Background: an optimization exercise with open tools, aiming at small area, a short achievable clock period and few clock cycles per item. Do not read the settings as production practice. RTL that was checked went through simulation tests only; none was proved equivalent to the original. The series may have gaps, and a smaller design here may also do less where the tests do not look. Only the layout flow was run in runs 5 and 6; the RTL was not checked for function there.

==> flow/design.v <==
module skinny_top (
    input               clock,
    input               reset,
    input               start,
    input [7:0]         input_plaintext,
    input [23:0]        input_tweakey,
    output              ready,
    output              done,
    output [127:0]      ciphertext
);
    reg [127:0] st;      
    reg [383:0] tk;      
    reg         loading;
    reg [3:0]   lcnt;
    reg         busy;
    reg [5:0]   rc;
    reg         done_r;
    wire last = (rc == 6'h0A);    
    assign ready      = ~loading & ~busy;
    assign done       = done_r;
    assign ciphertext = st;
    always @(posedge clock or posedge reset) begin
        if (reset) begin
            loading <= 1'b0;
            lcnt    <= 4'd0;
            busy    <= 1'b0;
            rc      <= 6'd0;
            done_r  <= 1'b0;
        end else begin
            done_r <= busy & last;
            if (loading) begin
                lcnt <= lcnt + 4'd1;
                if (lcnt == 4'd15) begin
                    loading <= 1'b0;
                    busy    <= 1'b1;
                end
            end else if (busy) begin
                if (last)
                    busy <= 1'b0;
            end else if (start) begin
                loading <= 1'b1;
                lcnt    <= 4'd1;
            end
            rc <= busy ? {rc[4:0], rc[5] ^ rc[4] ^ 1'b1} : 6'h01;
        end
    end
    always @(posedge clock) begin
        if (busy) begin
            st <= round(st, tk, rc);
            tk <= {tk_sched1(tk[383:256]), tk_sched2(tk[255:128]), tk_sched3(tk[127:0])};
        end else begin
            st <= {st[119:0], input_plaintext};
            tk <= {tk[359:0], input_tweakey};
        end
    end
    function [7:0] sbox;
        input [7:0] a;
        reg x0, x1, x2, x3, x4, x5, x6, x7;
        begin
            {x7, x6, x5, x4, x3, x2, x1, x0} = a;
            x0 = x0 ^ ~(x2 | x3);
            x4 = x4 ^ ~(x6 | x7);
            x5 = x5 ^ ~(x0 | x4);
            x6 = x6 ^ ~(x1 | x2);
            x7 = x7 ^ ~(x5 | x6);
            x1 = x1 ^ ~(x3 | x0);
            x2 = x2 ^ ~(x7 | x1);
            x3 = x3 ^ ~(x4 | x5);
            sbox = {x5, x4, x0, x3, x1, x6, x7, x2};
        end
    endfunction
    function [127:0] round;
        input [127:0] s;
        input [383:0] k;
        input [5:0]   c;
        reg [7:0] b [0:15];
        reg [7:0] n [0:15];
        integer i;
        begin
            for (i = 0; i < 16; i = i + 1)
                b[i] = sbox(s[127 - 8*i -: 8]);
            b[0] = b[0] ^ {4'h0, c[3:0]};
            b[4] = b[4] ^ {6'h00, c[5:4]};
            b[8] = b[8] ^ 8'h02;
            for (i = 0; i < 8; i = i + 1)
                b[i] = b[i] ^ k[383 - 8*i -: 8] ^ k[255 - 8*i -: 8] ^ k[127 - 8*i -: 8];
            for (i = 0; i < 4; i = i + 1) begin
                n[i]      = b[i];
                n[4 + i]  = b[4  + ((i + 3) % 4)];
                n[8 + i]  = b[8  + ((i + 2) % 4)];
                n[12 + i] = b[12 + ((i + 1) % 4)];
            end
            for (i = 0; i < 4; i = i + 1) begin
                round[127 - 8*i -: 8]      = n[i] ^ n[8+i] ^ n[12+i];
                round[127 - 8*(4+i) -: 8]  = n[i];
                round[127 - 8*(8+i) -: 8]  = n[4+i] ^ n[8+i];
                round[127 - 8*(12+i) -: 8] = n[i] ^ n[8+i];
            end
        end
    endfunction
    function [127:0] tk_perm;
        input [127:0] t;
        begin
            tk_perm = {t[55:48], t[7:0], t[63:56], t[23:16],
                       t[47:40], t[15:8], t[31:24], t[39:32],
                       t[127:64]};
        end
    endfunction
    function [127:0] tk_sched1;
        input [127:0] t;
        begin
            tk_sched1 = tk_perm(t);
        end
    endfunction
    function [127:0] tk_sched2;
        input [127:0] t;
        reg [127:0] p;
        integer i;
        begin
            p = tk_perm(t);
            for (i = 0; i < 8; i = i + 1)
                p[127 - 8*i -: 8] = {p[126 - 8*i -: 7], p[127 - 8*i] ^ p[125 - 8*i]};
            tk_sched2 = p;
        end
    endfunction
    function [127:0] tk_sched3;
        input [127:0] t;
        reg [127:0] p;
        integer i;
        begin
            p = tk_perm(t);
            for (i = 0; i < 8; i = i + 1)
                p[127 - 8*i -: 8] = {p[120 - 8*i] ^ p[126 - 8*i], p[127 - 8*i -: 7]};
            tk_sched3 = p;
        end
    endfunction
endmodule
==> flow/run.sh <==
#!/bin/bash
# synth_recipe.tcl (not shown) runs the flow's synth.tcl, then flattens the netlist and writes it again
# the make line also repeats each setting of config.mk as NAME=value (left out here)
make -C /OpenROAD-flow-scripts/flow DESIGN_CONFIG=/design/flow/config.mk WORK_HOME=/design/flow/orfs CLKGATE_MAP_FILE= SYNTH_SCRIPT=/design/flow/synth_recipe.tcl finish
==> flow/config.mk <==
export PLATFORM = sky130hd
export DESIGN_NAME = skinny_top
export DESIGN_NICKNAME = skinny_top
export VERILOG_FILES = /design/flow/design.v
export SDC_FILE = /design/flow/constraint.sdc
export NUM_CORES = 4
export LEC_CHECK = 0
export CAP_MARGIN = 20
export CORE_MARGIN = 2
export CORE_UTILIZATION = 40
export SLEW_MARGIN = 20
==> flow/constraint.sdc <==
create_clock -name core_clock -period 10.0 [get_ports {clock}]
set_input_delay 2.0000 -clock core_clock [delete_from_list [all_inputs] [get_ports {clock}]]
set_output_delay 2.0000 -clock core_clock [all_outputs]
set_load 0.01 [all_outputs]
==> run_1/clk_routes.png <==
Bar = 50 um.
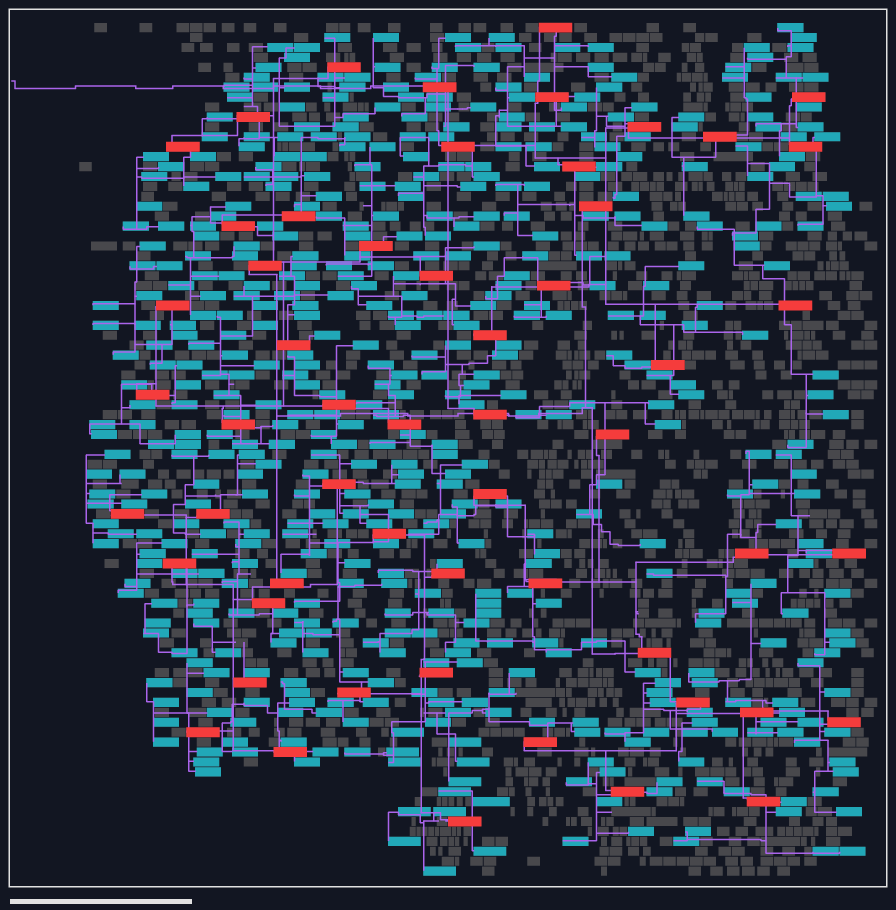
- purple: clock wires (length 6530 um)
- red: clock drivers (count 55)
- cyan: flip-flops (count 525)
- flops lie: widely spread
- routed clock nets: 56

==> run_1/layer_met4.png <==
Bar = 50 um.
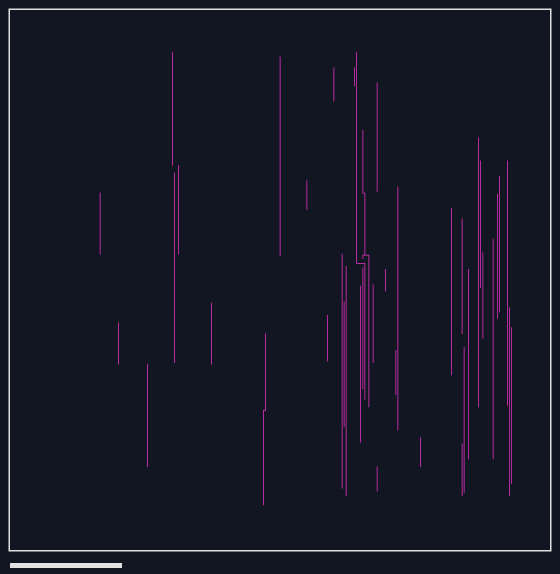
- wire length on this layer: 2420 um
- longest straight run: 120 um
- nets with wire on the layer: 27

==> run_1/flops_by_reg.png <==
Other sequential cells in the stronger grey, the rest of the logic in the fainter grey.
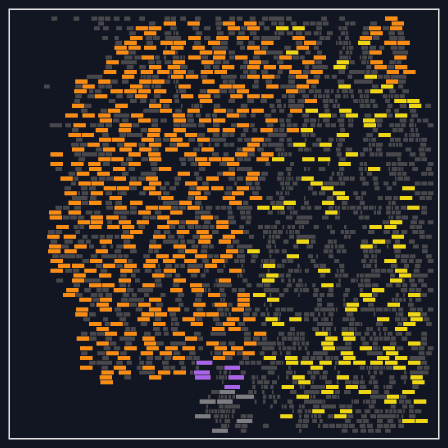
- orange: `tk` (placed flops 384)
- yellow: `st` (placed flops 128)
- purple: `rc` (placed flops 6; where south)
- not coloured: 7

==> reports/qor.csv, run 1 <==
stage,metric,value,unit
finish,num sequential,525,
global_route,largest net degree at the start of global routing,206,
synth,post-synthesis simple-gate area fraction,0.0606,
timing,Setup Skew,0.0166,ns
floorplanning,Die Ht,240,um
finish,"commonest non-fill, non-tap cells in the layout","512 x dfxtp_1, 475 x mux2_2, 334 x xnor2_1",
synth,main combinational cell family by area after synthesis,multiplexers,
timing,Final min period,4.30,ns
flow_run,Max Cap Viol,0,
synth,Synth warnings,3,
critical_path,CP Max Fanout,85,
timing,final setup violation count,0,
critical_path,Worst Setup SP,busy,
finish,post-route cell area,0.0265,mm2
synth,Yosys top cell area share,0.460,
floorplanning,Initial Util,0.405,
finish,filler instances,5025,
global_route,overall routing resource usage,0.235,
synth,Synth Register Bits,525,
clock_network,CTS resizes,0,
critical_path,reg2reg setup slack,5.70,ns
synth,"Seq/Total Area, Yosys",0.474,
finish,"commonest non-fill, non-tap cell in the layout",dfxtp_1,
synth,syn nets,1963,
detailed_routing,via count,14509,
clock_network,Root Buffer Master,clkbuf_16,
finish,layout clock buffer count,74,
finish,Non-Filler Instances,2854,
timing,Final Max Tran Viols,0,
clock_network,maximum buffer depth of the clock tree,3,
critical_path,WP data arrival,2.30,ns
critical_path,Worst Reg-to-Reg Cells,4,
run_status,run status,no timing/DRC/antenna violations,
finish,final net count,2100,
synth,Synth area leaders,"dfxtp_1 46%, mux2_2 24%, xnor2_1 13%, xor2_1 3.0%, nor2_1 1.5%",
finish,multi-input combinational area share,0.430,
detailed_routing,vias per cell,5.08,
detailed_routing,routed len/inst,24.0,um
floorplanning,Rows,86,
synth,async set or reset register ratio after synthesis,0.0248,
finish,Largest cell class,multi-input combinational cells,
hold_path,Min-Delay Startpoint,tk[184],
synth,Yosys cell types,52,
timing,worst-margin pin slew,1.11,ns
critical_path,reg2reg start,busy,
synth,synthesized instance count,1926,
placed_design,GP Congestion,0.923,
timing,Slew headroom,0.260,
placed_design,Inst Count DP,2754,
detailed_routing,DR iter-0 viols,898,
finish,Seq/total area,0.400,
global_route,GR Overflow Total,0,
synth,"area leader, netlist",dfxtp_1,
synth,Main synth FF type,dfxtp_1,
Testbench counts for the RTL of run 1, summed over its fixed seeds: cycles 27,656, items 384.
run 1: synthesized netlist by cell type, types with 3 or more instances:
cell type    n
nand3_1     22
a31oi_1      3
nor2_1      88
inv_1        5
mux2_2     475
nor3_1      10
xor3_1       4
and2_1      20
xnor2_1    334
nand3b_1    16
xor2_1      77
nand2b_1     5
mux2i_1     15
buf_1        9
o22ai_1      5
o21ai_0     46
nor4_1       3
or3_1       32
dfxtp_1    512
o21a_1      11
a21oi_1     40
clkbuf_1    77
nand4_1     11
nand2_1     57
a211oi_1     5
dfrtp_1     13
run 1: per-layer routing:
metal	wire, um	vias up	share of wire	global-route usage
li1	-	6898	-	-
met4	2420	0	0.035	0.0858
met2	33000	359	0.48	0.404
met1	30100	7150	0.44	0.303
met5	0	-	0	0
met3	2870	102	0.042	0.0295
run 1: sequential cells by signal (all words and copies together) (netlist names):
signal,cells
done_r,1
tk,384
st,128
lcnt,4
rc,6
busy,1
loading,1
run 1: per-stage QoR:
stage	utilization	worst slack (ns)	hold slack (ns)
after floorplan	-	6.76	0.447
after global placement	0.446	5.74	0.459
after detailed placement	0.446	5.69	0.464
after CTS	0.481	5.64	0.476
after global routing	0.481	5.40	0.491
final	0.481	5.70	0.471
run 1: worst max-delay path: stages (launching register included):
cell             delay (ns)
dfrtp_4                1.11
nor2_1                 0.08
clkdlybuf4s50_1        0.52
run 1: cell families (layout without fill, tap and decap cells):
| family | count (synthesis) | after routing |
|---|---|---|
| flops | 525 | 525 |
| mux | 490 | 490 |
| xor+xnor | 417 | 417 |
| simple gates | 273 | 273 |
| compound gates | 127 | 127 |
| buf+inv | 92 | 272 |
| fa+ha+maj | 2 | 2 |
run 1: worst min-delay path by stage:
stage	slack (ns)	to	cells after the start
6_report	0.47	tk[208]	2
5_1_grt	0.49	tk[358]	1
4_1_cts	0.48	tk[87]	2
3_5_place_dp	0.46	tk[97]	1
3_3_place_gp	0.46	tk[282]	1
2_1_floorplan	0.45	tk[192]	2
==> run 2, diff against run 1 <==
--- a/flow/config.mk
+++ b/flow/config.mk
@@ -9,3 +9,4 @@
 export CORE_MARGIN = 2
 export CORE_UTILIZATION = 40
+export SETUP_SLACK_MARGIN = 5
 export SLEW_MARGIN = 20
==> run_2/io_placement.png <==
Pins as bars across the die edge, other pins in grey.
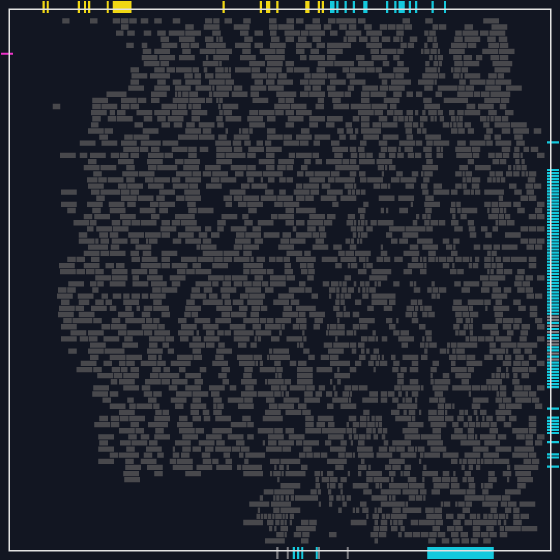
- magenta: `clock` (pins 1; direction input; edge west)
- cyan: `ciphertext` (pins 128; direction output; edge 76 east, 36 south, 16 north)
- yellow: `input_tweakey` (pins 24; direction input; edge north)
- all pins by edge: 84 east, 40 south, 40 north, 1 west

==> run_2/congestion.png <==
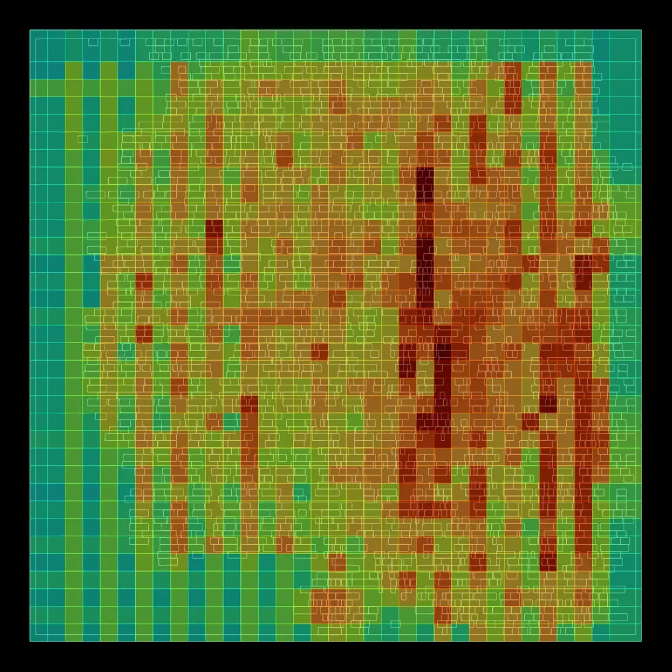
GR Util met1: 0.303
overall routing resource usage: 0.235
met3 Usage GRT: 0.0295
met2 global-route usage: 0.404
Most Used Layer, Global Route: met2

==> run 2 against run 1 <==
Compared with the run above:
- highest routed layer unchanged
- still clean on timing, DRC and antenna
- non-clock buffer count stayed put
- first-iteration DRC count stayed put
- die area stayed put
- worst hold slack stayed put
- register-to-register slack hardly changed
==> reports/qor.csv, run 2 <==
stage,metric,value,unit,change
detailed_routing,DR iter-0 viols,898,,unchanged
timing,Setup Skew,0.0166,ns,unchanged
finish,"commonest non-fill, non-tap cells in the layout","512 x dfxtp_1, 475 x mux2_2, 334 x xnor2_1",,unchanged
synth,commonest cells in the netlist,"512 x dfxtp_1, 475 x mux2_2, 334 x xnor2_1",,unchanged
placed_design,GP Congestion,0.923,,unchanged
timing,Final min period,4.30,ns,unchanged
synth,synthesized instance count,1926,,unchanged
placed_design,Inst Count DP,2754,,unchanged
clock_network,CTS resizes,0,,unchanged
floorplanning,Die Ht,240,um,unchanged
finish,Top Registers,"tk (384), st (128), rc (6)",,unchanged
global_route,GR Overflow Total,0,,unchanged
synth,Main synth FF type,dfxtp_1,,unchanged
hold_path,Hold Path Depth,2,,unchanged
detailed_routing,vias per cell,5.08,,unchanged
global_route,largest net degree at the start of global routing,206,,unchanged
run_status,run status,no timing/DRC/antenna violations,,unchanged
timing,Slew headroom,0.260,,unchanged
synth,Yosys top cell area share,0.460,,unchanged
detailed_routing,via count,14509,,unchanged
synth,Synth area leaders,"dfxtp_1 46%, mux2_2 24%, xnor2_1 13%, xor2_1 3.0%, nor2_1 1.5%",,unchanged
timing,worst-margin pin slew,1.11,ns,unchanged
timing,Final Max Tran Viols,0,,unchanged
floorplanning,Initial Util,0.405,,unchanged
synth,Yosys cell types,52,,unchanged
critical_path,WP data arrival,2.30,ns,about the same
critical_path,reg2reg setup slack,5.70,ns,about the same
floorplanning,Rows,86,,unchanged
synth,syn nets,1963,,unchanged
detailed_routing,routed len/inst,24.0,um,unchanged
## run 2: cell counts in the layout (fill, tap and decap cells not counted)
Identical to the previous run, type by type.
## run 2: metrics by stage
step | hold slack [ns] | instance area, um2
floorplan | 0.447 | 22300
global placement | 0.459 | 24600
detailed placement | 0.464 | 24600
CTS | 0.476 | 26500
global route | 0.491 | 26500
finish | 0.471 | 26500
## run 2: metal layers
metal / global-route usage / wire, um / up-vias
li1: - / - / 6898
met1: 0.303 / 30100 / 7150
met2: 0.404 / 33000 / 359
met3: 0.0295 / 2870 / 102
met4: 0.0858 / 2420 / 0
met5: 0 / 0 / -
## run 2: cell families after synthesis
family | synth area share
compound gates | 0.0339
xor+xnor | 0.168
fa+ha+maj | 0.00112
buf+inv | 0.0158
flops | 0.474
mux | 0.247
simple gates | 0.0606
## run 2: layout make-up
class | count | area (um2)
Inverter | 5 | 18.8
Timing Repair Buffer | 167 | 1690
Clock inverter | 26 | 353
Tap cell | 748 | 936
Sequential cell | 525 | 10600
Multi-Input combinational cell | 1309 | 11400
Fill cell | 5025 | 28600
Clock buffer | 74 | 1530
## run 2: path summary, 6_finish.rpt
check / from / endpoint
min: tk[184] / tk[208]
min reg2reg: tk[184] / tk[208]
max in group asynchronous: reset / busy
min in group asynchronous: reset / rc[5]
max: busy / ready
max reg2reg: busy / tk[96]
## run 2: worst max-delay path: stages (launching register included)
cell             delay, ns
dfrtp_4               1.11
nor2_1                0.08
clkdlybuf4s50_1       0.52
==> run 3, diff against run 2 <==
--- a/flow/config.mk
+++ b/flow/config.mk
@@ -6,4 +6,5 @@
 export NUM_CORES = 4
 export LEC_CHECK = 0
+export ABC_CLOCK_PERIOD_IN_PS = 3000
 export CAP_MARGIN = 20
 export CORE_MARGIN = 2
==> run 3 against run 2 <==
Compared with the run above:
- global-route usage unchanged
- cell count unchanged
- largest cell class unchanged
- critical path depth unchanged
- sequential cell count unchanged
- sequential share of layout area unchanged
- area after synthesis unchanged
- non-clock buffer count unchanged
- design area unchanged
- worst hold slack unchanged
==> reports/qor.csv, run 3 <==
stage,metric,value,unit,change
finish,"commonest non-fill, non-tap cells in the layout","512 x dfxtp_1, 475 x mux2_2, 334 x xnor2_1",,unchanged
critical_path,Crit Reg-Reg Endpoint,tk[96],,unchanged
detailed_routing,routed len/inst,24.0,um,unchanged
synth,synthesized instance count,1926,,unchanged
critical_path,CP Max Fanout,85,,unchanged
finish,register bank with the most flops,tk,,unchanged
synth,Yosys top cell area share,0.460,,unchanged
detailed_routing,via count,14509,,unchanged
critical_path,reg2reg setup slack,5.70,ns,about the same
finish,final net count,2100,,unchanged
clock_network,CTS resizes,0,,unchanged
detailed_routing,vias per cell,5.08,,unchanged
synth,Yosys cell types,52,,unchanged
finish,Top Registers,"tk (384), st (128), rc (6)",,unchanged
timing,Final min period,4.30,ns,unchanged
timing,final setup violation count,0,,unchanged
synth,commonest cells in the netlist,"512 x dfxtp_1, 475 x mux2_2, 334 x xnor2_1",,unchanged
critical_path,WP data arrival,2.30,ns,about the same
synth,async set or reset register ratio after synthesis,0.0248,,unchanged
finish,Util after Layout,0.481,,unchanged
timing,Slew headroom,0.260,,unchanged
synth,"count leader, synth",dfxtp_1,,unchanged
run_status,run status,no timing/DRC/antenna violations,,unchanged
placed_design,Inst Count DP,2754,,unchanged
finish,max reg flops,384,,unchanged
finish,"commonest non-fill, non-tap cell in the layout",dfxtp_1,,unchanged
synth,Synth Register Bits,525,,unchanged
placed_design,GP Congestion,0.923,,unchanged
hold_path,Hold Path Depth,2,,unchanged
global_route,overall routing resource usage,0.235,,unchanged
critical_path,reg2reg start,busy,,unchanged
global_route,largest net degree at the start of global routing,206,,unchanged
[run 3: area by class of cell]
class | count | area (um2) | share of cell area
Multi-Input combinational cell | 1309 | 11400 | 0.430
Inverter | 5 | 18.8 | 0.000709
Sequential cell | 525 | 10600 | 0.400
Timing Repair Buffer | 167 | 1690 | 0.0638
Tap cell | 748 | 936 | 0.0353
Clock buffer | 74 | 1530 | 0.0577
Clock inverter | 26 | 353 | 0.0133
[run 3: stage by stage]
stage          hold slack (ns)  instance area, um2  setup WS (ns)
3_5_place_dp             0.464               24600           5.69
6_report                 0.471               26500           5.70
2_1_floorplan            0.447               22300           6.76
5_1_grt                  0.491               26500           5.40
3_3_place_gp             0.459               24600           5.74
4_1_cts                  0.476               26500           5.64
[run 3: cell families (layout without fill, tap and decap cells)]
family / after synthesis / count (layout) / synth area share
AO/OA/AOI/OAI: 127 / 127 / 0.0339
AND/OR/NAND/NOR: 273 / 273 / 0.0606
adder cells (fa/ha/maj): 2 / 2 / 0.00112
flip-flops: 525 / 525 / 0.474
XOR/XNOR: 417 / 417 / 0.168
buffers and inverters: 92 / 272 / 0.0158
multiplexers: 490 / 490 / 0.247
[run 3: layer usage]
metal | global-route usage | part of all wire
met3 | 0.0295 | 0.042
met1 | 0.303 | 0.44
met4 | 0.0858 | 0.035
met2 | 0.404 | 0.48
met5 | 0 | 0
[run 3: worst max-delay path, stage by stage, from the launching register on]
cell and delay (ns):
dfrtp_4 1.11, nor2_1 0.08, clkdlybuf4s50_1 0.52
[run 3: worst max-delay path by stage]
stage	start	end	slack (ns)	depth (start not counted)
after floorplan	busy	ready	6.76	4
after global placement	busy	tk[246]	5.74	4
after detailed placement	busy	tk[0]	5.69	4
after CTS	busy	ready	5.64	2
after global routing	busy	tk[21]	5.40	4
final	busy	ready	5.70	2
==> run 4, diff against run 3 <==
==> flow/flow/run.sh (new file) <==
#!/bin/bash
set -euo pipefail
MARGIN=${MARGIN:-7}
bash standard.sh SETUP_SLACK_MARGIN=$MARGIN finish > standard_flow.log 2>&1
==> flow/standard.sh (new file) <==
#!/bin/bash
# synth_recipe.tcl (not shown) runs the flow's synth.tcl, then flattens the netlist and writes it again
# the make line also repeats each setting of config.mk as NAME=value (left out here)
make -C /OpenROAD-flow-scripts/flow DESIGN_CONFIG=/design/flow/config.mk WORK_HOME=/design/flow/orfs CLKGATE_MAP_FILE= SYNTH_SCRIPT=/design/flow/synth_recipe.tcl "${@:-finish}"
--- a/flow/config.mk
+++ b/flow/config.mk
@@ -6,8 +6,6 @@
 export NUM_CORES = 4
 export LEC_CHECK = 0
-export ABC_CLOCK_PERIOD_IN_PS = 3000
 export CAP_MARGIN = 20
 export CORE_MARGIN = 2
 export CORE_UTILIZATION = 40
-export SETUP_SLACK_MARGIN = 5
 export SLEW_MARGIN = 20
removed: flow/run.sh
==> run_4/congestion.png <==
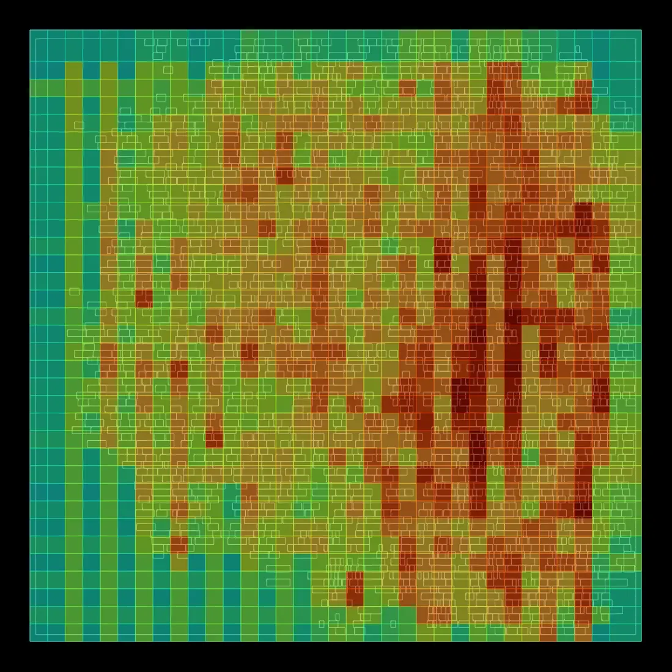
met2 global-route usage: 0.425
routed len/inst: 24.3 um
Util after Layout: 0.514
overall routing resource usage: 0.250

==> run_4/clk_routes.png <==
Bar = 50 um.
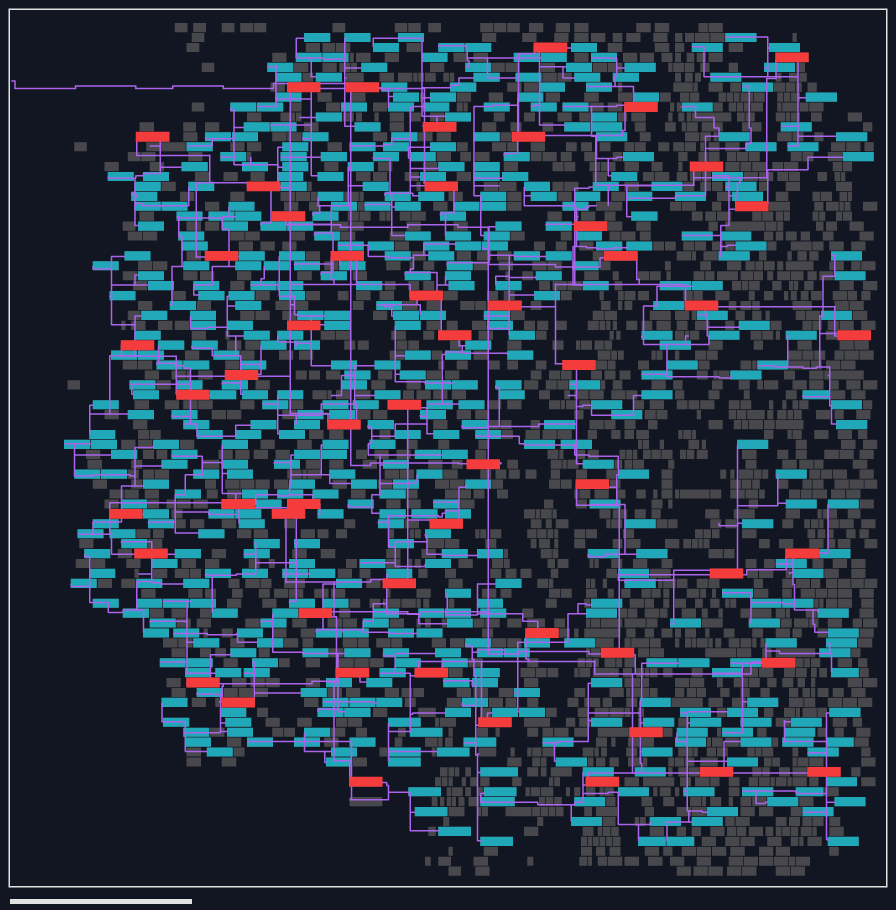
- red: clock drivers (count 54)
- purple: clock wires (length 6550 um)
- cyan: flip-flops (count 525)
- flops lie: widely spread

==> run_4/layer_met4.png <==
Bar = 50 um.
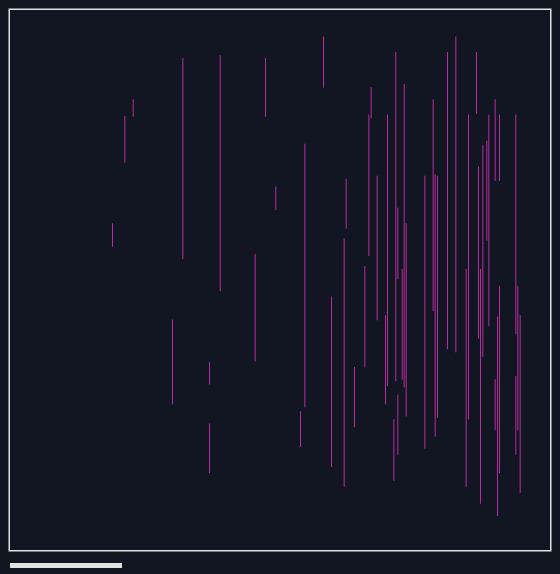
- main direction: vertical
- nets with wire on the layer: 40
- longest straight run: 146 um
- wire length on this layer: 3530 um
- share of all routed wire: 4.9%
Routed WL: 72900 um
via count: 15211

==> run 4 against run 3 <==
Compared with the run above:
- critical path type unchanged
- cell count increased by 5.1%
- fmax grew 30%
- die area is the same
- still clean on timing, DRC and antenna
- clock skew rose by 0.012 ns
- sequential cell count stayed put
- synthesized cell count unchanged
==> reports/qor.csv, run 4 <==
stage,metric,value,unit,change
synth,Main synth FF type,dfxtp_1,,unchanged
critical_path,cell chain of the critical path,"nor2_2, buf_2",,"was nor2_1, clkdlybuf4s50_1"
synth,syn nets,1963,,unchanged
synth,Synth area leaders,"dfxtp_1 46%, mux2_2 24%, xnor2_1 13%, xor2_1 3.0%, nor2_1 1.5%",,unchanged
clock_network,maximum buffer depth of the clock tree,3,,unchanged
timing,final setup violation count,0,,unchanged
synth,synthesized instance count,1926,,unchanged
finish,filler instances,4875,,was 5025
finish,Non-Filler Instances,3000,,was 2854
timing,Final min period,3.31,ns,was 4.30 ns
run_status,run status,no timing/DRC/antenna violations,,unchanged
synth,Synth Register Bits,525,,unchanged
timing,worst-margin pin slew,1.09,ns,was 1.11 ns
synth,Synth warnings,3,,unchanged
placed_design,GP Congestion,0.958,,was 0.923
timing,Slew headroom,0.270,,was 0.260
critical_path,WP data arrival,1.31,ns,was 2.30 ns
flow_run,Max Cap Viol,0,,unchanged
synth,commonest cells in the netlist,"512 x dfxtp_1, 475 x mux2_2, 334 x xnor2_1",,unchanged
finish,"commonest non-fill, non-tap cell in the layout",mux2_2,,was dfxtp_1
detailed_routing,DR iter-0 viols,1035,,was 898
finish,"commonest non-fill, non-tap cells in the layout","475 x mux2_2, 384 x dfxtp_1, 322 x xnor2_1",,"was 512 x dfxtp_1, 475 x mux2_2, 334 x xnor2_1"
global_route,largest net degree at the start of global routing,91,,was 206
timing,Setup Skew,0.0285,ns,was 0.0166 ns
finish,max reg flops,384,,unchanged
floorplanning,Die Ht,240,um,unchanged
global_route,GR Overflow Total,0,,unchanged
detailed_routing,vias per cell,5.07,,was 5.08
floorplanning,Initial Util,0.405,,unchanged
hold_path,Min-Delay Startpoint,tk[63],,was tk[184]
critical_path,CP peak stage delay,0.49,ns,was 1.11 ns
synth,async set or reset register ratio after synthesis,0.0248,,unchanged
critical_path,reg2reg start,st[107],,was busy
critical_path,CP Max Fanout,2,,was 85
placed_design,Setup WS pre-CTS,6.33,ns,was 5.69 ns
placed_design,Area after DPL,0.0246,mm2,unchanged
==> run 4: final timing paths <==
| check | end | slack [ns] | depth (start not counted) |
|---|---|---|---|
| worst max-delay path | ready | 6.69 | 2 |
| worst min-delay path | tk[87] | 0.46 | 2 |
| worst max register to register | st[108] | 7.06 | 10 |
| worst min register to register | tk[87] | 0.46 | 2 |
| max in group asynchronous | busy | 7.93 | 2 |
| min in group asynchronous | done_r | 1.70 | 2 |
==> run 4: cells by family (layout without fill, tap and decap cells) <==
kind of cell,after synthesis,after routing,share of synthesized area
AO/OA/AOI/OAI,127,127,0.0339
XOR/XNOR,417,417,0.168
adder cells (fa/ha/maj),2,2,0.00112
buffers and inverters,92,418,0.0158
flip-flops,525,525,0.474
multiplexers,490,490,0.247
AND/OR/NAND/NOR,273,273,0.0606
==> run 4: worst max-delay path, delay by kind of cell, from the launching register on <==
kind / cells / cell delay (ns)
buffers and inverters: 1 / 0.13
flip-flops: 1 / 0.49
AND/OR/NAND/NOR: 1 / 0.08
==> run 4: metal layers <==
metal	global-route usage	up-vias	wire (um)
li1	-	7182	-
met1	0.317	7460	31200
met5	0	-	0
met2	0.425	445	34800
met4	0.112	0	3530
met3	0.0331	124	3330
==> run 4: final cells by class <==
cell class / instances / area (um2) / area share
Tap cell: 748 / 936 / 0.0330
Clock inverter: 18 / 265 / 0.00936
Timing Repair Buffer: 312 / 2940 / 0.104
Inverter: 5 / 18.8 / 0.000662
Sequential cell: 525 / 11000 / 0.390
Clock buffer: 83 / 1600 / 0.0565
Multi-Input combinational cell: 1309 / 11500 / 0.407
==> run 4: metrics by stage <==
step	hold slack, ns	util
2_1_floorplan	0.447	-
6_report	0.463	0.514
5_1_grt	0.491	0.514
3_3_place_gp	0.457	0.446
4_1_cts	0.466	0.511
3_5_place_dp	0.463	0.446
==> run 4: repair_timing <==
action                                  in CTS  in global routing
resized for setup                          921                 17
hold buffers                                 0                  0
endpoints found under the setup margin     283                209
pin swaps                                    1                  6
setup buffers                              134                  8
==> run_4/flops_by_reg.png <==
Other sequential cells in the stronger grey, the rest of the logic in the fainter grey.
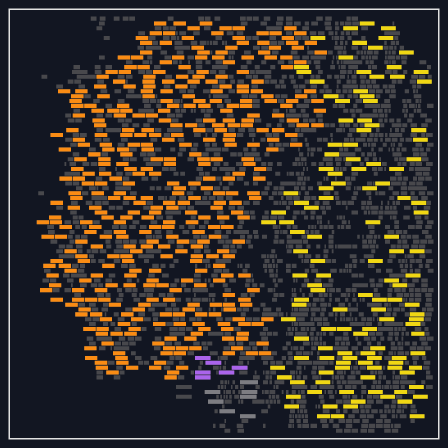

==> run 5, diff against run 4 <==
--- a/flow/design.v
+++ b/flow/design.v
@@ -16,8 +16,25 @@
     reg [5:0]   rc;
     reg         done_r;
+    reg         ready_r;
     wire last = (rc == 6'h0A);    
-    assign ready      = ~loading & ~busy;
+    assign ready      = ready_r;
     assign done       = done_r;
     assign ciphertext = st;
+    reg loading_n, busy_n;
+    always @(*) begin
+        loading_n = loading;
+        busy_n    = busy;
+        if (loading) begin
+            if (lcnt == 4'd15) begin
+                loading_n = 1'b0;
+                busy_n    = 1'b1;
+            end
+        end else if (busy) begin
+            if (last)
+                busy_n = 1'b0;
+        end else if (start) begin
+            loading_n = 1'b1;
+        end
+    end
     always @(posedge clock or posedge reset) begin
         if (reset) begin
@@ -27,20 +44,12 @@
             rc      <= 6'd0;
             done_r  <= 1'b0;
+            ready_r <= 1'b1;
         end else begin
-            done_r <= busy & last;
-            if (loading) begin
-                lcnt <= lcnt + 4'd1;
-                if (lcnt == 4'd15) begin
-                    loading <= 1'b0;
-                    busy    <= 1'b1;
-                end
-            end else if (busy) begin
-                if (last)
-                    busy <= 1'b0;
-            end else if (start) begin
-                loading <= 1'b1;
-                lcnt    <= 4'd1;
-            end
-            rc <= busy ? {rc[4:0], rc[5] ^ rc[4] ^ 1'b1} : 6'h01;
+            done_r  <= busy & last;
+            loading <= loading_n;
+            busy    <= busy_n;
+            ready_r <= ~loading_n & ~busy_n;
+            lcnt    <= loading ? lcnt + 4'd1 : 4'd1;
+            rc      <= busy ? {rc[4:0], rc[5] ^ rc[4] ^ 1'b1} : 6'h01;
         end
     end
--- a/flow/config.mk
+++ b/flow/config.mk
@@ -8,4 +8,5 @@
 export CAP_MARGIN = 20
 export CORE_MARGIN = 2
-export CORE_UTILIZATION = 40
+export CORE_UTILIZATION = 60
+export CTS_BUF_LIST = sky130_fd_sc_hd__clkbuf_4 sky130_fd_sc_hd__clkbuf_8
 export SLEW_MARGIN = 20
==> run_5/flops_by_reg.png <==
Other sequential cells in the stronger grey, the rest of the logic in the fainter grey.
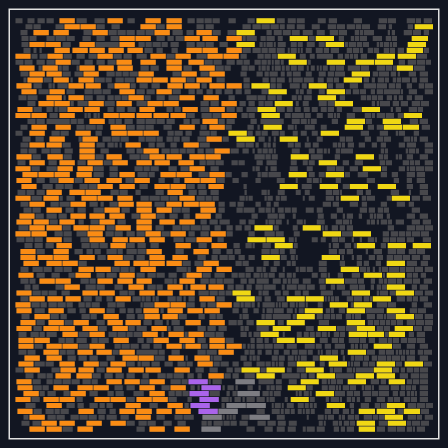
- purple: `rc` (placed flops 6; where south)
- orange: `tk` (placed flops 384)
- yellow: `st` (placed flops 128)
- not coloured: 8
Util after Layout: 0.762
register area: 0.0111 mm2

==> run_5/clk_routes.png <==
Bar = 50 um.
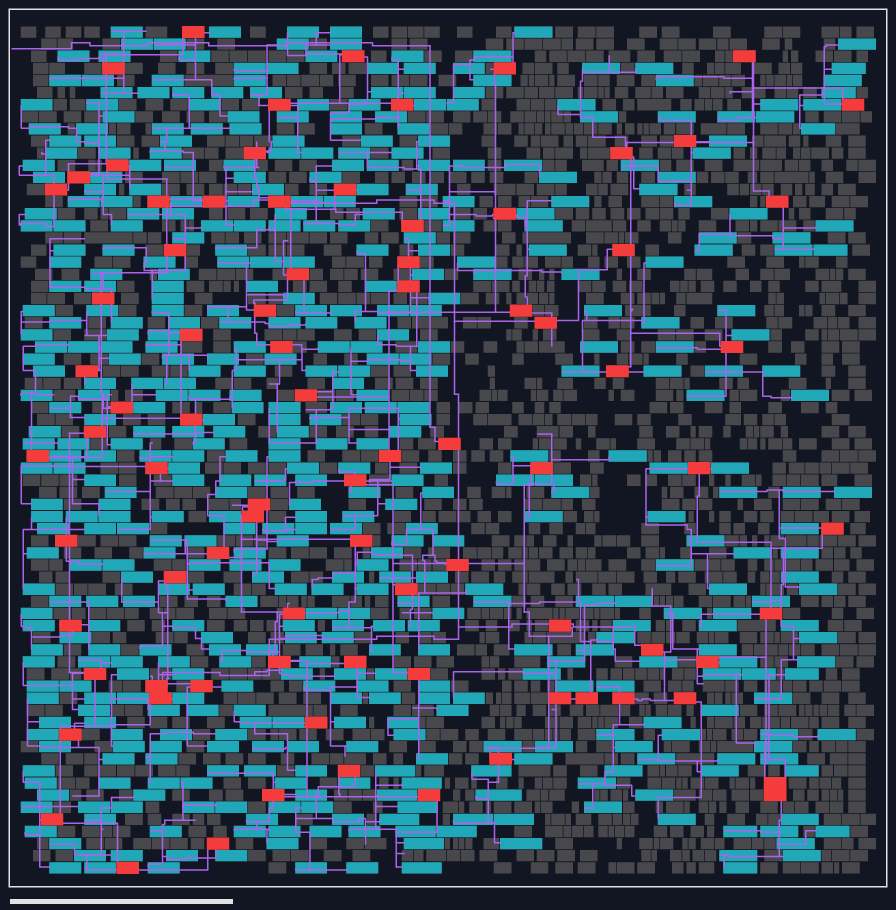
- red: clock drivers (count 83)
- purple: clock wires (length 6360 um)
- cyan: flip-flops (count 526)
- flops lie: widely spread
- routed clock nets: 84

==> run_5/io_placement.png <==
Pins as bars across the die edge, other pins in grey.
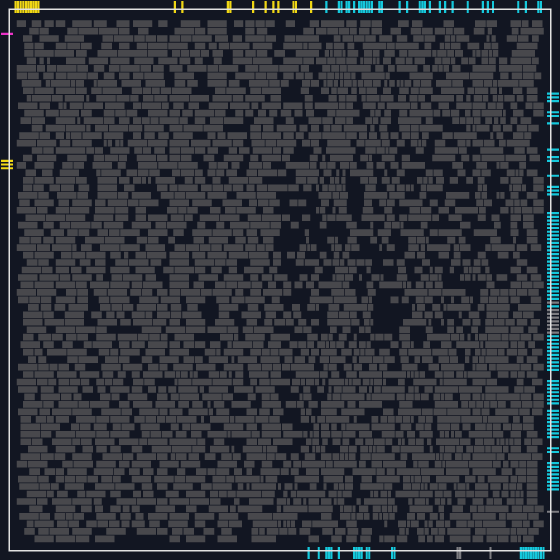
- yellow: `input_tweakey` (pins 24; direction input; edge 21 north, 3 west)
- magenta: `clock` (pins 1; direction input; edge west)
- cyan: `ciphertext` (pins 128; direction output; edge 73 east, 31 north, 24 south)
- all pins by edge: 82 east, 52 north, 27 south, 4 west
Die Ht: 197 um
I/O Buffers: 164

==> run 5 against run 4 <==
Compared with the run above:
- worst setup slack better by 0.0012 ns
- cell count fell by 8.2%
- critical path depth down 1
- clock skew up 0.0018 ns
- sequential cell count increased by 1
- first-iteration DRC count is 15% lower
- critical path type unchanged
- critical endpoint unchanged
==> reports/qor.csv, run 5 <==
stage,metric,value,unit,change
placed_design,Setup WS pre-CTS,6.70,ns,was 6.33 ns
timing,worst setup slack after layout,6.69,ns,about the same
flow_run,Max Cap Viol,0,,unchanged
placed_design,GP Congestion,0.953,,was 0.958
critical_path,cell chain of the critical path,buf_6,,"was nor2_2, buf_2"
critical_path,Crit path depth,1,,was 2
global_route,met2 global-route usage,0.577,,was 0.425
timing,Slew headroom,0.285,,was 0.270
finish,"commonest non-fill, non-tap cells in the layout","474 x mux2_2, 384 x dfxtp_1, 324 x xnor2_1",,"was 475 x mux2_2, 384 x dfxtp_1, 322 x xnor2_1"
global_route,overall routing resource usage,0.354,,was 0.250
timing,final setup violation count,0,,unchanged
finish,filler instances,2458,,was 4875
synth,"area leader, netlist",dfxtp_1,,unchanged
critical_path,Worst Reg-to-Reg Cells,9,,was 10
run_status,run status,no timing/DRC/antenna violations,,unchanged
synth,Synth warnings,3,,unchanged
synth,syn nets,1947,,was 1963
detailed_routing,Routed WL,69500,um,was 72900 um
timing,worst-margin pin slew,1.07,ns,was 1.09 ns
timing,Final min period,3.31,ns,about the same
synth,"Seq/Total Area, Yosys",0.476,,was 0.474
finish,final net count,2263,,was 2244
synth,commonest cells in the netlist,"512 x dfxtp_1, 474 x mux2_2, 331 x xnor2_1",,"was 512 x dfxtp_1, 475 x mux2_2, 334 x xnor2_1"
synth,synthesized instance count,1910,,was 1926
-- run 5: worst min path at each step --
stage	startpoint	end	slack (ns)	cells after the start
2_1_floorplan	lcnt[0]	lcnt[0]	0.44	1
3_3_place_gp	lcnt[0]	lcnt[0]	0.45	1
3_5_place_dp	lcnt[0]	lcnt[0]	0.46	1
4_1_cts	tk[5]	tk[116]	0.46	1
5_1_grt	tk[264]	tk[288]	0.48	1
6_report	tk[287]	tk[311]	0.46	1
-- run 5: kinds of logic after synthesis --
| group | count (synthesis) | synth area share |
|---|---|---|
| flops | 526 | 0.476 |
| mux | 489 | 0.246 |
| xor+xnor | 416 | 0.167 |
| simple gates | 271 | 0.0624 |
| compound gates | 121 | 0.0327 |
| buf+inv | 85 | 0.0148 |
| fa+ha+maj | 2 | 0.00112 |
-- run 5: what timing repair did --
item,in CTS,in global routing
pin swaps,0,3
setup buffers,131,9
endpoints found under the hold margin,0,0
endpoints found under the setup margin,441,363
cloned,0,0
resized for setup,902,20
-- run 5: routing by layer --
layer / share of wire / wire length (um) / vias to the layer above
met4: 0.057 / 3990 / 0
met3: 0.065 / 4530 / 172
met5: 0 / 0 / -
met2: 0.46 / 32200 / 627
li1: - / - / 7198
met1: 0.41 / 28800 / 7698
-- run 5: area by class of cell --
class	instances	share of cell area
inverter	7	0.000942
sequential	526	0.397
clock inverter	18	0.00790
clock buffer	127	0.0577
tap	468	0.0210
multi-input combinational	1299	0.411
timing repair buffer	309	0.105
-- run 5: metrics by stage --
step / area, um2 / cells / hold WS (ns)
floorplan: 22300 / 1910 / 0.438
global placement: 24300 / 2469 / 0.454
detailed placement: 24300 / 2469 / 0.464
CTS: 27700 / 2745 / 0.459
global route: 27900 / 2754 / 0.479
finish: 27900 / 2754 / 0.464
==> run_5/layer_met4.png <==
Bar = 50 um.
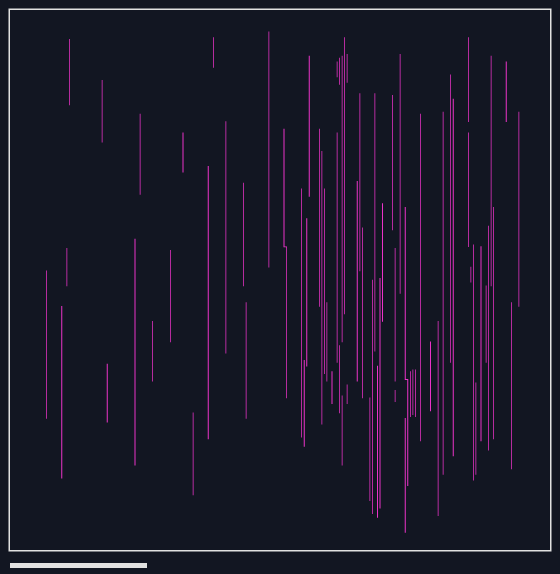

==> run 6, diff against run 5 <==
--- a/flow/config.mk
+++ b/flow/config.mk
@@ -8,5 +8,4 @@
 export CAP_MARGIN = 20
 export CORE_MARGIN = 2
-export CORE_UTILIZATION = 60
-export CTS_BUF_LIST = sky130_fd_sc_hd__clkbuf_4 sky130_fd_sc_hd__clkbuf_8
+export CORE_UTILIZATION = 40
 export SLEW_MARGIN = 20
==> run_6/layer_met4.png <==
Bar = 50 um.
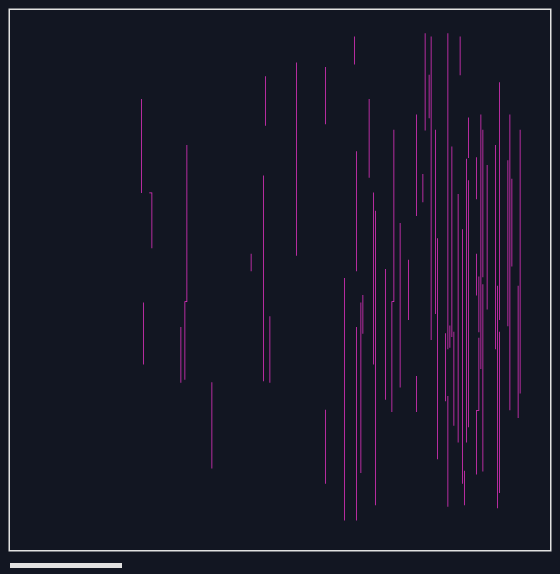
- nets with wire on the layer: 48
- longest straight run: 140 um

==> run_6/io_placement.png <==
Pins as bars across the die edge, other pins in grey.
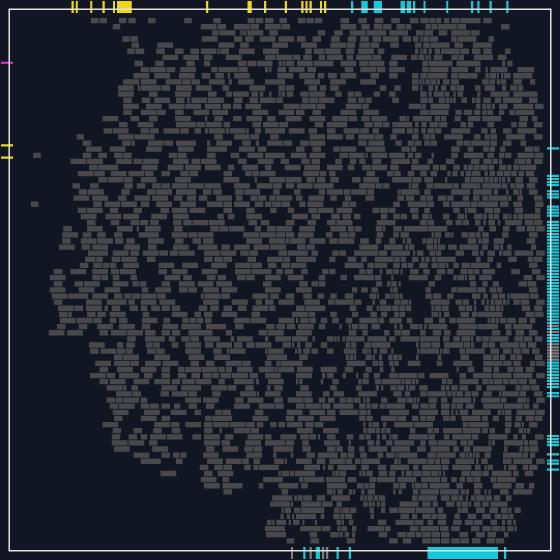
- magenta: `clock` (pins 1; direction input; edge west)
- cyan: `ciphertext` (pins 128; direction output; edge 69 east, 40 south, 19 north)
- yellow: `input_tweakey` (pins 24; direction input; edge 22 north, 2 west)
- all pins by edge: 77 east, 44 south, 41 north, 3 west
Die Span X: 240 um
Die Ht: 240 um

==> run 6 against run 5 <==
Compared with the run above:
- critical path depth unchanged
- area after synthesis unchanged
- die area increased by 49%
- non-clock buffer count is 7 higher
- still clean
==> reports/qor.csv, run 6 <==
stage,metric,value,unit,change
synth,async set or reset register ratio after synthesis,0.0266,,unchanged
synth,Synth area leaders,"dfxtp_1 46%, mux2_2 24%, xnor2_1 13%, xor2_1 3.1%, dfrtp_1 1.5%",,unchanged
synth,syn nets,1947,,unchanged
run_status,run status,no timing/DRC/antenna violations,,unchanged
finish,"commonest non-fill, non-tap cell in the layout",mux2_2,,unchanged
timing,Final Max Tran Viols,0,,unchanged
finish,"commonest non-fill, non-tap cells in the layout","474 x mux2_2, 384 x dfxtp_1, 322 x xnor2_1",,"was 474 x mux2_2, 384 x dfxtp_1, 324 x xnor2_1"
placed_design,Setup WS pre-CTS,6.75,ns,was 6.70 ns
synth,commonest cells in the netlist,"512 x dfxtp_1, 474 x mux2_2, 331 x xnor2_1",,unchanged
synth,"Seq/Total Area, Yosys",0.476,,unchanged
clock_network,maximum buffer depth of the clock tree,3,,unchanged
clock_network,CTS Hold Bufs,0,,unchanged
floorplanning,Rows,86,,was 70
synth,Yosys cell types,54,,unchanged
timing,Final min period,3.23,ns,was 3.31 ns
synth,Yosys top cell area share,0.460,,unchanged
timing,Setup Skew,0.0238,ns,was 0.0303 ns
synth,"area leader, netlist",dfxtp_1,,unchanged
hold_path,Min-Delay Startpoint,lcnt[0],,was tk[287]
timing,final hold slack,0.464,ns,about the same
timing,Slew headroom,0.266,,was 0.285
floorplanning,Initial Util,0.404,,was 0.609
synth,Main synth FF type,dfxtp_1,,unchanged
critical_path,crit path buf inv count,1,,unchanged
critical_path,CP peak stage delay,0.52,ns,was 0.56 ns
finish,register bank with the most flops,tk,,unchanged
finish,filler instances,4839,,was 2458
critical_path,WP data arrival,1.23,ns,was 1.31 ns
placed_design,I/O Buffers,164,,unchanged
global_route,largest net degree at the start of global routing,201,,was 182
flow_run,Max Cap Viol,0,,unchanged
timing,worst-margin pin slew,1.10,ns,was 1.07 ns
critical_path,CP max stage cell,dfstp_2,,unchanged
clock_network,Root Buffer Master,clkbuf_16,,was clkbuf_8
finish,Top Registers,"tk (384), st (128), rc (6)",,unchanged
critical_path,cell chain of the critical path,buf_6,,unchanged
finish,max reg flops,384,,unchanged
placed_design,Inst Count DP,2747,,was 2469
placed_design,GP Congestion,0.901,,was 0.953
finish,register area,0.0111,mm2,about the same
==> run_6/congestion.png <==
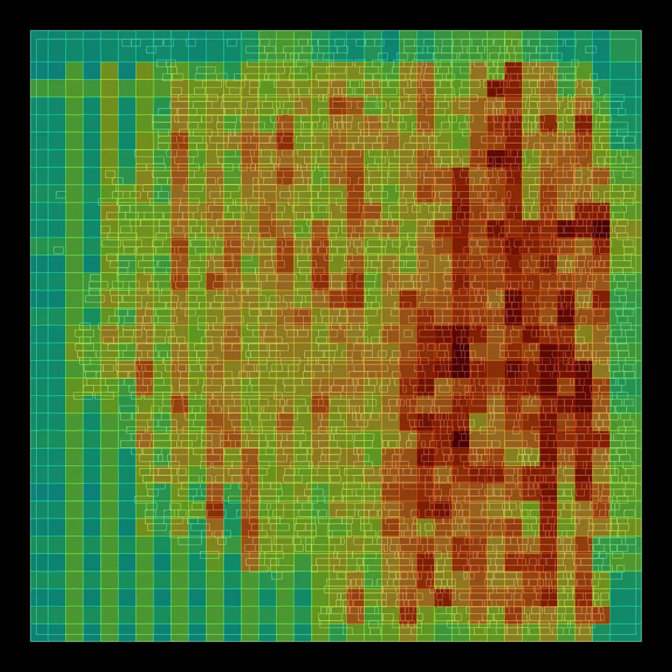
routed len/inst: 24.1 um
met2 global-route usage: 0.421
GR Util met1: 0.309
Util after Layout: 0.516

## run 6: cell counts after synthesis
Identical to the previous run, type by type.
## run 6: path summary, 6_finish.rpt
| path | cells after the start | slack (ns) | endpoint |
|---|---|---|---|
| min reg2reg | 1 | 0.46 | lcnt[0] |
| min in group asynchronous | 2 | 1.71 | loading |
| max | 1 | 6.77 | ready |
| max reg2reg | 11 | 6.99 | st[120] |
| max in group asynchronous | 2 | 7.91 | busy |
| min | 1 | 0.46 | lcnt[0] |
## run 6: cells by family (layout without fill, tap and decap cells)
kind of cell / count (synthesis) / count (layout) / share of synthesized area
AO/OA/AOI/OAI: 121 / 121 / 0.0327
adder cells (fa/ha/maj): 2 / 2 / 0.00112
AND/OR/NAND/NOR: 271 / 271 / 0.0624
flip-flops: 526 / 526 / 0.476
buffers and inverters: 85 / 426 / 0.0148
multiplexers: 489 / 489 / 0.246
XOR/XNOR: 416 / 416 / 0.167
## run 6: metal layers
metal | vias up | GRT usage | routed length, um
met5 | - | 0 | 0
met4 | 0 | 0.134 | 3970
met3 | 147 | 0.0310 | 3160
met2 | 478 | 0.421 | 34500
met1 | 7517 | 0.309 | 30600
li1 | 7151 | - | -
## run 6: area by class of cell
cell class | instances | share of cell area
Multi-Input combinational cell | 1299 | 0.403
Tap cell | 748 | 0.0329
Inverter | 7 | 0.000925
Clock buffer | 78 | 0.0560
Clock inverter | 25 | 0.0122
Timing Repair Buffer | 316 | 0.105
Sequential cell | 526 | 0.389
## run 6: through the flow
step,instance area (um2)
6_report,28400
3_5_place_dp,24600
5_1_grt,28400
3_3_place_gp,24600
2_1_floorplan,22300
4_1_cts,28300
## run 6: timing repair
item | 4_1_cts | 5_1_grt
resized for setup | 916 | 18
buffers inserted | 140 | 9
endpoints found under the hold margin | 0 | 0
pin swaps | 0 | 2
setup endpoints to repair | 134 | 139
==> run_6/flops_by_reg.png <==
Other sequential cells in the stronger grey, the rest of the logic in the fainter grey.
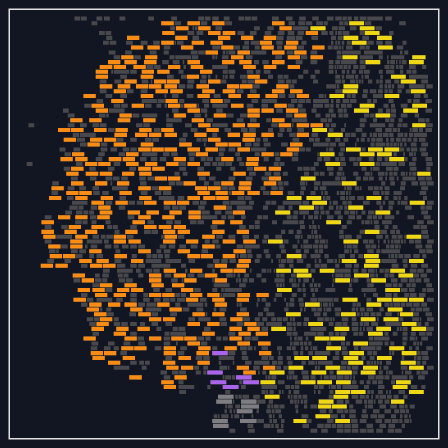

==> run 7, diff against run 6 <==
--- a/flow/design.v
+++ b/flow/design.v
@@ -17,4 +17,5 @@
     reg         done_r;
     reg         ready_r;
+    reg         idle_n;      
     wire last = (rc == 6'h0A);    
     assign ready      = ready_r;
@@ -44,9 +45,11 @@
             rc      <= 6'd0;
             done_r  <= 1'b0;
-            ready_r <= 1'b1;
+            ready_r <= 1'b0;
+            idle_n  <= 1'b1;
         end else begin
             done_r  <= busy & last;
             loading <= loading_n;
             busy    <= busy_n;
+            idle_n  <= ~busy_n;
             ready_r <= ~loading_n & ~busy_n;
             lcnt    <= loading ? lcnt + 4'd1 : 4'd1;
@@ -54,12 +57,9 @@
         end
     end
+    wire [127:0] st_rnd = round(st, tk, rc);
+    wire [383:0] tk_rnd = {tk_sched1(tk[383:256]), tk_sched2(tk[255:128]), tk_sched3(tk[127:0])};
     always @(posedge clock) begin
-        if (busy) begin
-            st <= round(st, tk, rc);
-            tk <= {tk_sched1(tk[383:256]), tk_sched2(tk[255:128]), tk_sched3(tk[127:0])};
-        end else begin
-            st <= {st[119:0], input_plaintext};
-            tk <= {tk[359:0], input_tweakey};
-        end
+        st <= ({128{busy}} & st_rnd) | ({128{idle_n}} & {st[119:0], input_plaintext});
+        tk <= ({384{busy}} & tk_rnd) | ({384{idle_n}} & {tk[359:0], input_tweakey});
     end
     function [7:0] sbox;
==> flow/flow/run.sh (replaced) <==
#!/bin/bash
# Standard ORFS layout (standard.sh), with the resizer asked to aim for
# a setup slack margin of 7 ns, so it works the critical paths harder.
set -euo pipefail
bash standard.sh SETUP_SLACK_MARGIN=7 finish > standard_flow.log 2>&1
==> run_7/flops_by_reg.png <==
Other sequential cells in the stronger grey, the rest of the logic in the fainter grey.
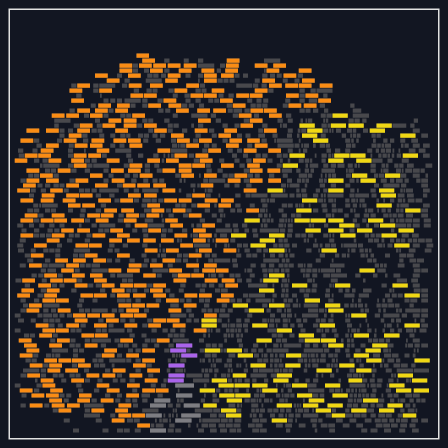
- purple: `rc` (placed flops 6; where south)
- yellow: `st` (placed flops 128)
- orange: `tk` (placed flops 384)

==> run_7/congestion.png <==
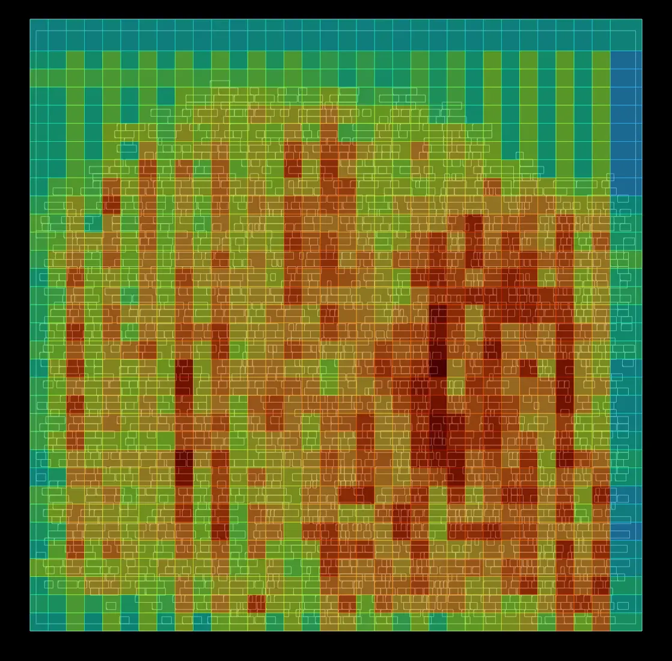
Util after Layout: 0.518
met3 Usage GRT: 0.0347
met2 global-route usage: 0.442
routed len/inst: 25.9 um
GR Util met1: 0.367

==> run_7/clk_routes.png <==
Bar = 50 um.
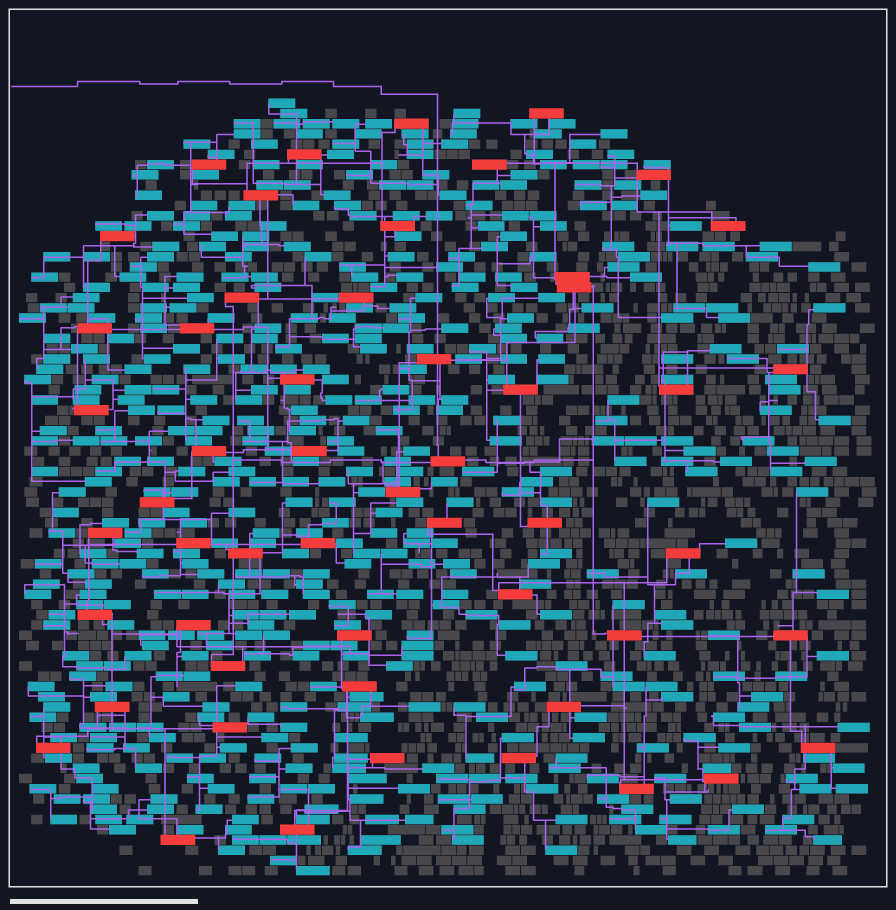
- cyan: flip-flops (count 527)
- red: clock drivers (count 53)
- purple: clock wires (length 6500 um)
- flops lie: widely spread

==> run 7 against run 6 <==
Compared with the run above:
- worst hold slack got worse by 0.0081 ns
- still clean
- synthesized cell count rose by 1.1%
- critical path depth did not move
- highest routed layer unchanged
==> reports/qor.csv, run 7 <==
stage,metric,value,unit,change
run_status,run status,no timing/DRC/antenna violations,,unchanged
floorplanning,Die Span X,233,um,was 240 um
placed_design,I/O Buffers,164,,unchanged
synth,"count leader, synth",dfxtp_1,,unchanged
finish,post-route cell area,0.0267,mm2,was 0.0284 mm2
placed_design,GP Congestion,0.953,,was 0.901
synth,Synth area leaders,"dfxtp_1 49%, a22o_1 18%, xnor2_1 12%, xor2_1 4.7%, o21ai_0 2.8%",,"was dfxtp_1 46%, mux2_2 24%, xnor2_1 13%, xor2_1 3.1%, dfrtp_1 1.5%"
critical_path,CP Max Fanout,6,,was 1
finish,max reg flops,384,,unchanged
critical_path,CP peak stage delay,0.40,ns,was 0.52 ns
global_route,overall routing resource usage,0.270,,was 0.249
timing,Setup Skew,0.0186,ns,was 0.0238 ns
floorplanning,Rows,83,,was 86
finish,Multi-input gate area,0.00990,mm2,was 0.0115 mm2
floorplanning,Initial Util,0.407,,was 0.404
synth,synthesized instance count,1931,,was 1910
synth,Yosys cell types,34,,was 54
synth,Main synth FF type,dfxtp_1,,unchanged
synth,Synth warnings,3,,unchanged
flow_run,Max Cap Viol,0,,unchanged
timing,Final min period,3.14,ns,was 3.23 ns
finish,Top Registers,"tk (384), st (128), rc (6)",,unchanged
critical_path,CP top delay family,flip-flops,,unchanged
clock_network,maximum buffer depth of the clock tree,3,,unchanged
synth,syn nets,1968,,was 1947
timing,Final Max Tran Viols,0,,unchanged
synth,async set or reset register ratio after synthesis,0.0285,,was 0.0266
detailed_routing,Routed WL,74900,um,was 72200 um
critical_path,cell chain of the critical path,buf_6,,unchanged
timing,final hold slack,0.456,ns,was 0.464 ns
finish,final net count,2213,,was 2242
hold_path,Hold Path Depth,1,,unchanged
critical_path,WP data arrival,1.14,ns,was 1.23 ns
finish,filler instances,4691,,was 4839
detailed_routing,DR iter-0 viols,1481,,was 932
global_route,GR Overflow Total,0,,unchanged
finish,"commonest non-fill, non-tap cells in the layout","435 x a22o_1, 384 x dfxtp_1, 283 x xnor2_1",,"was 474 x mux2_2, 384 x dfxtp_1, 322 x xnor2_1"
placed_design,Area after DPL,0.0230,mm2,was 0.0246 mm2
critical_path,crit path buf inv count,1,,unchanged
critical_path,Worst Reg-to-Reg Cells,9,,was 11
synth,"Seq/Total Area, Yosys",0.507,,was 0.476
Testbench counts for the RTL of run 7, summed over its fixed seeds: cycles 27,656, items 384.
-- run 7: final timing paths --
kind                                   to  slack (ns)    start
setup / recovery           ciphertext[37]        6.86   st[37]
hold / removal                    tk[342]        0.46  tk[270]
setup reg to reg                  st[104]        7.06   st[58]
hold reg to reg                   tk[342]        0.46  tk[270]
max in group asynchronous            busy        7.85    reset
min in group asynchronous         lcnt[0]        1.74    reset
-- run 7: cell families (layout without fill, tap and decap cells) --
family | after synthesis | after routing | share of synthesized area
XOR/XNOR | 413 | 413 | 0.179
adder cells (fa/ha/maj) | 2 | 2 | 0.00119
buffers and inverters | 127 | 414 | 0.0256
AO/OA/AOI/OAI | 561 | 561 | 0.213
flip-flops | 527 | 527 | 0.507
multiplexers | 15 | 15 | 0.00717
AND/OR/NAND/NOR | 286 | 286 | 0.0668
-- run 7: per-stage QoR --
stage	setup WS [ns]	instances
floorplan	7.42	1931
global placement	6.56	2662
detailed placement	6.49	2662
CTS	6.79	2887
global route	6.84	2898
finish	6.86	2898
-- run 7: what timing repair did --
action,in CTS,in global routing
cloned,0,0
pin swaps,3,3
gates resized for setup,924,14
hold buffers,0,0
buffers inserted,128,10
setup endpoints to repair,341,138
-- run 7: final cells by class --
type | instances | share of cell area
tap | 680 | 0.0319
sequential | 527 | 0.416
clock buffer | 78 | 0.0589
timing repair buffer | 311 | 0.111
inverter | 6 | 0.000844
multi-input combinational | 1277 | 0.371
clock inverter | 19 | 0.00994
-- run 7: layer usage --
| metal | routed length (um) | vias up | GRT usage |
|---|---|---|---|
| met2 | 34600 | 613 | 0.442 |
| met1 | 33100 | 8226 | 0.367 |
| met5 | 0 | - | 0 |
| met4 | 2420 | 0 | 0.0906 |
| met3 | 4740 | 112 | 0.0347 |
| li1 | - | 7406 | - |
==> run_7/layer_met4.png <==
Bar = 50 um.
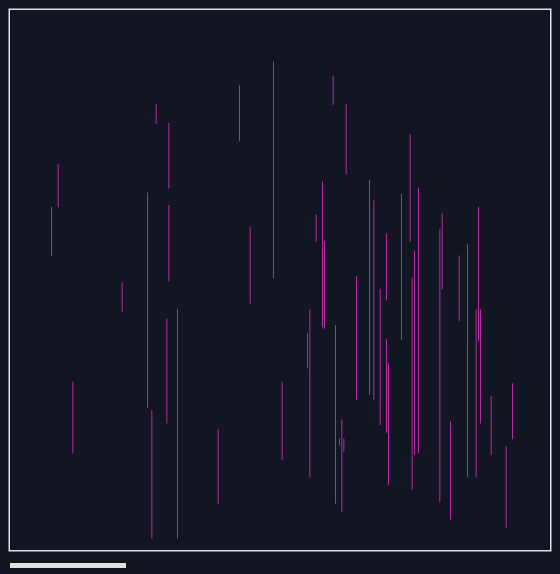

==> run 8, diff against run 7 <==
--- a/flow/config.mk
+++ b/flow/config.mk
@@ -8,4 +8,6 @@
 export CAP_MARGIN = 20
 export CORE_MARGIN = 2
-export CORE_UTILIZATION = 40
+export CORE_UTILIZATION = 55
+export CTS_CLUSTER_DIAMETER = 100
+export CTS_CLUSTER_SIZE = 20
 export SLEW_MARGIN = 20
==> run_8/layer_met4.png <==
Bar = 50 um.
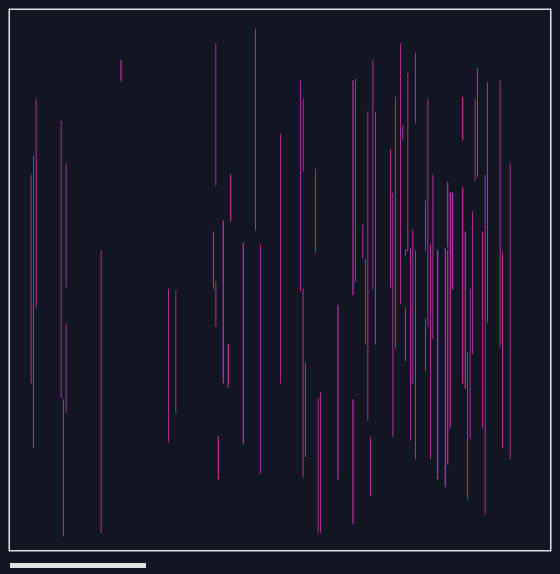
- nets with wire on the layer: 61
- wire length on this layer: 4430 um
- share of all routed wire: 6.2%
- main direction: vertical
Routed WL: 71300 um
via count: 16172

==> run_8/io_placement.png <==
Pins as bars across the die edge, other pins in grey.
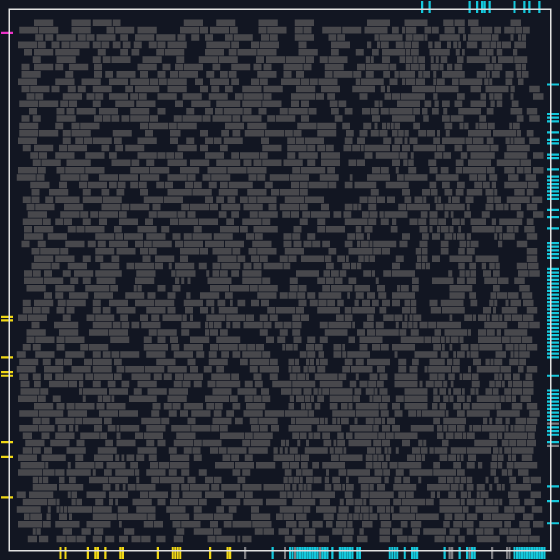
- yellow: `input_tweakey` (pins 24; direction input; edge 16 south, 8 west)
- cyan: `ciphertext` (pins 128; direction output; edge 67 east, 50 south, 11 north)
- magenta: `clock` (pins 1; direction input; edge west)

==> run 8 against run 7 <==
Compared with the run above:
- worst setup slack gained 0.037 ns
- die area shrank 27%
- via count shrank 1.1%
- register-to-register slack lost 0.02 ns
- sequential share of layout area grew 2.1 points
- first-iteration DRC count shrank 13%
- non-clock buffer count shrank 2
- critical endpoint is now ciphertext[81]
- highest routed layer unchanged
==> reports/qor.csv, run 8 <==
stage,metric,value,unit,change
hold_path,WHS Endpoint,tk[80],,was tk[342]
critical_path,Worst Setup SP,st[81],,was st[37]
hold_path,Min-Delay Startpoint,tk[9],,was tk[270]
timing,Final min period,3.11,ns,was 3.14 ns
critical_path,CP max stage cell,dfxtp_4,,unchanged
global_route,GR Overflow Total,0,,unchanged
finish,max reg flops,384,,unchanged
run_status,run status,no timing/DRC/antenna violations,,unchanged
floorplanning,Die Ht,199,um,was 233 um
floorplanning,Initial Util,0.558,,was 0.407
finish,"commonest non-fill, non-tap cells in the layout","435 x a22o_1, 384 x dfxtp_1, 283 x xnor2_1",,unchanged
synth,synthesized instance count,1931,,unchanged
placed_design,GP Congestion,0.962,,was 0.953
finish,register bank with the most flops,tk,,unchanged
critical_path,crit path buf inv count,1,,unchanged
timing,Final Max Tran Viols,0,,unchanged
critical_path,CP Max Fanout,2,,was 6
finish,"commonest non-fill, non-tap cell in the layout",a22o_1,,unchanged
synth,Yosys top cell area share,0.489,,unchanged
critical_path,reg2reg setup slack,7.04,ns,was 7.06 ns
finish,filler instances,3019,,was 4691
detailed_routing,DR iter-0 viols,1291,,was 1481
synth,"count leader, synth",dfxtp_1,,unchanged
floorplanning,Die Span X,199,um,was 233 um
finish,final net count,2188,,was 2213
timing,Slew headroom,0.315,,was 0.341
synth,Main synth FF type,dfxtp_1,,unchanged
global_route,overall routing resource usage,0.355,,was 0.270
flow_run,Max Cap Viol,0,,unchanged
critical_path,reg2reg start,st[58],,unchanged
critical_path,CP top delay family,flip-flops,,unchanged
detailed_routing,routed len/inst,26.8,um,was 25.9 um
timing,final setup violation count,0,,unchanged
finish,Non-Filler Instances,2664,,was 2898
synth,Yosys cell types,34,,unchanged
clock_network,Root Buffer Master,clkbuf_16,,unchanged
finish,Top Registers,"tk (384), st (128), rc (6)",,unchanged
synth,Synth warnings,3,,unchanged
==> run_8/clk_routes.png <==
Bar = 50 um.
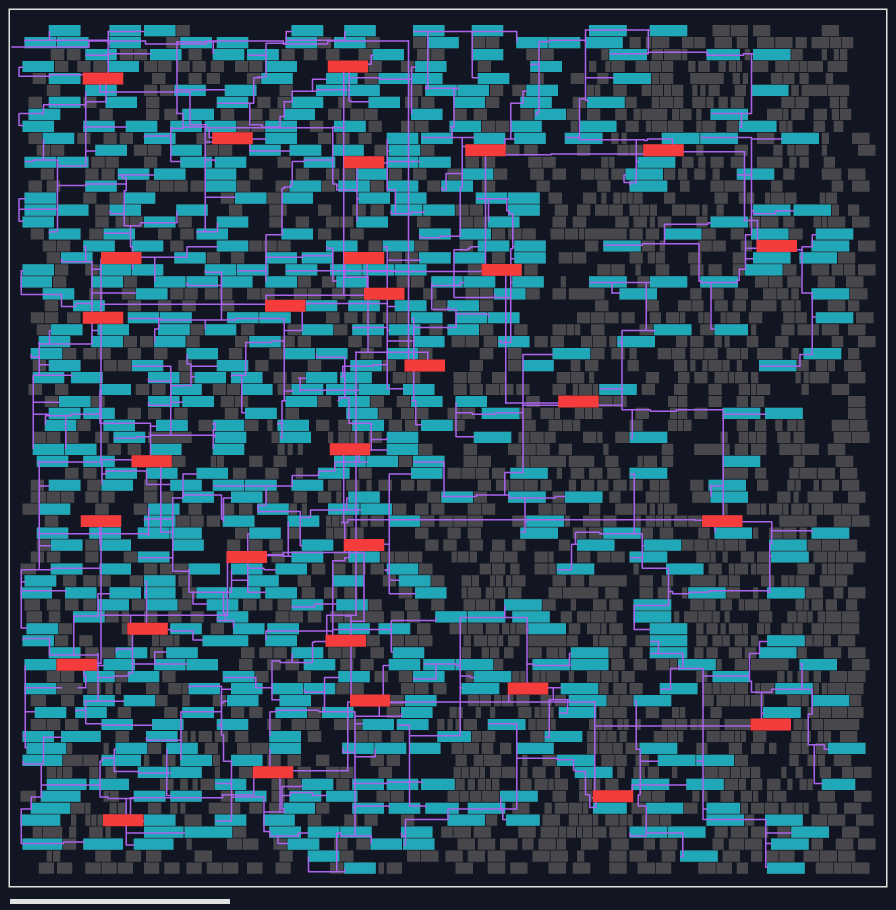
- cyan: flip-flops (count 527)
- purple: clock wires (length 5430 um)
- red: clock drivers (count 30)
- routed clock nets: 31
- flops lie: widely spread
Setup Skew: 0.0177 ns

==> run 8: metal layers <==
| layer | routed length [um] | GRT usage | vias up |
|---|---|---|---|
| met5 | 0 | 0 | - |
| met4 | 4430 | 0.194 | 0 |
| met3 | 4210 | 0.0386 | 158 |
| met2 | 32700 | 0.573 | 663 |
| met1 | 30000 | 0.469 | 8014 |
| li1 | - | - | 7337 |
==> run 8: per-stage QoR <==
step	hold WS, ns	util	instance area (um2)	setup slack [ns]
floorplan	0.429	-	21000	7.42
global placement	0.446	0.607	22800	6.71
detailed placement	0.453	0.607	22800	6.67
CTS	0.459	0.671	25200	6.88
global route	0.479	0.676	25400	6.85
finish	0.453	0.676	25400	6.89
==> run 8: logic make-up (layout without fill, tap and decap cells) <==
family | count (synthesis) | count (layout) | share of synthesized area
AND/OR/NAND/NOR | 286 | 286 | 0.0668
AO/OA/AOI/OAI | 561 | 561 | 0.213
flip-flops | 527 | 527 | 0.507
multiplexers | 15 | 15 | 0.00717
adder cells (fa/ha/maj) | 2 | 2 | 0.00119
buffers and inverters | 127 | 349 | 0.0256
XOR/XNOR | 413 | 413 | 0.179
==> run 8: cell type report <==
class | count | area (um2) | share of cell area
timing repair buffer | 309 | 2940 | 0.116
inverter | 6 | 22.5 | 0.000887
clock buffer | 33 | 783 | 0.0308
sequential | 527 | 11100 | 0.437
clock inverter | 1 | 16.3 | 0.000641
tap | 511 | 639 | 0.0252
multi-input combinational | 1277 | 9900 | 0.390
==> run 8: what timing repair did <==
action | 4_1_cts | 5_1_grt
buffers inserted | 125 | 9
gates resized for setup | 912 | 16
pin swaps | 1 | 1
setup endpoints to repair | 225 | 229
==> run 8: how the worst max path moves through the flow <==
| stage | endpoint | slack, ns | cells after the start |
|---|---|---|---|
| 5_1_grt | done | 6.85 | 1 |
| 3_5_place_dp | tk[275] | 6.67 | 4 |
| 2_1_floorplan | st[120] | 7.42 | 9 |
| 6_report | ciphertext[81] | 6.89 | 1 |
| 4_1_cts | done | 6.88 | 1 |
| 3_3_place_gp | tk[291] | 6.71 | 4 |
==> run_8/congestion.png <==
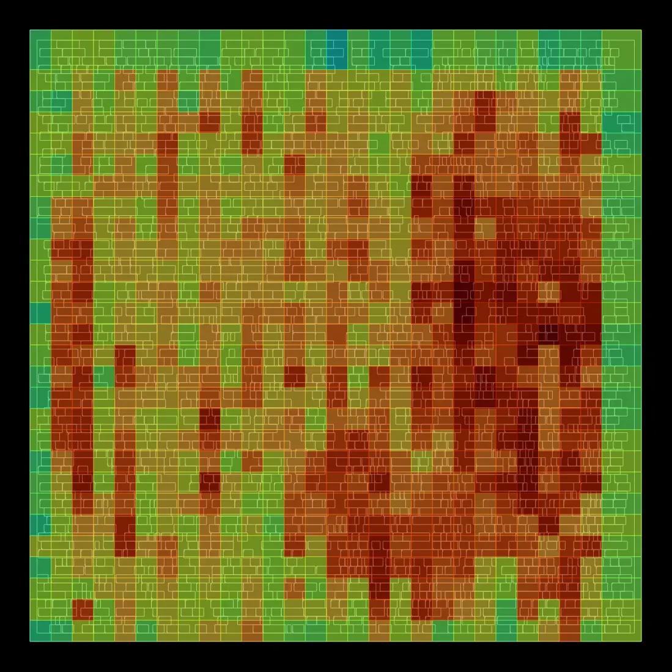

==> run 9, diff against run 8 <==
--- a/flow/config.mk
+++ b/flow/config.mk
@@ -9,5 +9,5 @@
 export CORE_MARGIN = 2
 export CORE_UTILIZATION = 55
-export CTS_CLUSTER_DIAMETER = 100
-export CTS_CLUSTER_SIZE = 20
+export CTS_CLUSTER_DIAMETER = 120
+export CTS_CLUSTER_SIZE = 24
 export SLEW_MARGIN = 20
==> run_9/congestion.png <==
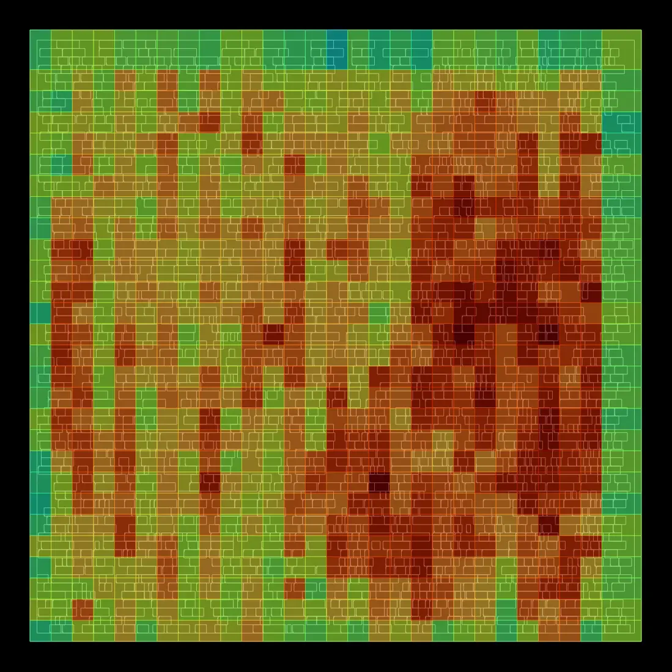
met2 global-route usage: 0.582
Util after Layout: 0.670

==> run_9/io_placement.png <==
Pins as bars across the die edge, other pins in grey.
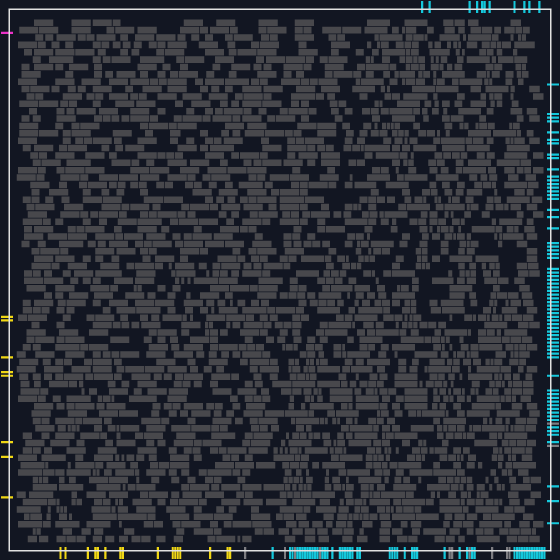
- yellow: `input_tweakey` (pins 24; direction input; edge 16 south, 8 west)
- cyan: `ciphertext` (pins 128; direction output; edge 67 east, 50 south, 11 north)
- magenta: `clock` (pins 1; direction input; edge west)

==> run 9 against run 8 <==
Compared with the run above:
- critical path type is now flip-flop to flip-flop
- first-iteration DRC count increased by 3.6%
- fmax increased by 0.38%
- critical endpoint is now st[105]
- highest routed layer unchanged
- global-route usage decreased by 0.11 points
- worst hold slack improved by 0.016 ns
- via count decreased by 0.62%
- sequential cell count unchanged
- utilization decreased by 0.53 points
- still clean on timing, DRC and antenna
- critical path depth increased by 8
==> reports/qor.csv, run 9 <==
stage,metric,value,unit,change
finish,register bank with the most flops,tk,,unchanged
clock_network,maximum buffer depth of the clock tree,3,,unchanged
global_route,largest net degree at the start of global routing,221,,unchanged
finish,Top Registers,"tk (384), st (128), rc (6)",,unchanged
finish,"commonest non-fill, non-tap cell in the layout",a22o_1,,unchanged
placed_design,I/O Buffers,164,,unchanged
run_status,run status,no timing/DRC/antenna violations,,unchanged
global_route,overall routing resource usage,0.354,,was 0.355
finish,max reg flops,384,,unchanged
critical_path,reg2reg start,st[107],,was st[58]
placed_design,Setup WS pre-CTS,6.67,ns,unchanged
synth,async set or reset register ratio after synthesis,0.0285,,unchanged
critical_path,WP data arrival,3.53,ns,was 1.11 ns
finish,post-route cell area,0.0252,mm2,was 0.0254 mm2
global_route,GR Overflow Total,0,,unchanged
floorplanning,Die Span X,199,um,unchanged
timing,worst setup slack after layout,6.91,ns,was 6.89 ns
detailed_routing,routed len/inst,26.8,um,about the same
critical_path,cell chain of the critical path,"buf_4, or3_1, nand4_1, mux2i_2, xor2_1, xnor2_1, xor2_1, xor2_1, o21ai_0",,was buf_6
critical_path,Worst Setup SP,st[107],,was st[81]
finish,Non-Filler Instances,2654,,was 2664
timing,Setup Skew,0.0296,ns,was 0.0177 ns
critical_path,most numerous cell on the critical path,xor2_1,,
synth,Synth Register Bits,527,,unchanged
critical_path,CP Max Fanout,6,,was 2
finish,final net count,2179,,was 2188
synth,main combinational cell family by area after synthesis,compound AO/OA/AOI/OAI gates,,unchanged
placed_design,Area after DPL,0.0228,mm2,unchanged
timing,worst-margin pin slew,1.01,ns,was 1.03 ns
synth,post-synthesis adder-cell area fraction,0.00119,,unchanged
detailed_routing,vias per cell,6.06,,was 6.07
==> run_9/layer_met4.png <==
Bar = 50 um.
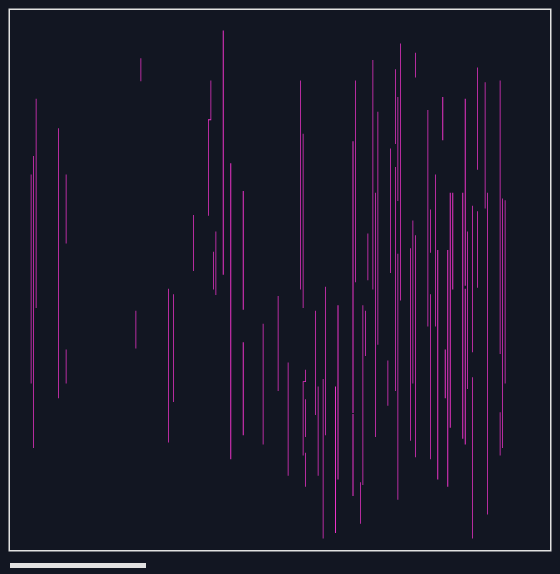
- nets with wire on the layer: 63
- longest straight run: 118 um
Routed WL: 71100 um
via count: 16072

run 9: stage by stage:
stage / hold slack [ns]
CTS: 0.473
finish: 0.470
global placement: 0.446
floorplan: 0.429
detailed placement: 0.453
global route: 0.487
run 9: per-layer routing:
metal  up-vias  part of all wire  routed length, um  global-route usage
li1       7310                 -                  -                   -
met1      8009              0.42              29700               0.462
met2       591              0.46              33000               0.582
met3       162             0.060               4290              0.0402
met4         0             0.058               4140               0.183
met5         -                 0                  0                   0
run 9: critical path, delay by kind of cell, from the launching register on:
family / cells / cell delay [ns]
buffers and inverters: 1 / 0.17
muxes: 1 / 0.36
xor gates and xnor gates: 4 / 1.34
AOI/OAI and AO/OA: 1 / 0.10
DFF: 1 / 0.37
and+or+nand+nor: 2 / 0.58
run 9: cell type report:
class | count | area (um2) | area share
tap | 511 | 639 | 0.0254
multi-input combinational | 1277 | 9890 | 0.393
timing repair buffer | 305 | 2900 | 0.115
sequential | 527 | 11100 | 0.440
inverter | 6 | 22.5 | 0.000894
clock inverter | 1 | 8.76 | 0.000348
clock buffer | 27 | 633 | 0.0251
run 9: final timing paths:
kind                       depth (start not counted)       to  slack (ns)
setup / recovery                                   9  st[105]        6.91
hold reg to reg                                    1  lcnt[0]        0.47
min in group asynchronous                          2  ready_r        1.82
setup reg to reg                                   9  st[105]        6.91
hold / removal                                     1  lcnt[0]        0.47
max in group asynchronous                          2     busy        7.69
run 9: cells by family after synthesis:
| logic type | count (synthesis) |
|---|---|
| XOR/XNOR | 413 |
| AO/OA/AOI/OAI | 561 |
| flip-flops | 527 |
| AND/OR/NAND/NOR | 286 |
| buffers and inverters | 127 |
| multiplexers | 15 |
| adder cells (fa/ha/maj) | 2 |
run 9: timing repair:
| item | CTS | global route |
|---|---|---|
| gates resized for setup | 910 | 16 |
| pin swaps | 1 | 1 |
| hold buffers | 0 | 0 |
| buffers inserted | 125 | 5 |
| endpoints found under the setup margin | 224 | 231 |
| endpoints found under the hold margin | 0 | 0 |
==> run_9/flops_by_reg.png <==
Other sequential cells in the stronger grey, the rest of the logic in the fainter grey.
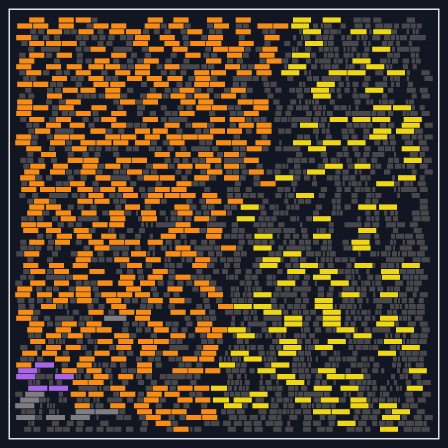

==> run 10, diff against run 9 <==
--- a/flow/design.v
+++ b/flow/design.v
@@ -83,26 +83,40 @@
         input [383:0] k;
         input [5:0]   c;
-        reg [7:0] b [0:15];
-        reg [7:0] n [0:15];
+        reg [7:0] e [0:15];    
+        reg [7:0] l [0:15];    
+        reg [7:0] ne [0:15];
+        reg [7:0] nl [0:15];
+        reg x0, x1, x2, x3, x4, x5, x6, x7, y0, y1, y2;
         integer i;
         begin
-            for (i = 0; i < 16; i = i + 1)
-                b[i] = sbox(s[127 - 8*i -: 8]);
-            b[0] = b[0] ^ {4'h0, c[3:0]};
-            b[4] = b[4] ^ {6'h00, c[5:4]};
-            b[8] = b[8] ^ 8'h02;
+            for (i = 0; i < 16; i = i + 1) begin
+                {x7, x6, x5, x4, x3, x2, x1, x0} = s[127 - 8*i -: 8];
+                x0 = x0 ^ ~(x2 | x3);
+                x4 = x4 ^ ~(x6 | x7);
+                x5 = x5 ^ ~(x0 | x4);
+                x6 = x6 ^ ~(x1 | x2);
+                y0 = ~(x5 | x6);           
+                x1 = x1 ^ ~(x3 | x0);
+                y1 = ~((x7 ^ y0) | x1);    
+                y2 = ~(x4 | x5);           
+                e[i] = {x5, x4, x0, x3, x1, x6, x7, x2};
+                l[i] = {3'b0, y2, 2'b0, y0, y1};
+            end
+            e[0] = e[0] ^ {4'h0, c[3:0]};
+            e[4] = e[4] ^ {6'h00, c[5:4]};
+            e[8] = e[8] ^ 8'h02;
             for (i = 0; i < 8; i = i + 1)
-                b[i] = b[i] ^ k[383 - 8*i -: 8] ^ k[255 - 8*i -: 8] ^ k[127 - 8*i -: 8];
+                e[i] = e[i] ^ k[383 - 8*i -: 8] ^ k[255 - 8*i -: 8] ^ k[127 - 8*i -: 8];
             for (i = 0; i < 4; i = i + 1) begin
-                n[i]      = b[i];
-                n[4 + i]  = b[4  + ((i + 3) % 4)];
-                n[8 + i]  = b[8  + ((i + 2) % 4)];
-                n[12 + i] = b[12 + ((i + 1) % 4)];
+                ne[i]      = e[i];                   nl[i]      = l[i];
+                ne[4 + i]  = e[4  + ((i + 3) % 4)];  nl[4 + i]  = l[4  + ((i + 3) % 4)];
+                ne[8 + i]  = e[8  + ((i + 2) % 4)];  nl[8 + i]  = l[8  + ((i + 2) % 4)];
+                ne[12 + i] = e[12 + ((i + 1) % 4)];  nl[12 + i] = l[12 + ((i + 1) % 4)];
             end
             for (i = 0; i < 4; i = i + 1) begin
-                round[127 - 8*i -: 8]      = n[i] ^ n[8+i] ^ n[12+i];
-                round[127 - 8*(4+i) -: 8]  = n[i];
-                round[127 - 8*(8+i) -: 8]  = n[4+i] ^ n[8+i];
-                round[127 - 8*(12+i) -: 8] = n[i] ^ n[8+i];
+                round[127 - 8*i -: 8]      = (nl[i] ^ nl[8+i]) ^ (nl[12+i] ^ (ne[i] ^ ne[8+i] ^ ne[12+i]));
+                round[127 - 8*(4+i) -: 8]  = nl[i] ^ ne[i];
+                round[127 - 8*(8+i) -: 8]  = (nl[4+i] ^ nl[8+i]) ^ (ne[4+i] ^ ne[8+i]);
+                round[127 - 8*(12+i) -: 8] = (nl[i] ^ nl[8+i]) ^ (ne[i] ^ ne[8+i]);
             end
         end
==> run_10/flops_by_reg.png <==
Other sequential cells in the stronger grey, the rest of the logic in the fainter grey.
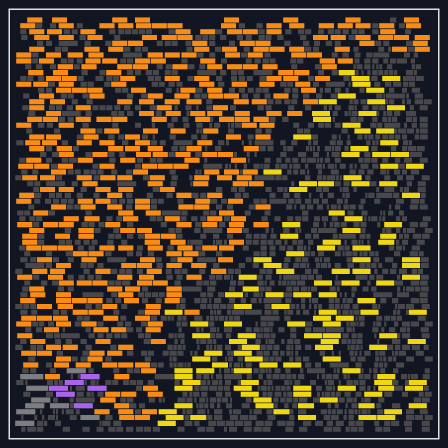
- yellow: `st` (placed flops 128)
- purple: `rc` (placed flops 6; where south-west)
- orange: `tk` (placed flops 384)
- not coloured: 9

==> run_10/layer_met4.png <==
Bar = 50 um.
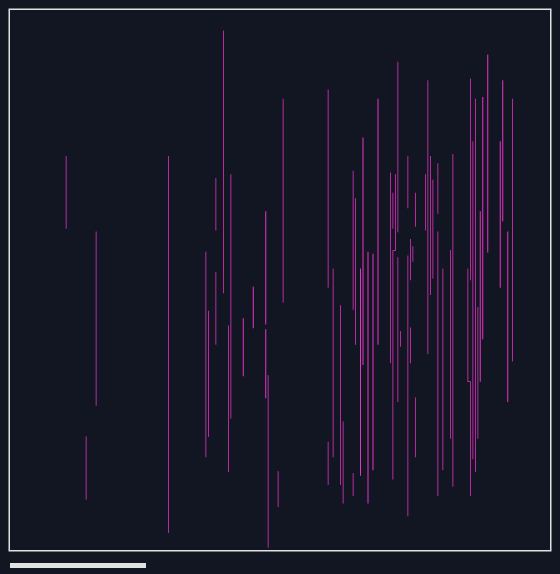
- share of all routed wire: 5.3%
- wire length on this layer: 3740 um
- longest straight run: 139 um

==> run_10/io_placement.png <==
Pins as bars across the die edge, other pins in grey.
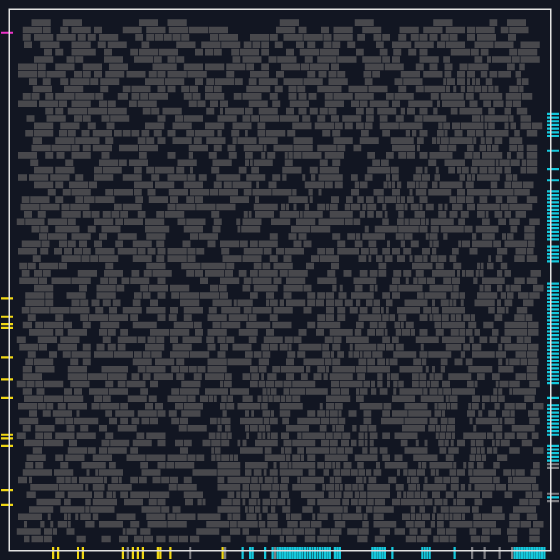
- cyan: `ciphertext` (pins 128; direction output; edge 73 east, 55 south)
- magenta: `clock` (pins 1; direction input; edge west)
- yellow: `input_tweakey` (pins 24; direction input; edge 12 south, 12 west)
- all pins by edge: 77 east, 75 south, 13 west

==> run 10 against run 9 <==
Compared with the run above:
- die area is essentially flat
- sequential cell count did not move
- synthesized cell count about the same
- via count is 0.41% higher
- still clean on timing, DRC and antenna
==> reports/qor.csv, run 10 <==
stage,metric,value,unit,change
run_status,run status,no timing/DRC/antenna violations,,unchanged
critical_path,CP top delay family,flip-flops,,was XOR/XNOR gates
timing,final setup violation count,0,,unchanged
placed_design,Setup WS pre-CTS,6.84,ns,was 6.67 ns
finish,register area,0.0111,mm2,about the same
flow_run,Max Cap Viol,0,,unchanged
global_route,overall routing resource usage,0.354,,about the same
critical_path,reg2reg setup slack,7.07,ns,was 6.91 ns
finish,Top Registers,"tk (384), st (128), rc (6)",,unchanged
synth,Synth area leaders,"dfxtp_1 49%, a22o_1 18%, xnor2_1 12%, xor2_1 4.8%, o21ai_0 2.8%",,"was dfxtp_1 49%, a22o_1 18%, xnor2_1 12%, xor2_1 4.7%, o21ai_0 2.8%"
clock_network,CTS Hold Bufs,0,,unchanged
detailed_routing,Routed WL,71000,um,was 71100 um
synth,Main synth FF type,dfxtp_1,,unchanged
detailed_routing,vias per cell,6.06,,about the same
detailed_routing,routed len/inst,26.7,um,was 26.8 um
detailed_routing,DR iter-0 viols,1618,,was 1338
finish,Multi-input gate area,0.00988,mm2,was 0.00989 mm2
critical_path,crit path buf inv count,1,,unchanged
clock_network,maximum buffer depth of the clock tree,3,,unchanged
critical_path,Crit path depth,1,,was 9
placed_design,I/O Buffers,164,,unchanged
finish,Util after Layout,0.671,,was 0.670
floorplanning,Die Span X,199,um,about the same
floorplanning,Rows,71,,unchanged
clock_network,Root Buffer Master,clkbuf_16,,unchanged
global_route,largest net degree at the start of global routing,235,,was 221
critical_path,WP data arrival,1.10,ns,was 3.53 ns
timing,Slew headroom,0.325,,was 0.326
hold_path,Hold Path Depth,1,,unchanged
placed_design,GP Congestion,0.992,,was 0.962
finish,"commonest non-fill, non-tap cells in the layout","433 x a22o_1, 384 x dfxtp_1, 283 x xnor2_1",,"was 435 x a22o_1, 384 x dfxtp_1, 283 x xnor2_1"
critical_path,Worst Reg-to-Reg Cells,9,,unchanged
floorplanning,Die Ht,199,um,about the same
synth,"count leader, synth",dfxtp_1,,unchanged
finish,final net count,2186,,was 2179
synth,"Seq/Total Area, Yosys",0.507,,about the same
critical_path,CP Max Fanout,1,,was 6
finish,register bank with the most flops,tk,,unchanged
Testbench counts for the RTL of run 10, summed over its fixed seeds: cycles 27,656, items 384.
run 10: cell count changes in the layout (fill, tap and decap cells not counted), sizes merged:
cell   delta
buf       +6
a22o      -1
nand2     +1
o21ai     +1
xnor2     -1
xor2      +1
run 10: final cells by class:
cell class | instances | share of cell area
Clock buffer | 27 | 0.0251
Timing Repair Buffer | 311 | 0.117
Multi-Input combinational cell | 1278 | 0.392
Clock inverter | 1 | 0.000347
Tap cell | 511 | 0.0254
Sequential cell | 527 | 0.440
Inverter | 6 | 0.000893
run 10: timing repair:
item	4_1_cts	5_1_grt
pin swaps	1	0
cloned	0	0
gates resized for setup	917	16
endpoints found under the setup margin	335	358
buffers inserted	129	9
run 10: kinds of logic after synthesis:
| group | count (synthesis) | synth area share |
|---|---|---|
| AO/OA/AOI/OAI | 561 | 0.213 |
| XOR/XNOR | 413 | 0.179 |
| adder cells (fa/ha/maj) | 2 | 0.00119 |
| buffers and inverters | 127 | 0.0250 |
| flip-flops | 527 | 0.507 |
| multiplexers | 15 | 0.00717 |
| AND/OR/NAND/NOR | 287 | 0.0672 |
run 10: worst paths after layout:
| path | from | to |
|---|---|---|
| setup / recovery | ready_r | ready |
| hold / removal | tk[280] | tk[328] |
| setup reg to reg | st[99] | st[100] |
| hold reg to reg | tk[280] | tk[328] |
| max in group asynchronous | reset | busy |
| min in group asynchronous | reset | ready_r |
run 10: routing by layer:
layer | global-route usage | vias up | wire, um
met1 | 0.488 | 7987 | 30100
met4 | 0.157 | 0 | 3740
met5 | 0 | - | 0
met2 | 0.567 | 695 | 32100
met3 | 0.0338 | 141 | 5010
li1 | - | 7315 | -
run 10: worst register-to-register path: cells and delay by family (launching register included):
kind / cells / cell delay (ns)
compound gates: 1 / 0.08
xor+xnor: 4 / 1.48
buf+inv: 1 / 0.16
flops: 1 / 0.36
simple gates: 3 / 0.70
run 10: stage by stage:
| stage | instance area (um2) | cells |
|---|---|---|
| after floorplan | 20900 | 1932 |
| after global placement | 22800 | 2495 |
| after detailed placement | 22800 | 2495 |
| after CTS | 25100 | 2652 |
| after global routing | 25200 | 2661 |
| final | 25200 | 2661 |
==> run_10/congestion.png <==
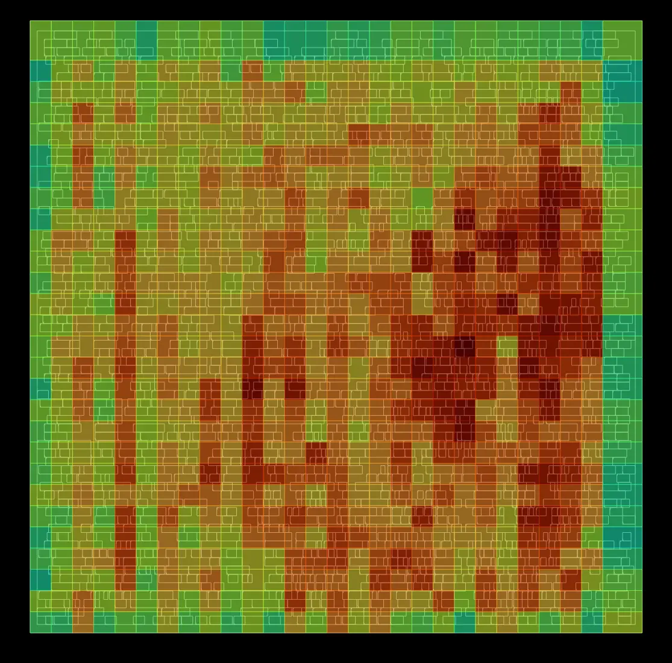

==> run 11, diff against run 10 <==
--- a/flow/config.mk
+++ b/flow/config.mk
@@ -8,6 +8,6 @@
 export CAP_MARGIN = 20
 export CORE_MARGIN = 2
-export CORE_UTILIZATION = 55
-export CTS_CLUSTER_DIAMETER = 120
+export CORE_UTILIZATION = 70
+export CTS_CLUSTER_DIAMETER = 100
 export CTS_CLUSTER_SIZE = 24
 export SLEW_MARGIN = 20
==> run_11/congestion.png <==
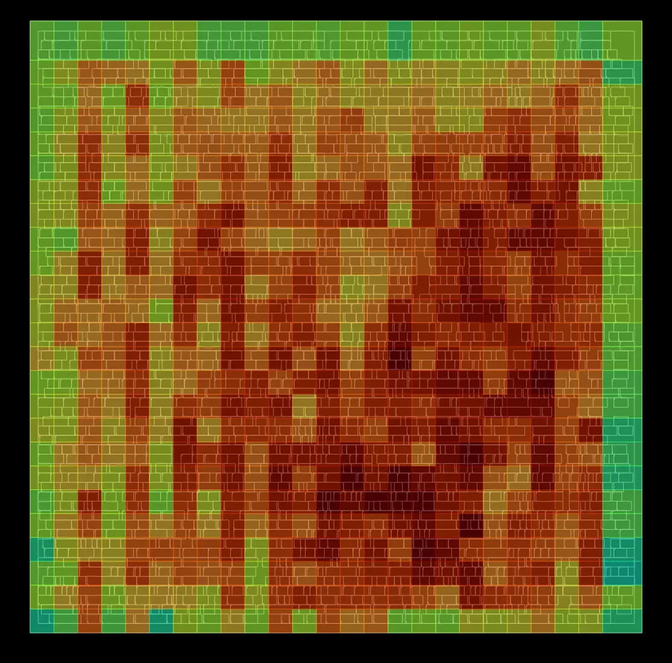
Util after Layout: 0.847
overall routing resource usage: 0.440
met3 Usage GRT: 0.0887

==> run_11/io_placement.png <==
Pins as bars across the die edge, other pins in grey.
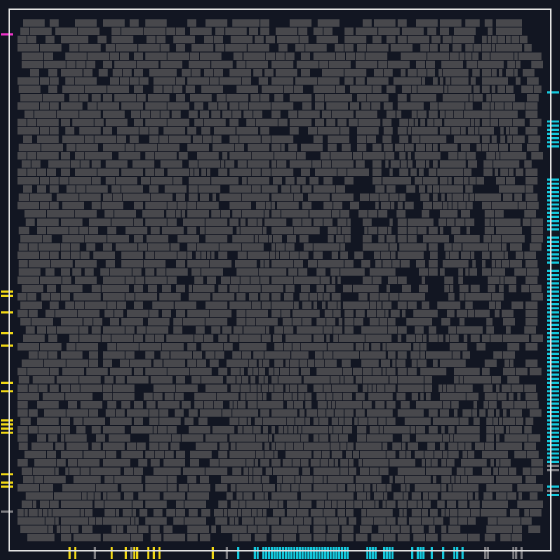
- yellow: `input_tweakey` (pins 24; direction input; edge 14 west, 10 south)
- magenta: `clock` (pins 1; direction input; edge west)
- cyan: `ciphertext` (pins 128; direction output; edge 77 east, 51 south)
Die Span X: 177 um
Die Ht: 177 um

==> run 11 against run 10 <==
Compared with the run above:
- global-route usage is 8.6 points higher
- cell count is 4.8% lower
- worst setup slack worse by 0.0041 ns
- sequential share of layout area is 0.34 points higher
==> reports/qor.csv, run 11 <==
stage,metric,value,unit,change
finish,final net count,2178,,was 2186
critical_path,CP Max Fanout,2,,was 1
synth,syn nets,1969,,unchanged
flow_run,Max Cap Viol,0,,unchanged
finish,Top Registers,"tk (384), st (128), rc (6)",,unchanged
timing,final setup violation count,0,,unchanged
synth,synthesized instance count,1932,,unchanged
critical_path,cell chain of the critical path,buf_6,,unchanged
clock_network,Root Buffer Master,clkbuf_16,,unchanged
critical_path,crit path buf inv count,1,,unchanged
critical_path,CP peak stage delay,0.41,ns,was 0.40 ns
detailed_routing,vias per cell,6.74,,was 6.06
clock_network,CTS Hold Bufs,0,,unchanged
run_status,run status,no timing/DRC/antenna violations,,unchanged
timing,RSZ-0062 raised after global routing,true,,unchanged
timing,Setup Skew,0.0196,ns,was 0.0237 ns
placed_design,I/O Buffers,164,,unchanged
timing,Final Max Tran Viols,0,,unchanged
finish,"commonest non-fill, non-tap cells in the layout","433 x a22o_1, 384 x dfxtp_1, 283 x xnor2_1",,unchanged
synth,Yosys cell types,35,,unchanged
critical_path,Worst Setup SP,st[123],,was ready_r
floorplanning,Rows,63,,was 71
critical_path,CP top delay family,flip-flops,,unchanged
floorplanning,Initial Util,0.708,,was 0.557
synth,"Seq/Total Area, Yosys",0.507,,unchanged
detailed_routing,routed len/inst,27.7,um,was 26.7 um
global_route,largest net degree at the start of global routing,247,,was 235
timing,worst-margin pin slew,1.20,ns,was 1.01 ns
finish,post-route cell area,0.0250,mm2,was 0.0252 mm2
finish,"commonest non-fill, non-tap cell in the layout",a22o_1,,unchanged
synth,Yosys top cell area share,0.489,,unchanged
synth,Synth area leaders,"dfxtp_1 49%, a22o_1 18%, xnor2_1 12%, xor2_1 4.8%, o21ai_0 2.8%",,unchanged
timing,Slew headroom,0.198,,was 0.325
global_route,vias in the first global route,16041,,was 15229
synth,"count leader, synth",dfxtp_1,,unchanged
placed_design,GP Congestion,1.01,,was 0.992
finish,register bank with the most flops,tk,,unchanged
clock_network,maximum buffer depth of the clock tree,3,,unchanged
synth,Synth warnings,5,,unchanged
finish,max reg flops,384,,unchanged
synth,"area leader, netlist",dfxtp_1,,unchanged
hold_path,Min-Delay Startpoint,tk[280],,unchanged
detailed_routing,Routed WL,70200,um,was 71000 um
synth,async set or reset register ratio after synthesis,0.0285,,unchanged
finish,fraction of layout cells with a size suffix above 1,0.208,,was 0.211
synth,Main synth FF type,dfxtp_1,,unchanged
critical_path,WP data arrival,1.11,ns,was 1.10 ns
detailed_routing,DR iter-0 viols,2502,,was 1618
critical_path,reg2reg start,st[38],,was st[99]
synth,commonest cells in the netlist,"512 x dfxtp_1, 433 x a22o_1, 290 x xnor2_1",,unchanged
timing,Final min period,3.11,ns,was 3.10 ns
==> run_11/flops_by_reg.png <==
Other sequential cells in the stronger grey, the rest of the logic in the fainter grey.
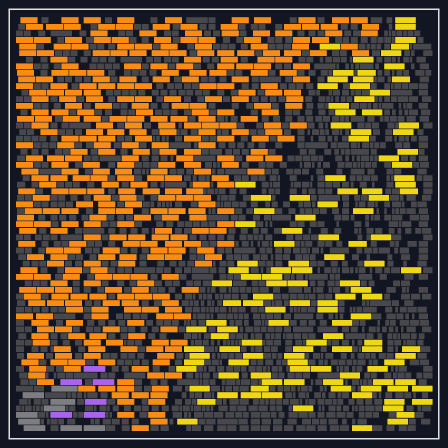
- orange: `tk` (placed flops 384)
- purple: `rc` (placed flops 6; where south-west)
- yellow: `st` (placed flops 128)
- not coloured: 9
Seq/total area: 0.443
register area: 0.0111 mm2

## run 11: cell counts after synthesis
Identical to the previous run, type by type.
## run 11: final cells by class
| class | count | area, um2 |
|---|---|---|
| Inverter | 6 | 22.5 |
| Clock inverter | 1 | 20.0 |
| Multi-Input combinational cell | 1278 | 9880 |
| Timing Repair Buffer | 303 | 2900 |
| Tap cell | 390 | 488 |
| Fill cell | 1629 | 4540 |
| Clock buffer | 27 | 633 |
| Sequential cell | 527 | 11100 |
## run 11: cells by family (layout without fill, tap and decap cells)
logic type,Yosys count,after routing,synth area share
buffers and inverters,127,337,0.0250
and+or+nand+nor,287,287,0.0672
AOI/OAI and AO/OA,561,561,0.213
DFF,527,527,0.507
xor gates and xnor gates,413,413,0.179
muxes,15,15,0.00717
adders and majority gates,2,2,0.00119
## run 11: repair_timing
item                                    in CTS  in global routing
gates resized for setup                    905                 15
buffers inserted                           126                  6
pin swaps                                    0                  0
endpoints found under the setup margin     244                154
cloned                                       0                  1
## run 11: worst register-to-register path: cells and delay by family, from the launching register on
family / cells / cell delay [ns]
compound gates: 2 / 0.39
xor+xnor: 3 / 0.90
buf+inv: 1 / 0.15
flops: 1 / 0.37
mux: 2 / 0.66
simple gates: 1 / 0.45
## run 11: routing by layer
layer,GRT usage,part of all wire
met1,0.555,0.36
met4,0.296,0.083
met3,0.0887,0.11
met2,0.685,0.44
met5,0,0
## run 11: final timing paths
check,to,slack (ns),cells after the start
setup / recovery,ciphertext[123],6.89,1
hold / removal,tk[328],0.46,1
setup reg to reg,st[112],6.97,9
hold reg to reg,tk[328],0.46,1
max in group asynchronous,busy,7.82,2
min in group asynchronous,rc[0],1.76,2
## run 11: per-stage QoR
stage	instances	hold WS [ns]	setup slack, ns	utilization
2_1_floorplan	1932	0.429	7.42	-
3_3_place_gp	2371	0.444	6.59	0.766
3_5_place_dp	2371	0.454	6.54	0.766
4_1_cts	2525	0.464	6.89	0.841
5_1_grt	2532	0.484	6.85	0.847
6_report	2532	0.464	6.89	0.847
==> run_11/clk_routes.png <==
Bar = 50 um.
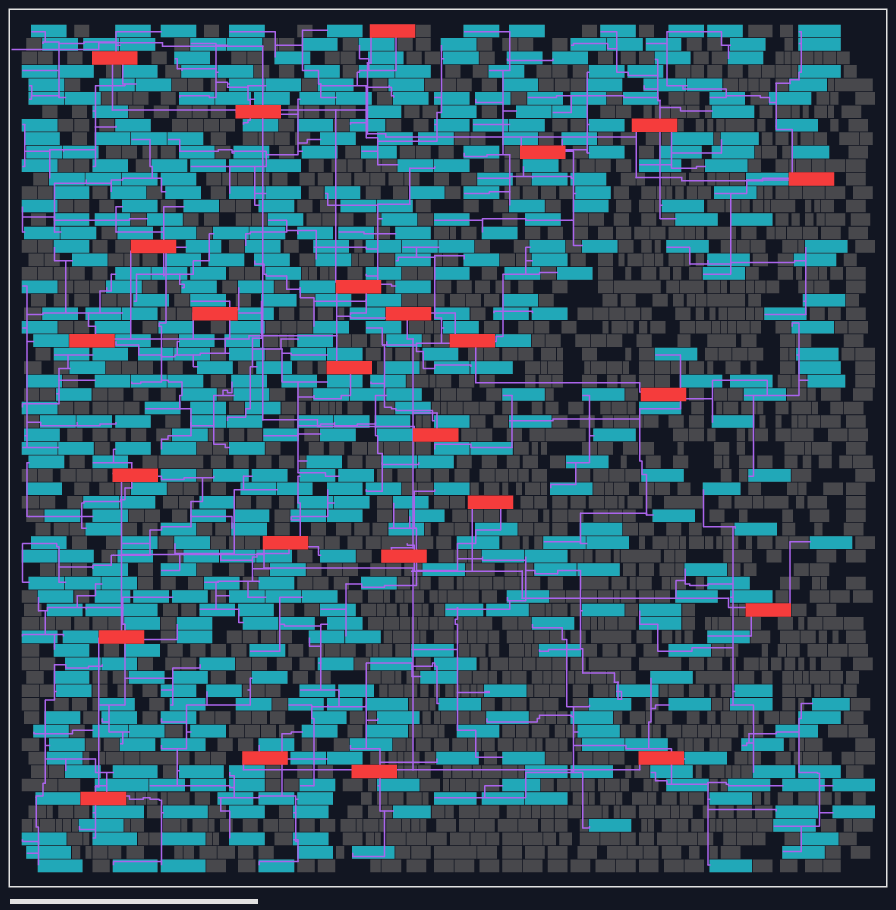

==> run 12, diff against run 11 <==
==> flow/flow/run.sh (replaced) <==
#!/bin/bash
# Standard ORFS layout (standard.sh), with the resizer asked to aim for
# a setup slack margin of 6.6 ns, so it works the critical paths harder.
set -euo pipefail
bash standard.sh SETUP_SLACK_MARGIN=6.6 finish > standard_flow.log 2>&1
--- a/flow/config.mk
+++ b/flow/config.mk
@@ -8,6 +8,6 @@
 export CAP_MARGIN = 20
 export CORE_MARGIN = 2
-export CORE_UTILIZATION = 70
-export CTS_CLUSTER_DIAMETER = 100
+export CORE_UTILIZATION = 55
+export CTS_CLUSTER_DIAMETER = 120
 export CTS_CLUSTER_SIZE = 24
 export SLEW_MARGIN = 20
==> run_12/clk_routes.png <==
Bar = 50 um.
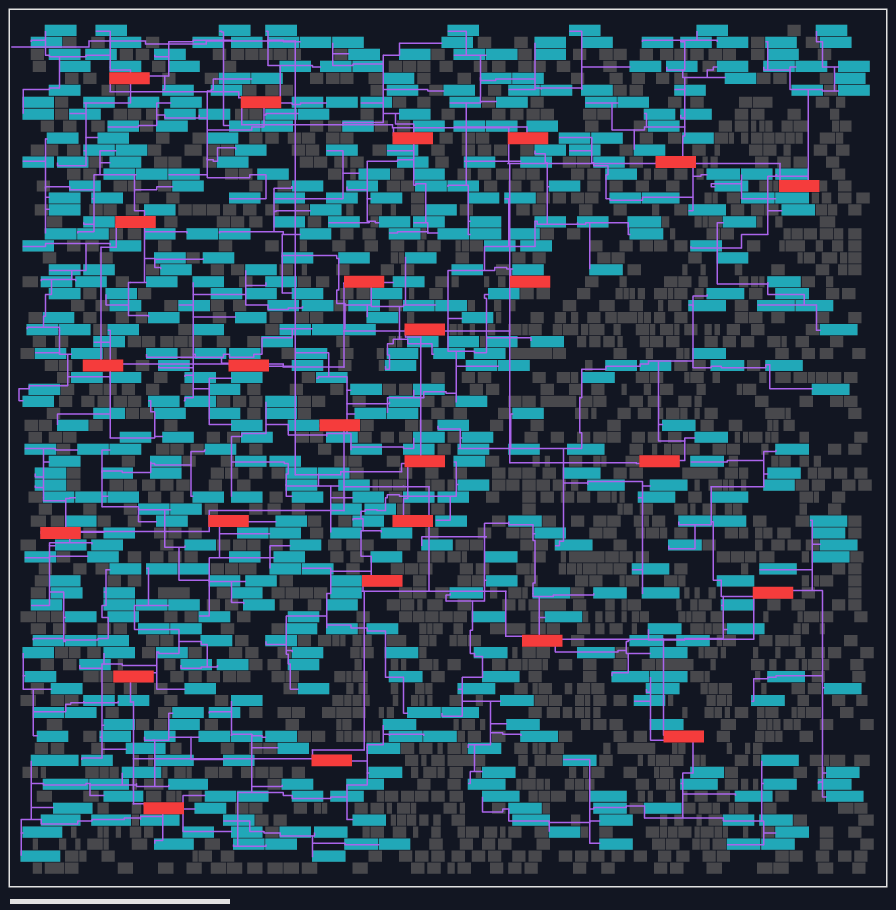
- red: clock drivers (count 25)
- purple: clock wires (length 5290 um)
- cyan: flip-flops (count 527)
- flops lie: widely spread
- routed clock nets: 26
Setup Skew: 0.0228 ns
Skew-Pair Late Insertion Delay: 0.58 ns

==> run_12/layer_met4.png <==
Bar = 50 um.
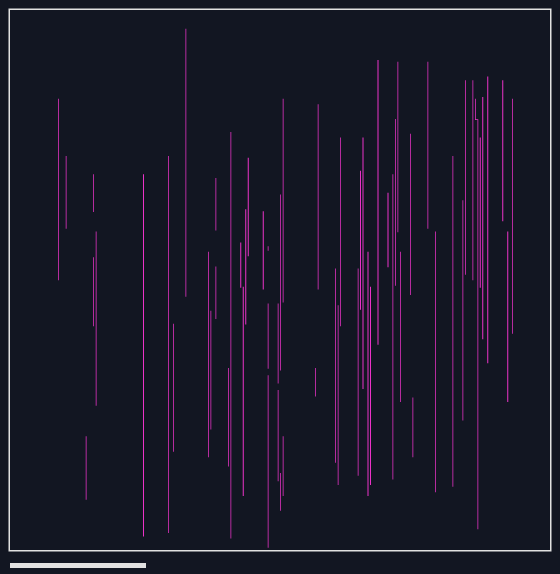
- share of all routed wire: 5.6%
- main direction: vertical
- longest straight run: 151 um
via count: 15307
Routed WL: 67800 um

==> run_12/congestion.png <==
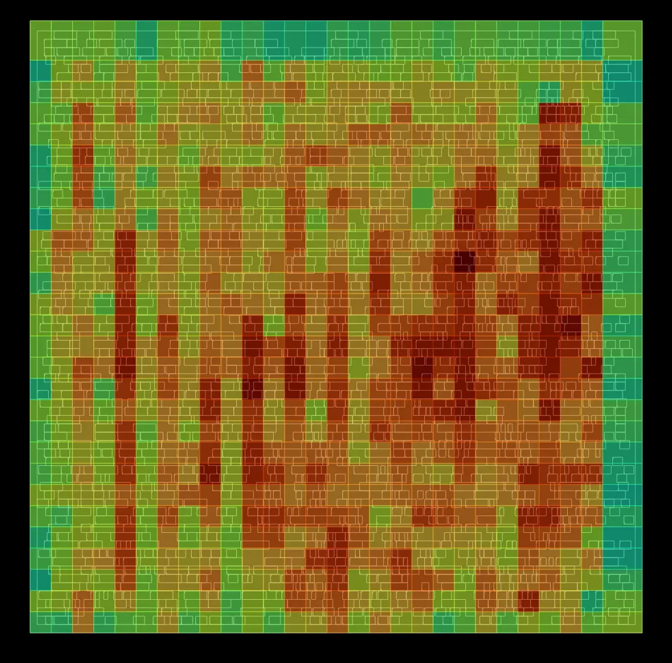
routed len/inst: 26.9 um
Util after Layout: 0.627

==> run 12 against run 11 <==
Compared with the run above:
- cell count shrank 0.32%
- critical path type unchanged
- die area is 27% higher
- register-to-register slack got worse by 0.08 ns
==> reports/qor.csv, run 12 <==
stage,metric,value,unit,change
finish,fraction of layout cells with a size suffix above 1,0.0805,,was 0.208
synth,Yosys cell types,35,,unchanged
finish,register bank with the most flops,tk,,unchanged
placed_design,Area after DPL,0.0228,mm2,was 0.0226 mm2
critical_path,crit path buf inv count,1,,unchanged
finish,filler instances,3202,,was 1629
timing,Slew headroom,0.228,,was 0.198
synth,Synth Register Bits,527,,unchanged
finish,Top Registers,"tk (384), st (128), rc (6)",,unchanged
clock_network,maximum buffer depth of the clock tree,3,,unchanged
detailed_routing,DR iter-0 viols,1436,,was 2502
run_status,run status,no timing/DRC/antenna violations,,unchanged
synth,synthesized instance count,1932,,unchanged
critical_path,WP data arrival,1.37,ns,was 1.11 ns
placed_design,I/O Buffers,164,,unchanged
finish,final net count,2049,,was 2178
synth,Synth warnings,5,,unchanged
synth,"count leader, synth",dfxtp_1,,unchanged
global_route,GR Overflow Total,0,,unchanged
synth,Main synth FF type,dfxtp_1,,unchanged
floorplanning,Die Span X,199,um,was 177 um
global_route,vias in the first global route,14459,,was 16041
timing,RSZ-0062 raised after global routing,true,,unchanged
floorplanning,Initial Util,0.557,,was 0.708
timing,Final min period,3.37,ns,was 3.11 ns
timing,worst-margin pin slew,1.16,ns,was 1.20 ns
flow_run,Max Cap Viol,0,,unchanged
timing,Final Max Tran Viols,0,,unchanged
-- run 12: cell counts after synthesis --
No cell type changed its count.
-- run 12: cells by family (layout without fill, tap and decap cells) --
| group | count (synthesis) | in the layout | share of synthesized area |
|---|---|---|---|
| buf+inv | 127 | 208 | 0.0250 |
| compound gates | 561 | 561 | 0.213 |
| flops | 527 | 527 | 0.507 |
| fa+ha+maj | 2 | 2 | 0.00119 |
| mux | 15 | 15 | 0.00717 |
| xor+xnor | 413 | 413 | 0.179 |
| simple gates | 287 | 287 | 0.0672 |
-- run 12: layout make-up --
class                   count  area [um2]  area share
clock buffers              27         633      0.0269
inverters                   6        22.5    0.000956
repair buffers            174        1580      0.0671
well taps                 511         639      0.0271
clock inverters             1        8.76    0.000372
multi-input cells        1278        9790       0.415
flip-flops and latches    527       10900       0.462
-- run 12: timing repair --
item	4_1_cts	5_1_grt
hold buffers	0	0
endpoints found under the setup margin	130	39
resized for setup	288	7
setup buffers	1	0
-- run 12: metrics by stage --
stage | utilization | std cells | worst slack, ns | hold WS, ns
2_1_floorplan | - | 1932 | 7.42 | 0.429
3_3_place_gp | 0.607 | 2495 | 6.82 | 0.440
3_5_place_dp | 0.607 | 2495 | 6.84 | 0.449
4_1_cts | 0.627 | 2524 | 6.35 | 0.453
5_1_grt | 0.627 | 2524 | 6.58 | 0.477
6_report | 0.627 | 2524 | 6.63 | 0.453
-- run 12: path summary, 6_finish.rpt --
path	start	to	slack, ns	cells past startpoint
max reg2reg	st[62]	st[104]	6.89	8
max	st[46]	ciphertext[46]	6.63	1
min reg2reg	tk[280]	tk[328]	0.45	1
min in group asynchronous	reset	ready_r	1.77	2
min	tk[280]	tk[328]	0.45	1
max in group asynchronous	reset	busy	7.81	2
-- run 12: per-layer routing --
metal / vias up / wire length [um] / track usage
met2: 565 / 30300 / 0.535
met5: - / 0 / 0
met3: 131 / 4530 / 0.0390
li1: 7031 / - / -
met4: 0 / 3790 / 0.169
met1: 7580 / 29200 / 0.464

## Gallery

I/O pins on the die edge.
Pins as bars across the die edge, other pins in grey.
panel A
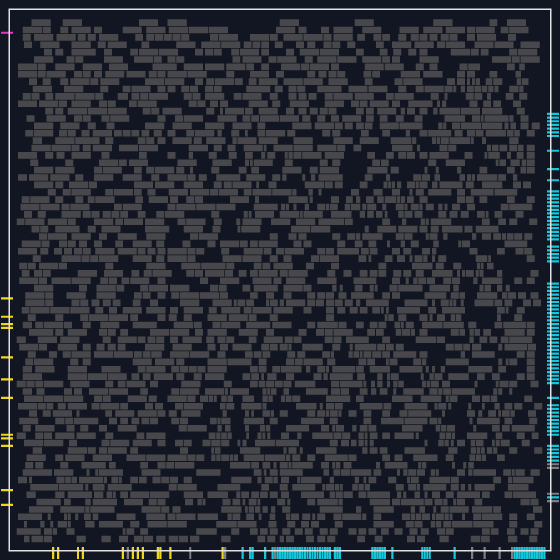
panel B
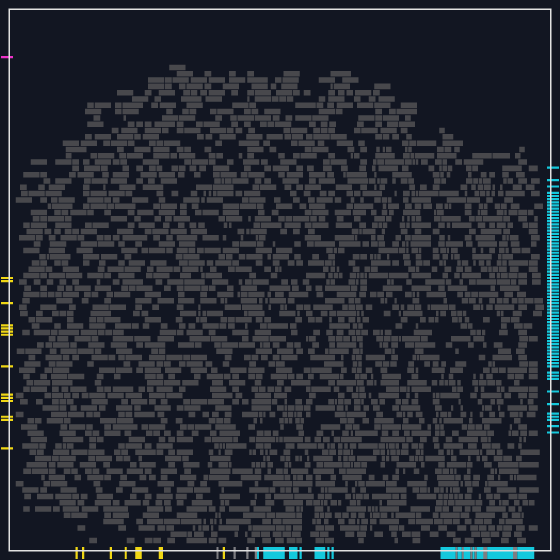
panel C
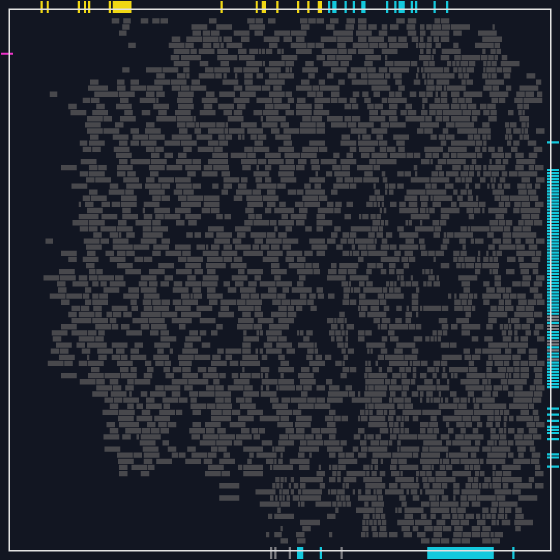
Run 7 is panel B.
Run 12 is panel A.
Run 4 is panel C.

Key to panel C:
- yellow: `input_tweakey` (pins 24; direction input; edge north)
- cyan: `ciphertext` (pins 128; direction output; edge 75 east, 37 south, 16 north)
- magenta: `clock` (pins 1; direction input; edge west)
- all pins by edge: 83 east, 41 south, 40 north, 1 west

==> static timing again, ports no longer ideal <==
The results above use ideal ports. As a check the final layouts listed here were re-extracted and re-timed, cells and wires unchanged. Step 1 assumes that a clkbuf_16 drives the clock port and a buf_2 every other input. Step 2 moves the port delays by t, midway between the first and last clock arrival at a register: inputs arrive t later, outputs are due t later. That takes back most of the time a late clock gives input paths. Three values: ideal, step 1, step 2; two values: the first two.
run	shift t [ns]	slack for setup (ns)	hold slack, ns	clock arrival spread, ns
run 1	0.657	5.698 / 5.639 / 5.703	0.471 / 0.471 / 0.471	0.017 / 0.017
run 2	0.657	5.698 / 5.639 / 5.703	0.471 / 0.471 / 0.471	0.017 / 0.017
run 3	0.657	5.698 / 5.639 / 5.703	0.471 / 0.471 / 0.471	0.017 / 0.017
run 4	0.670	6.692 / 6.631 / 6.848	0.463 / 0.463 / 0.463	0.029 / 0.030
run 5	0.690	6.693 / 6.641 / 7.013	0.464 / 0.464 / 0.464	0.031 / 0.031
run 6	0.674	6.766 / 6.708 / 6.988	0.464 / 0.464 / 0.464	0.027 / 0.026
run 7	0.665	6.857 / 6.801 / 7.060	0.456 / 0.456 / 0.456	0.019 / 0.019
run 8	0.644	6.894 / 6.841 / 7.035	0.453 / 0.453 / 0.453	0.022 / 0.022
run 9	0.621	6.906 / 6.856 / 6.906	0.470 / 0.470 / 0.470	0.030 / 0.030
run 10	0.628	6.897 / 6.840 / 7.063	0.452 / 0.452 / 0.452	0.026 / 0.026
run 11	0.636	6.893 / 6.839 / 6.974	0.464 / 0.464 / 0.464	0.020 / 0.020
run 12	0.627	6.627 / 6.569 / 6.889	0.453 / 0.453 / 0.453	0.024 / 0.024
After both steps every run listed still meets setup and hold.
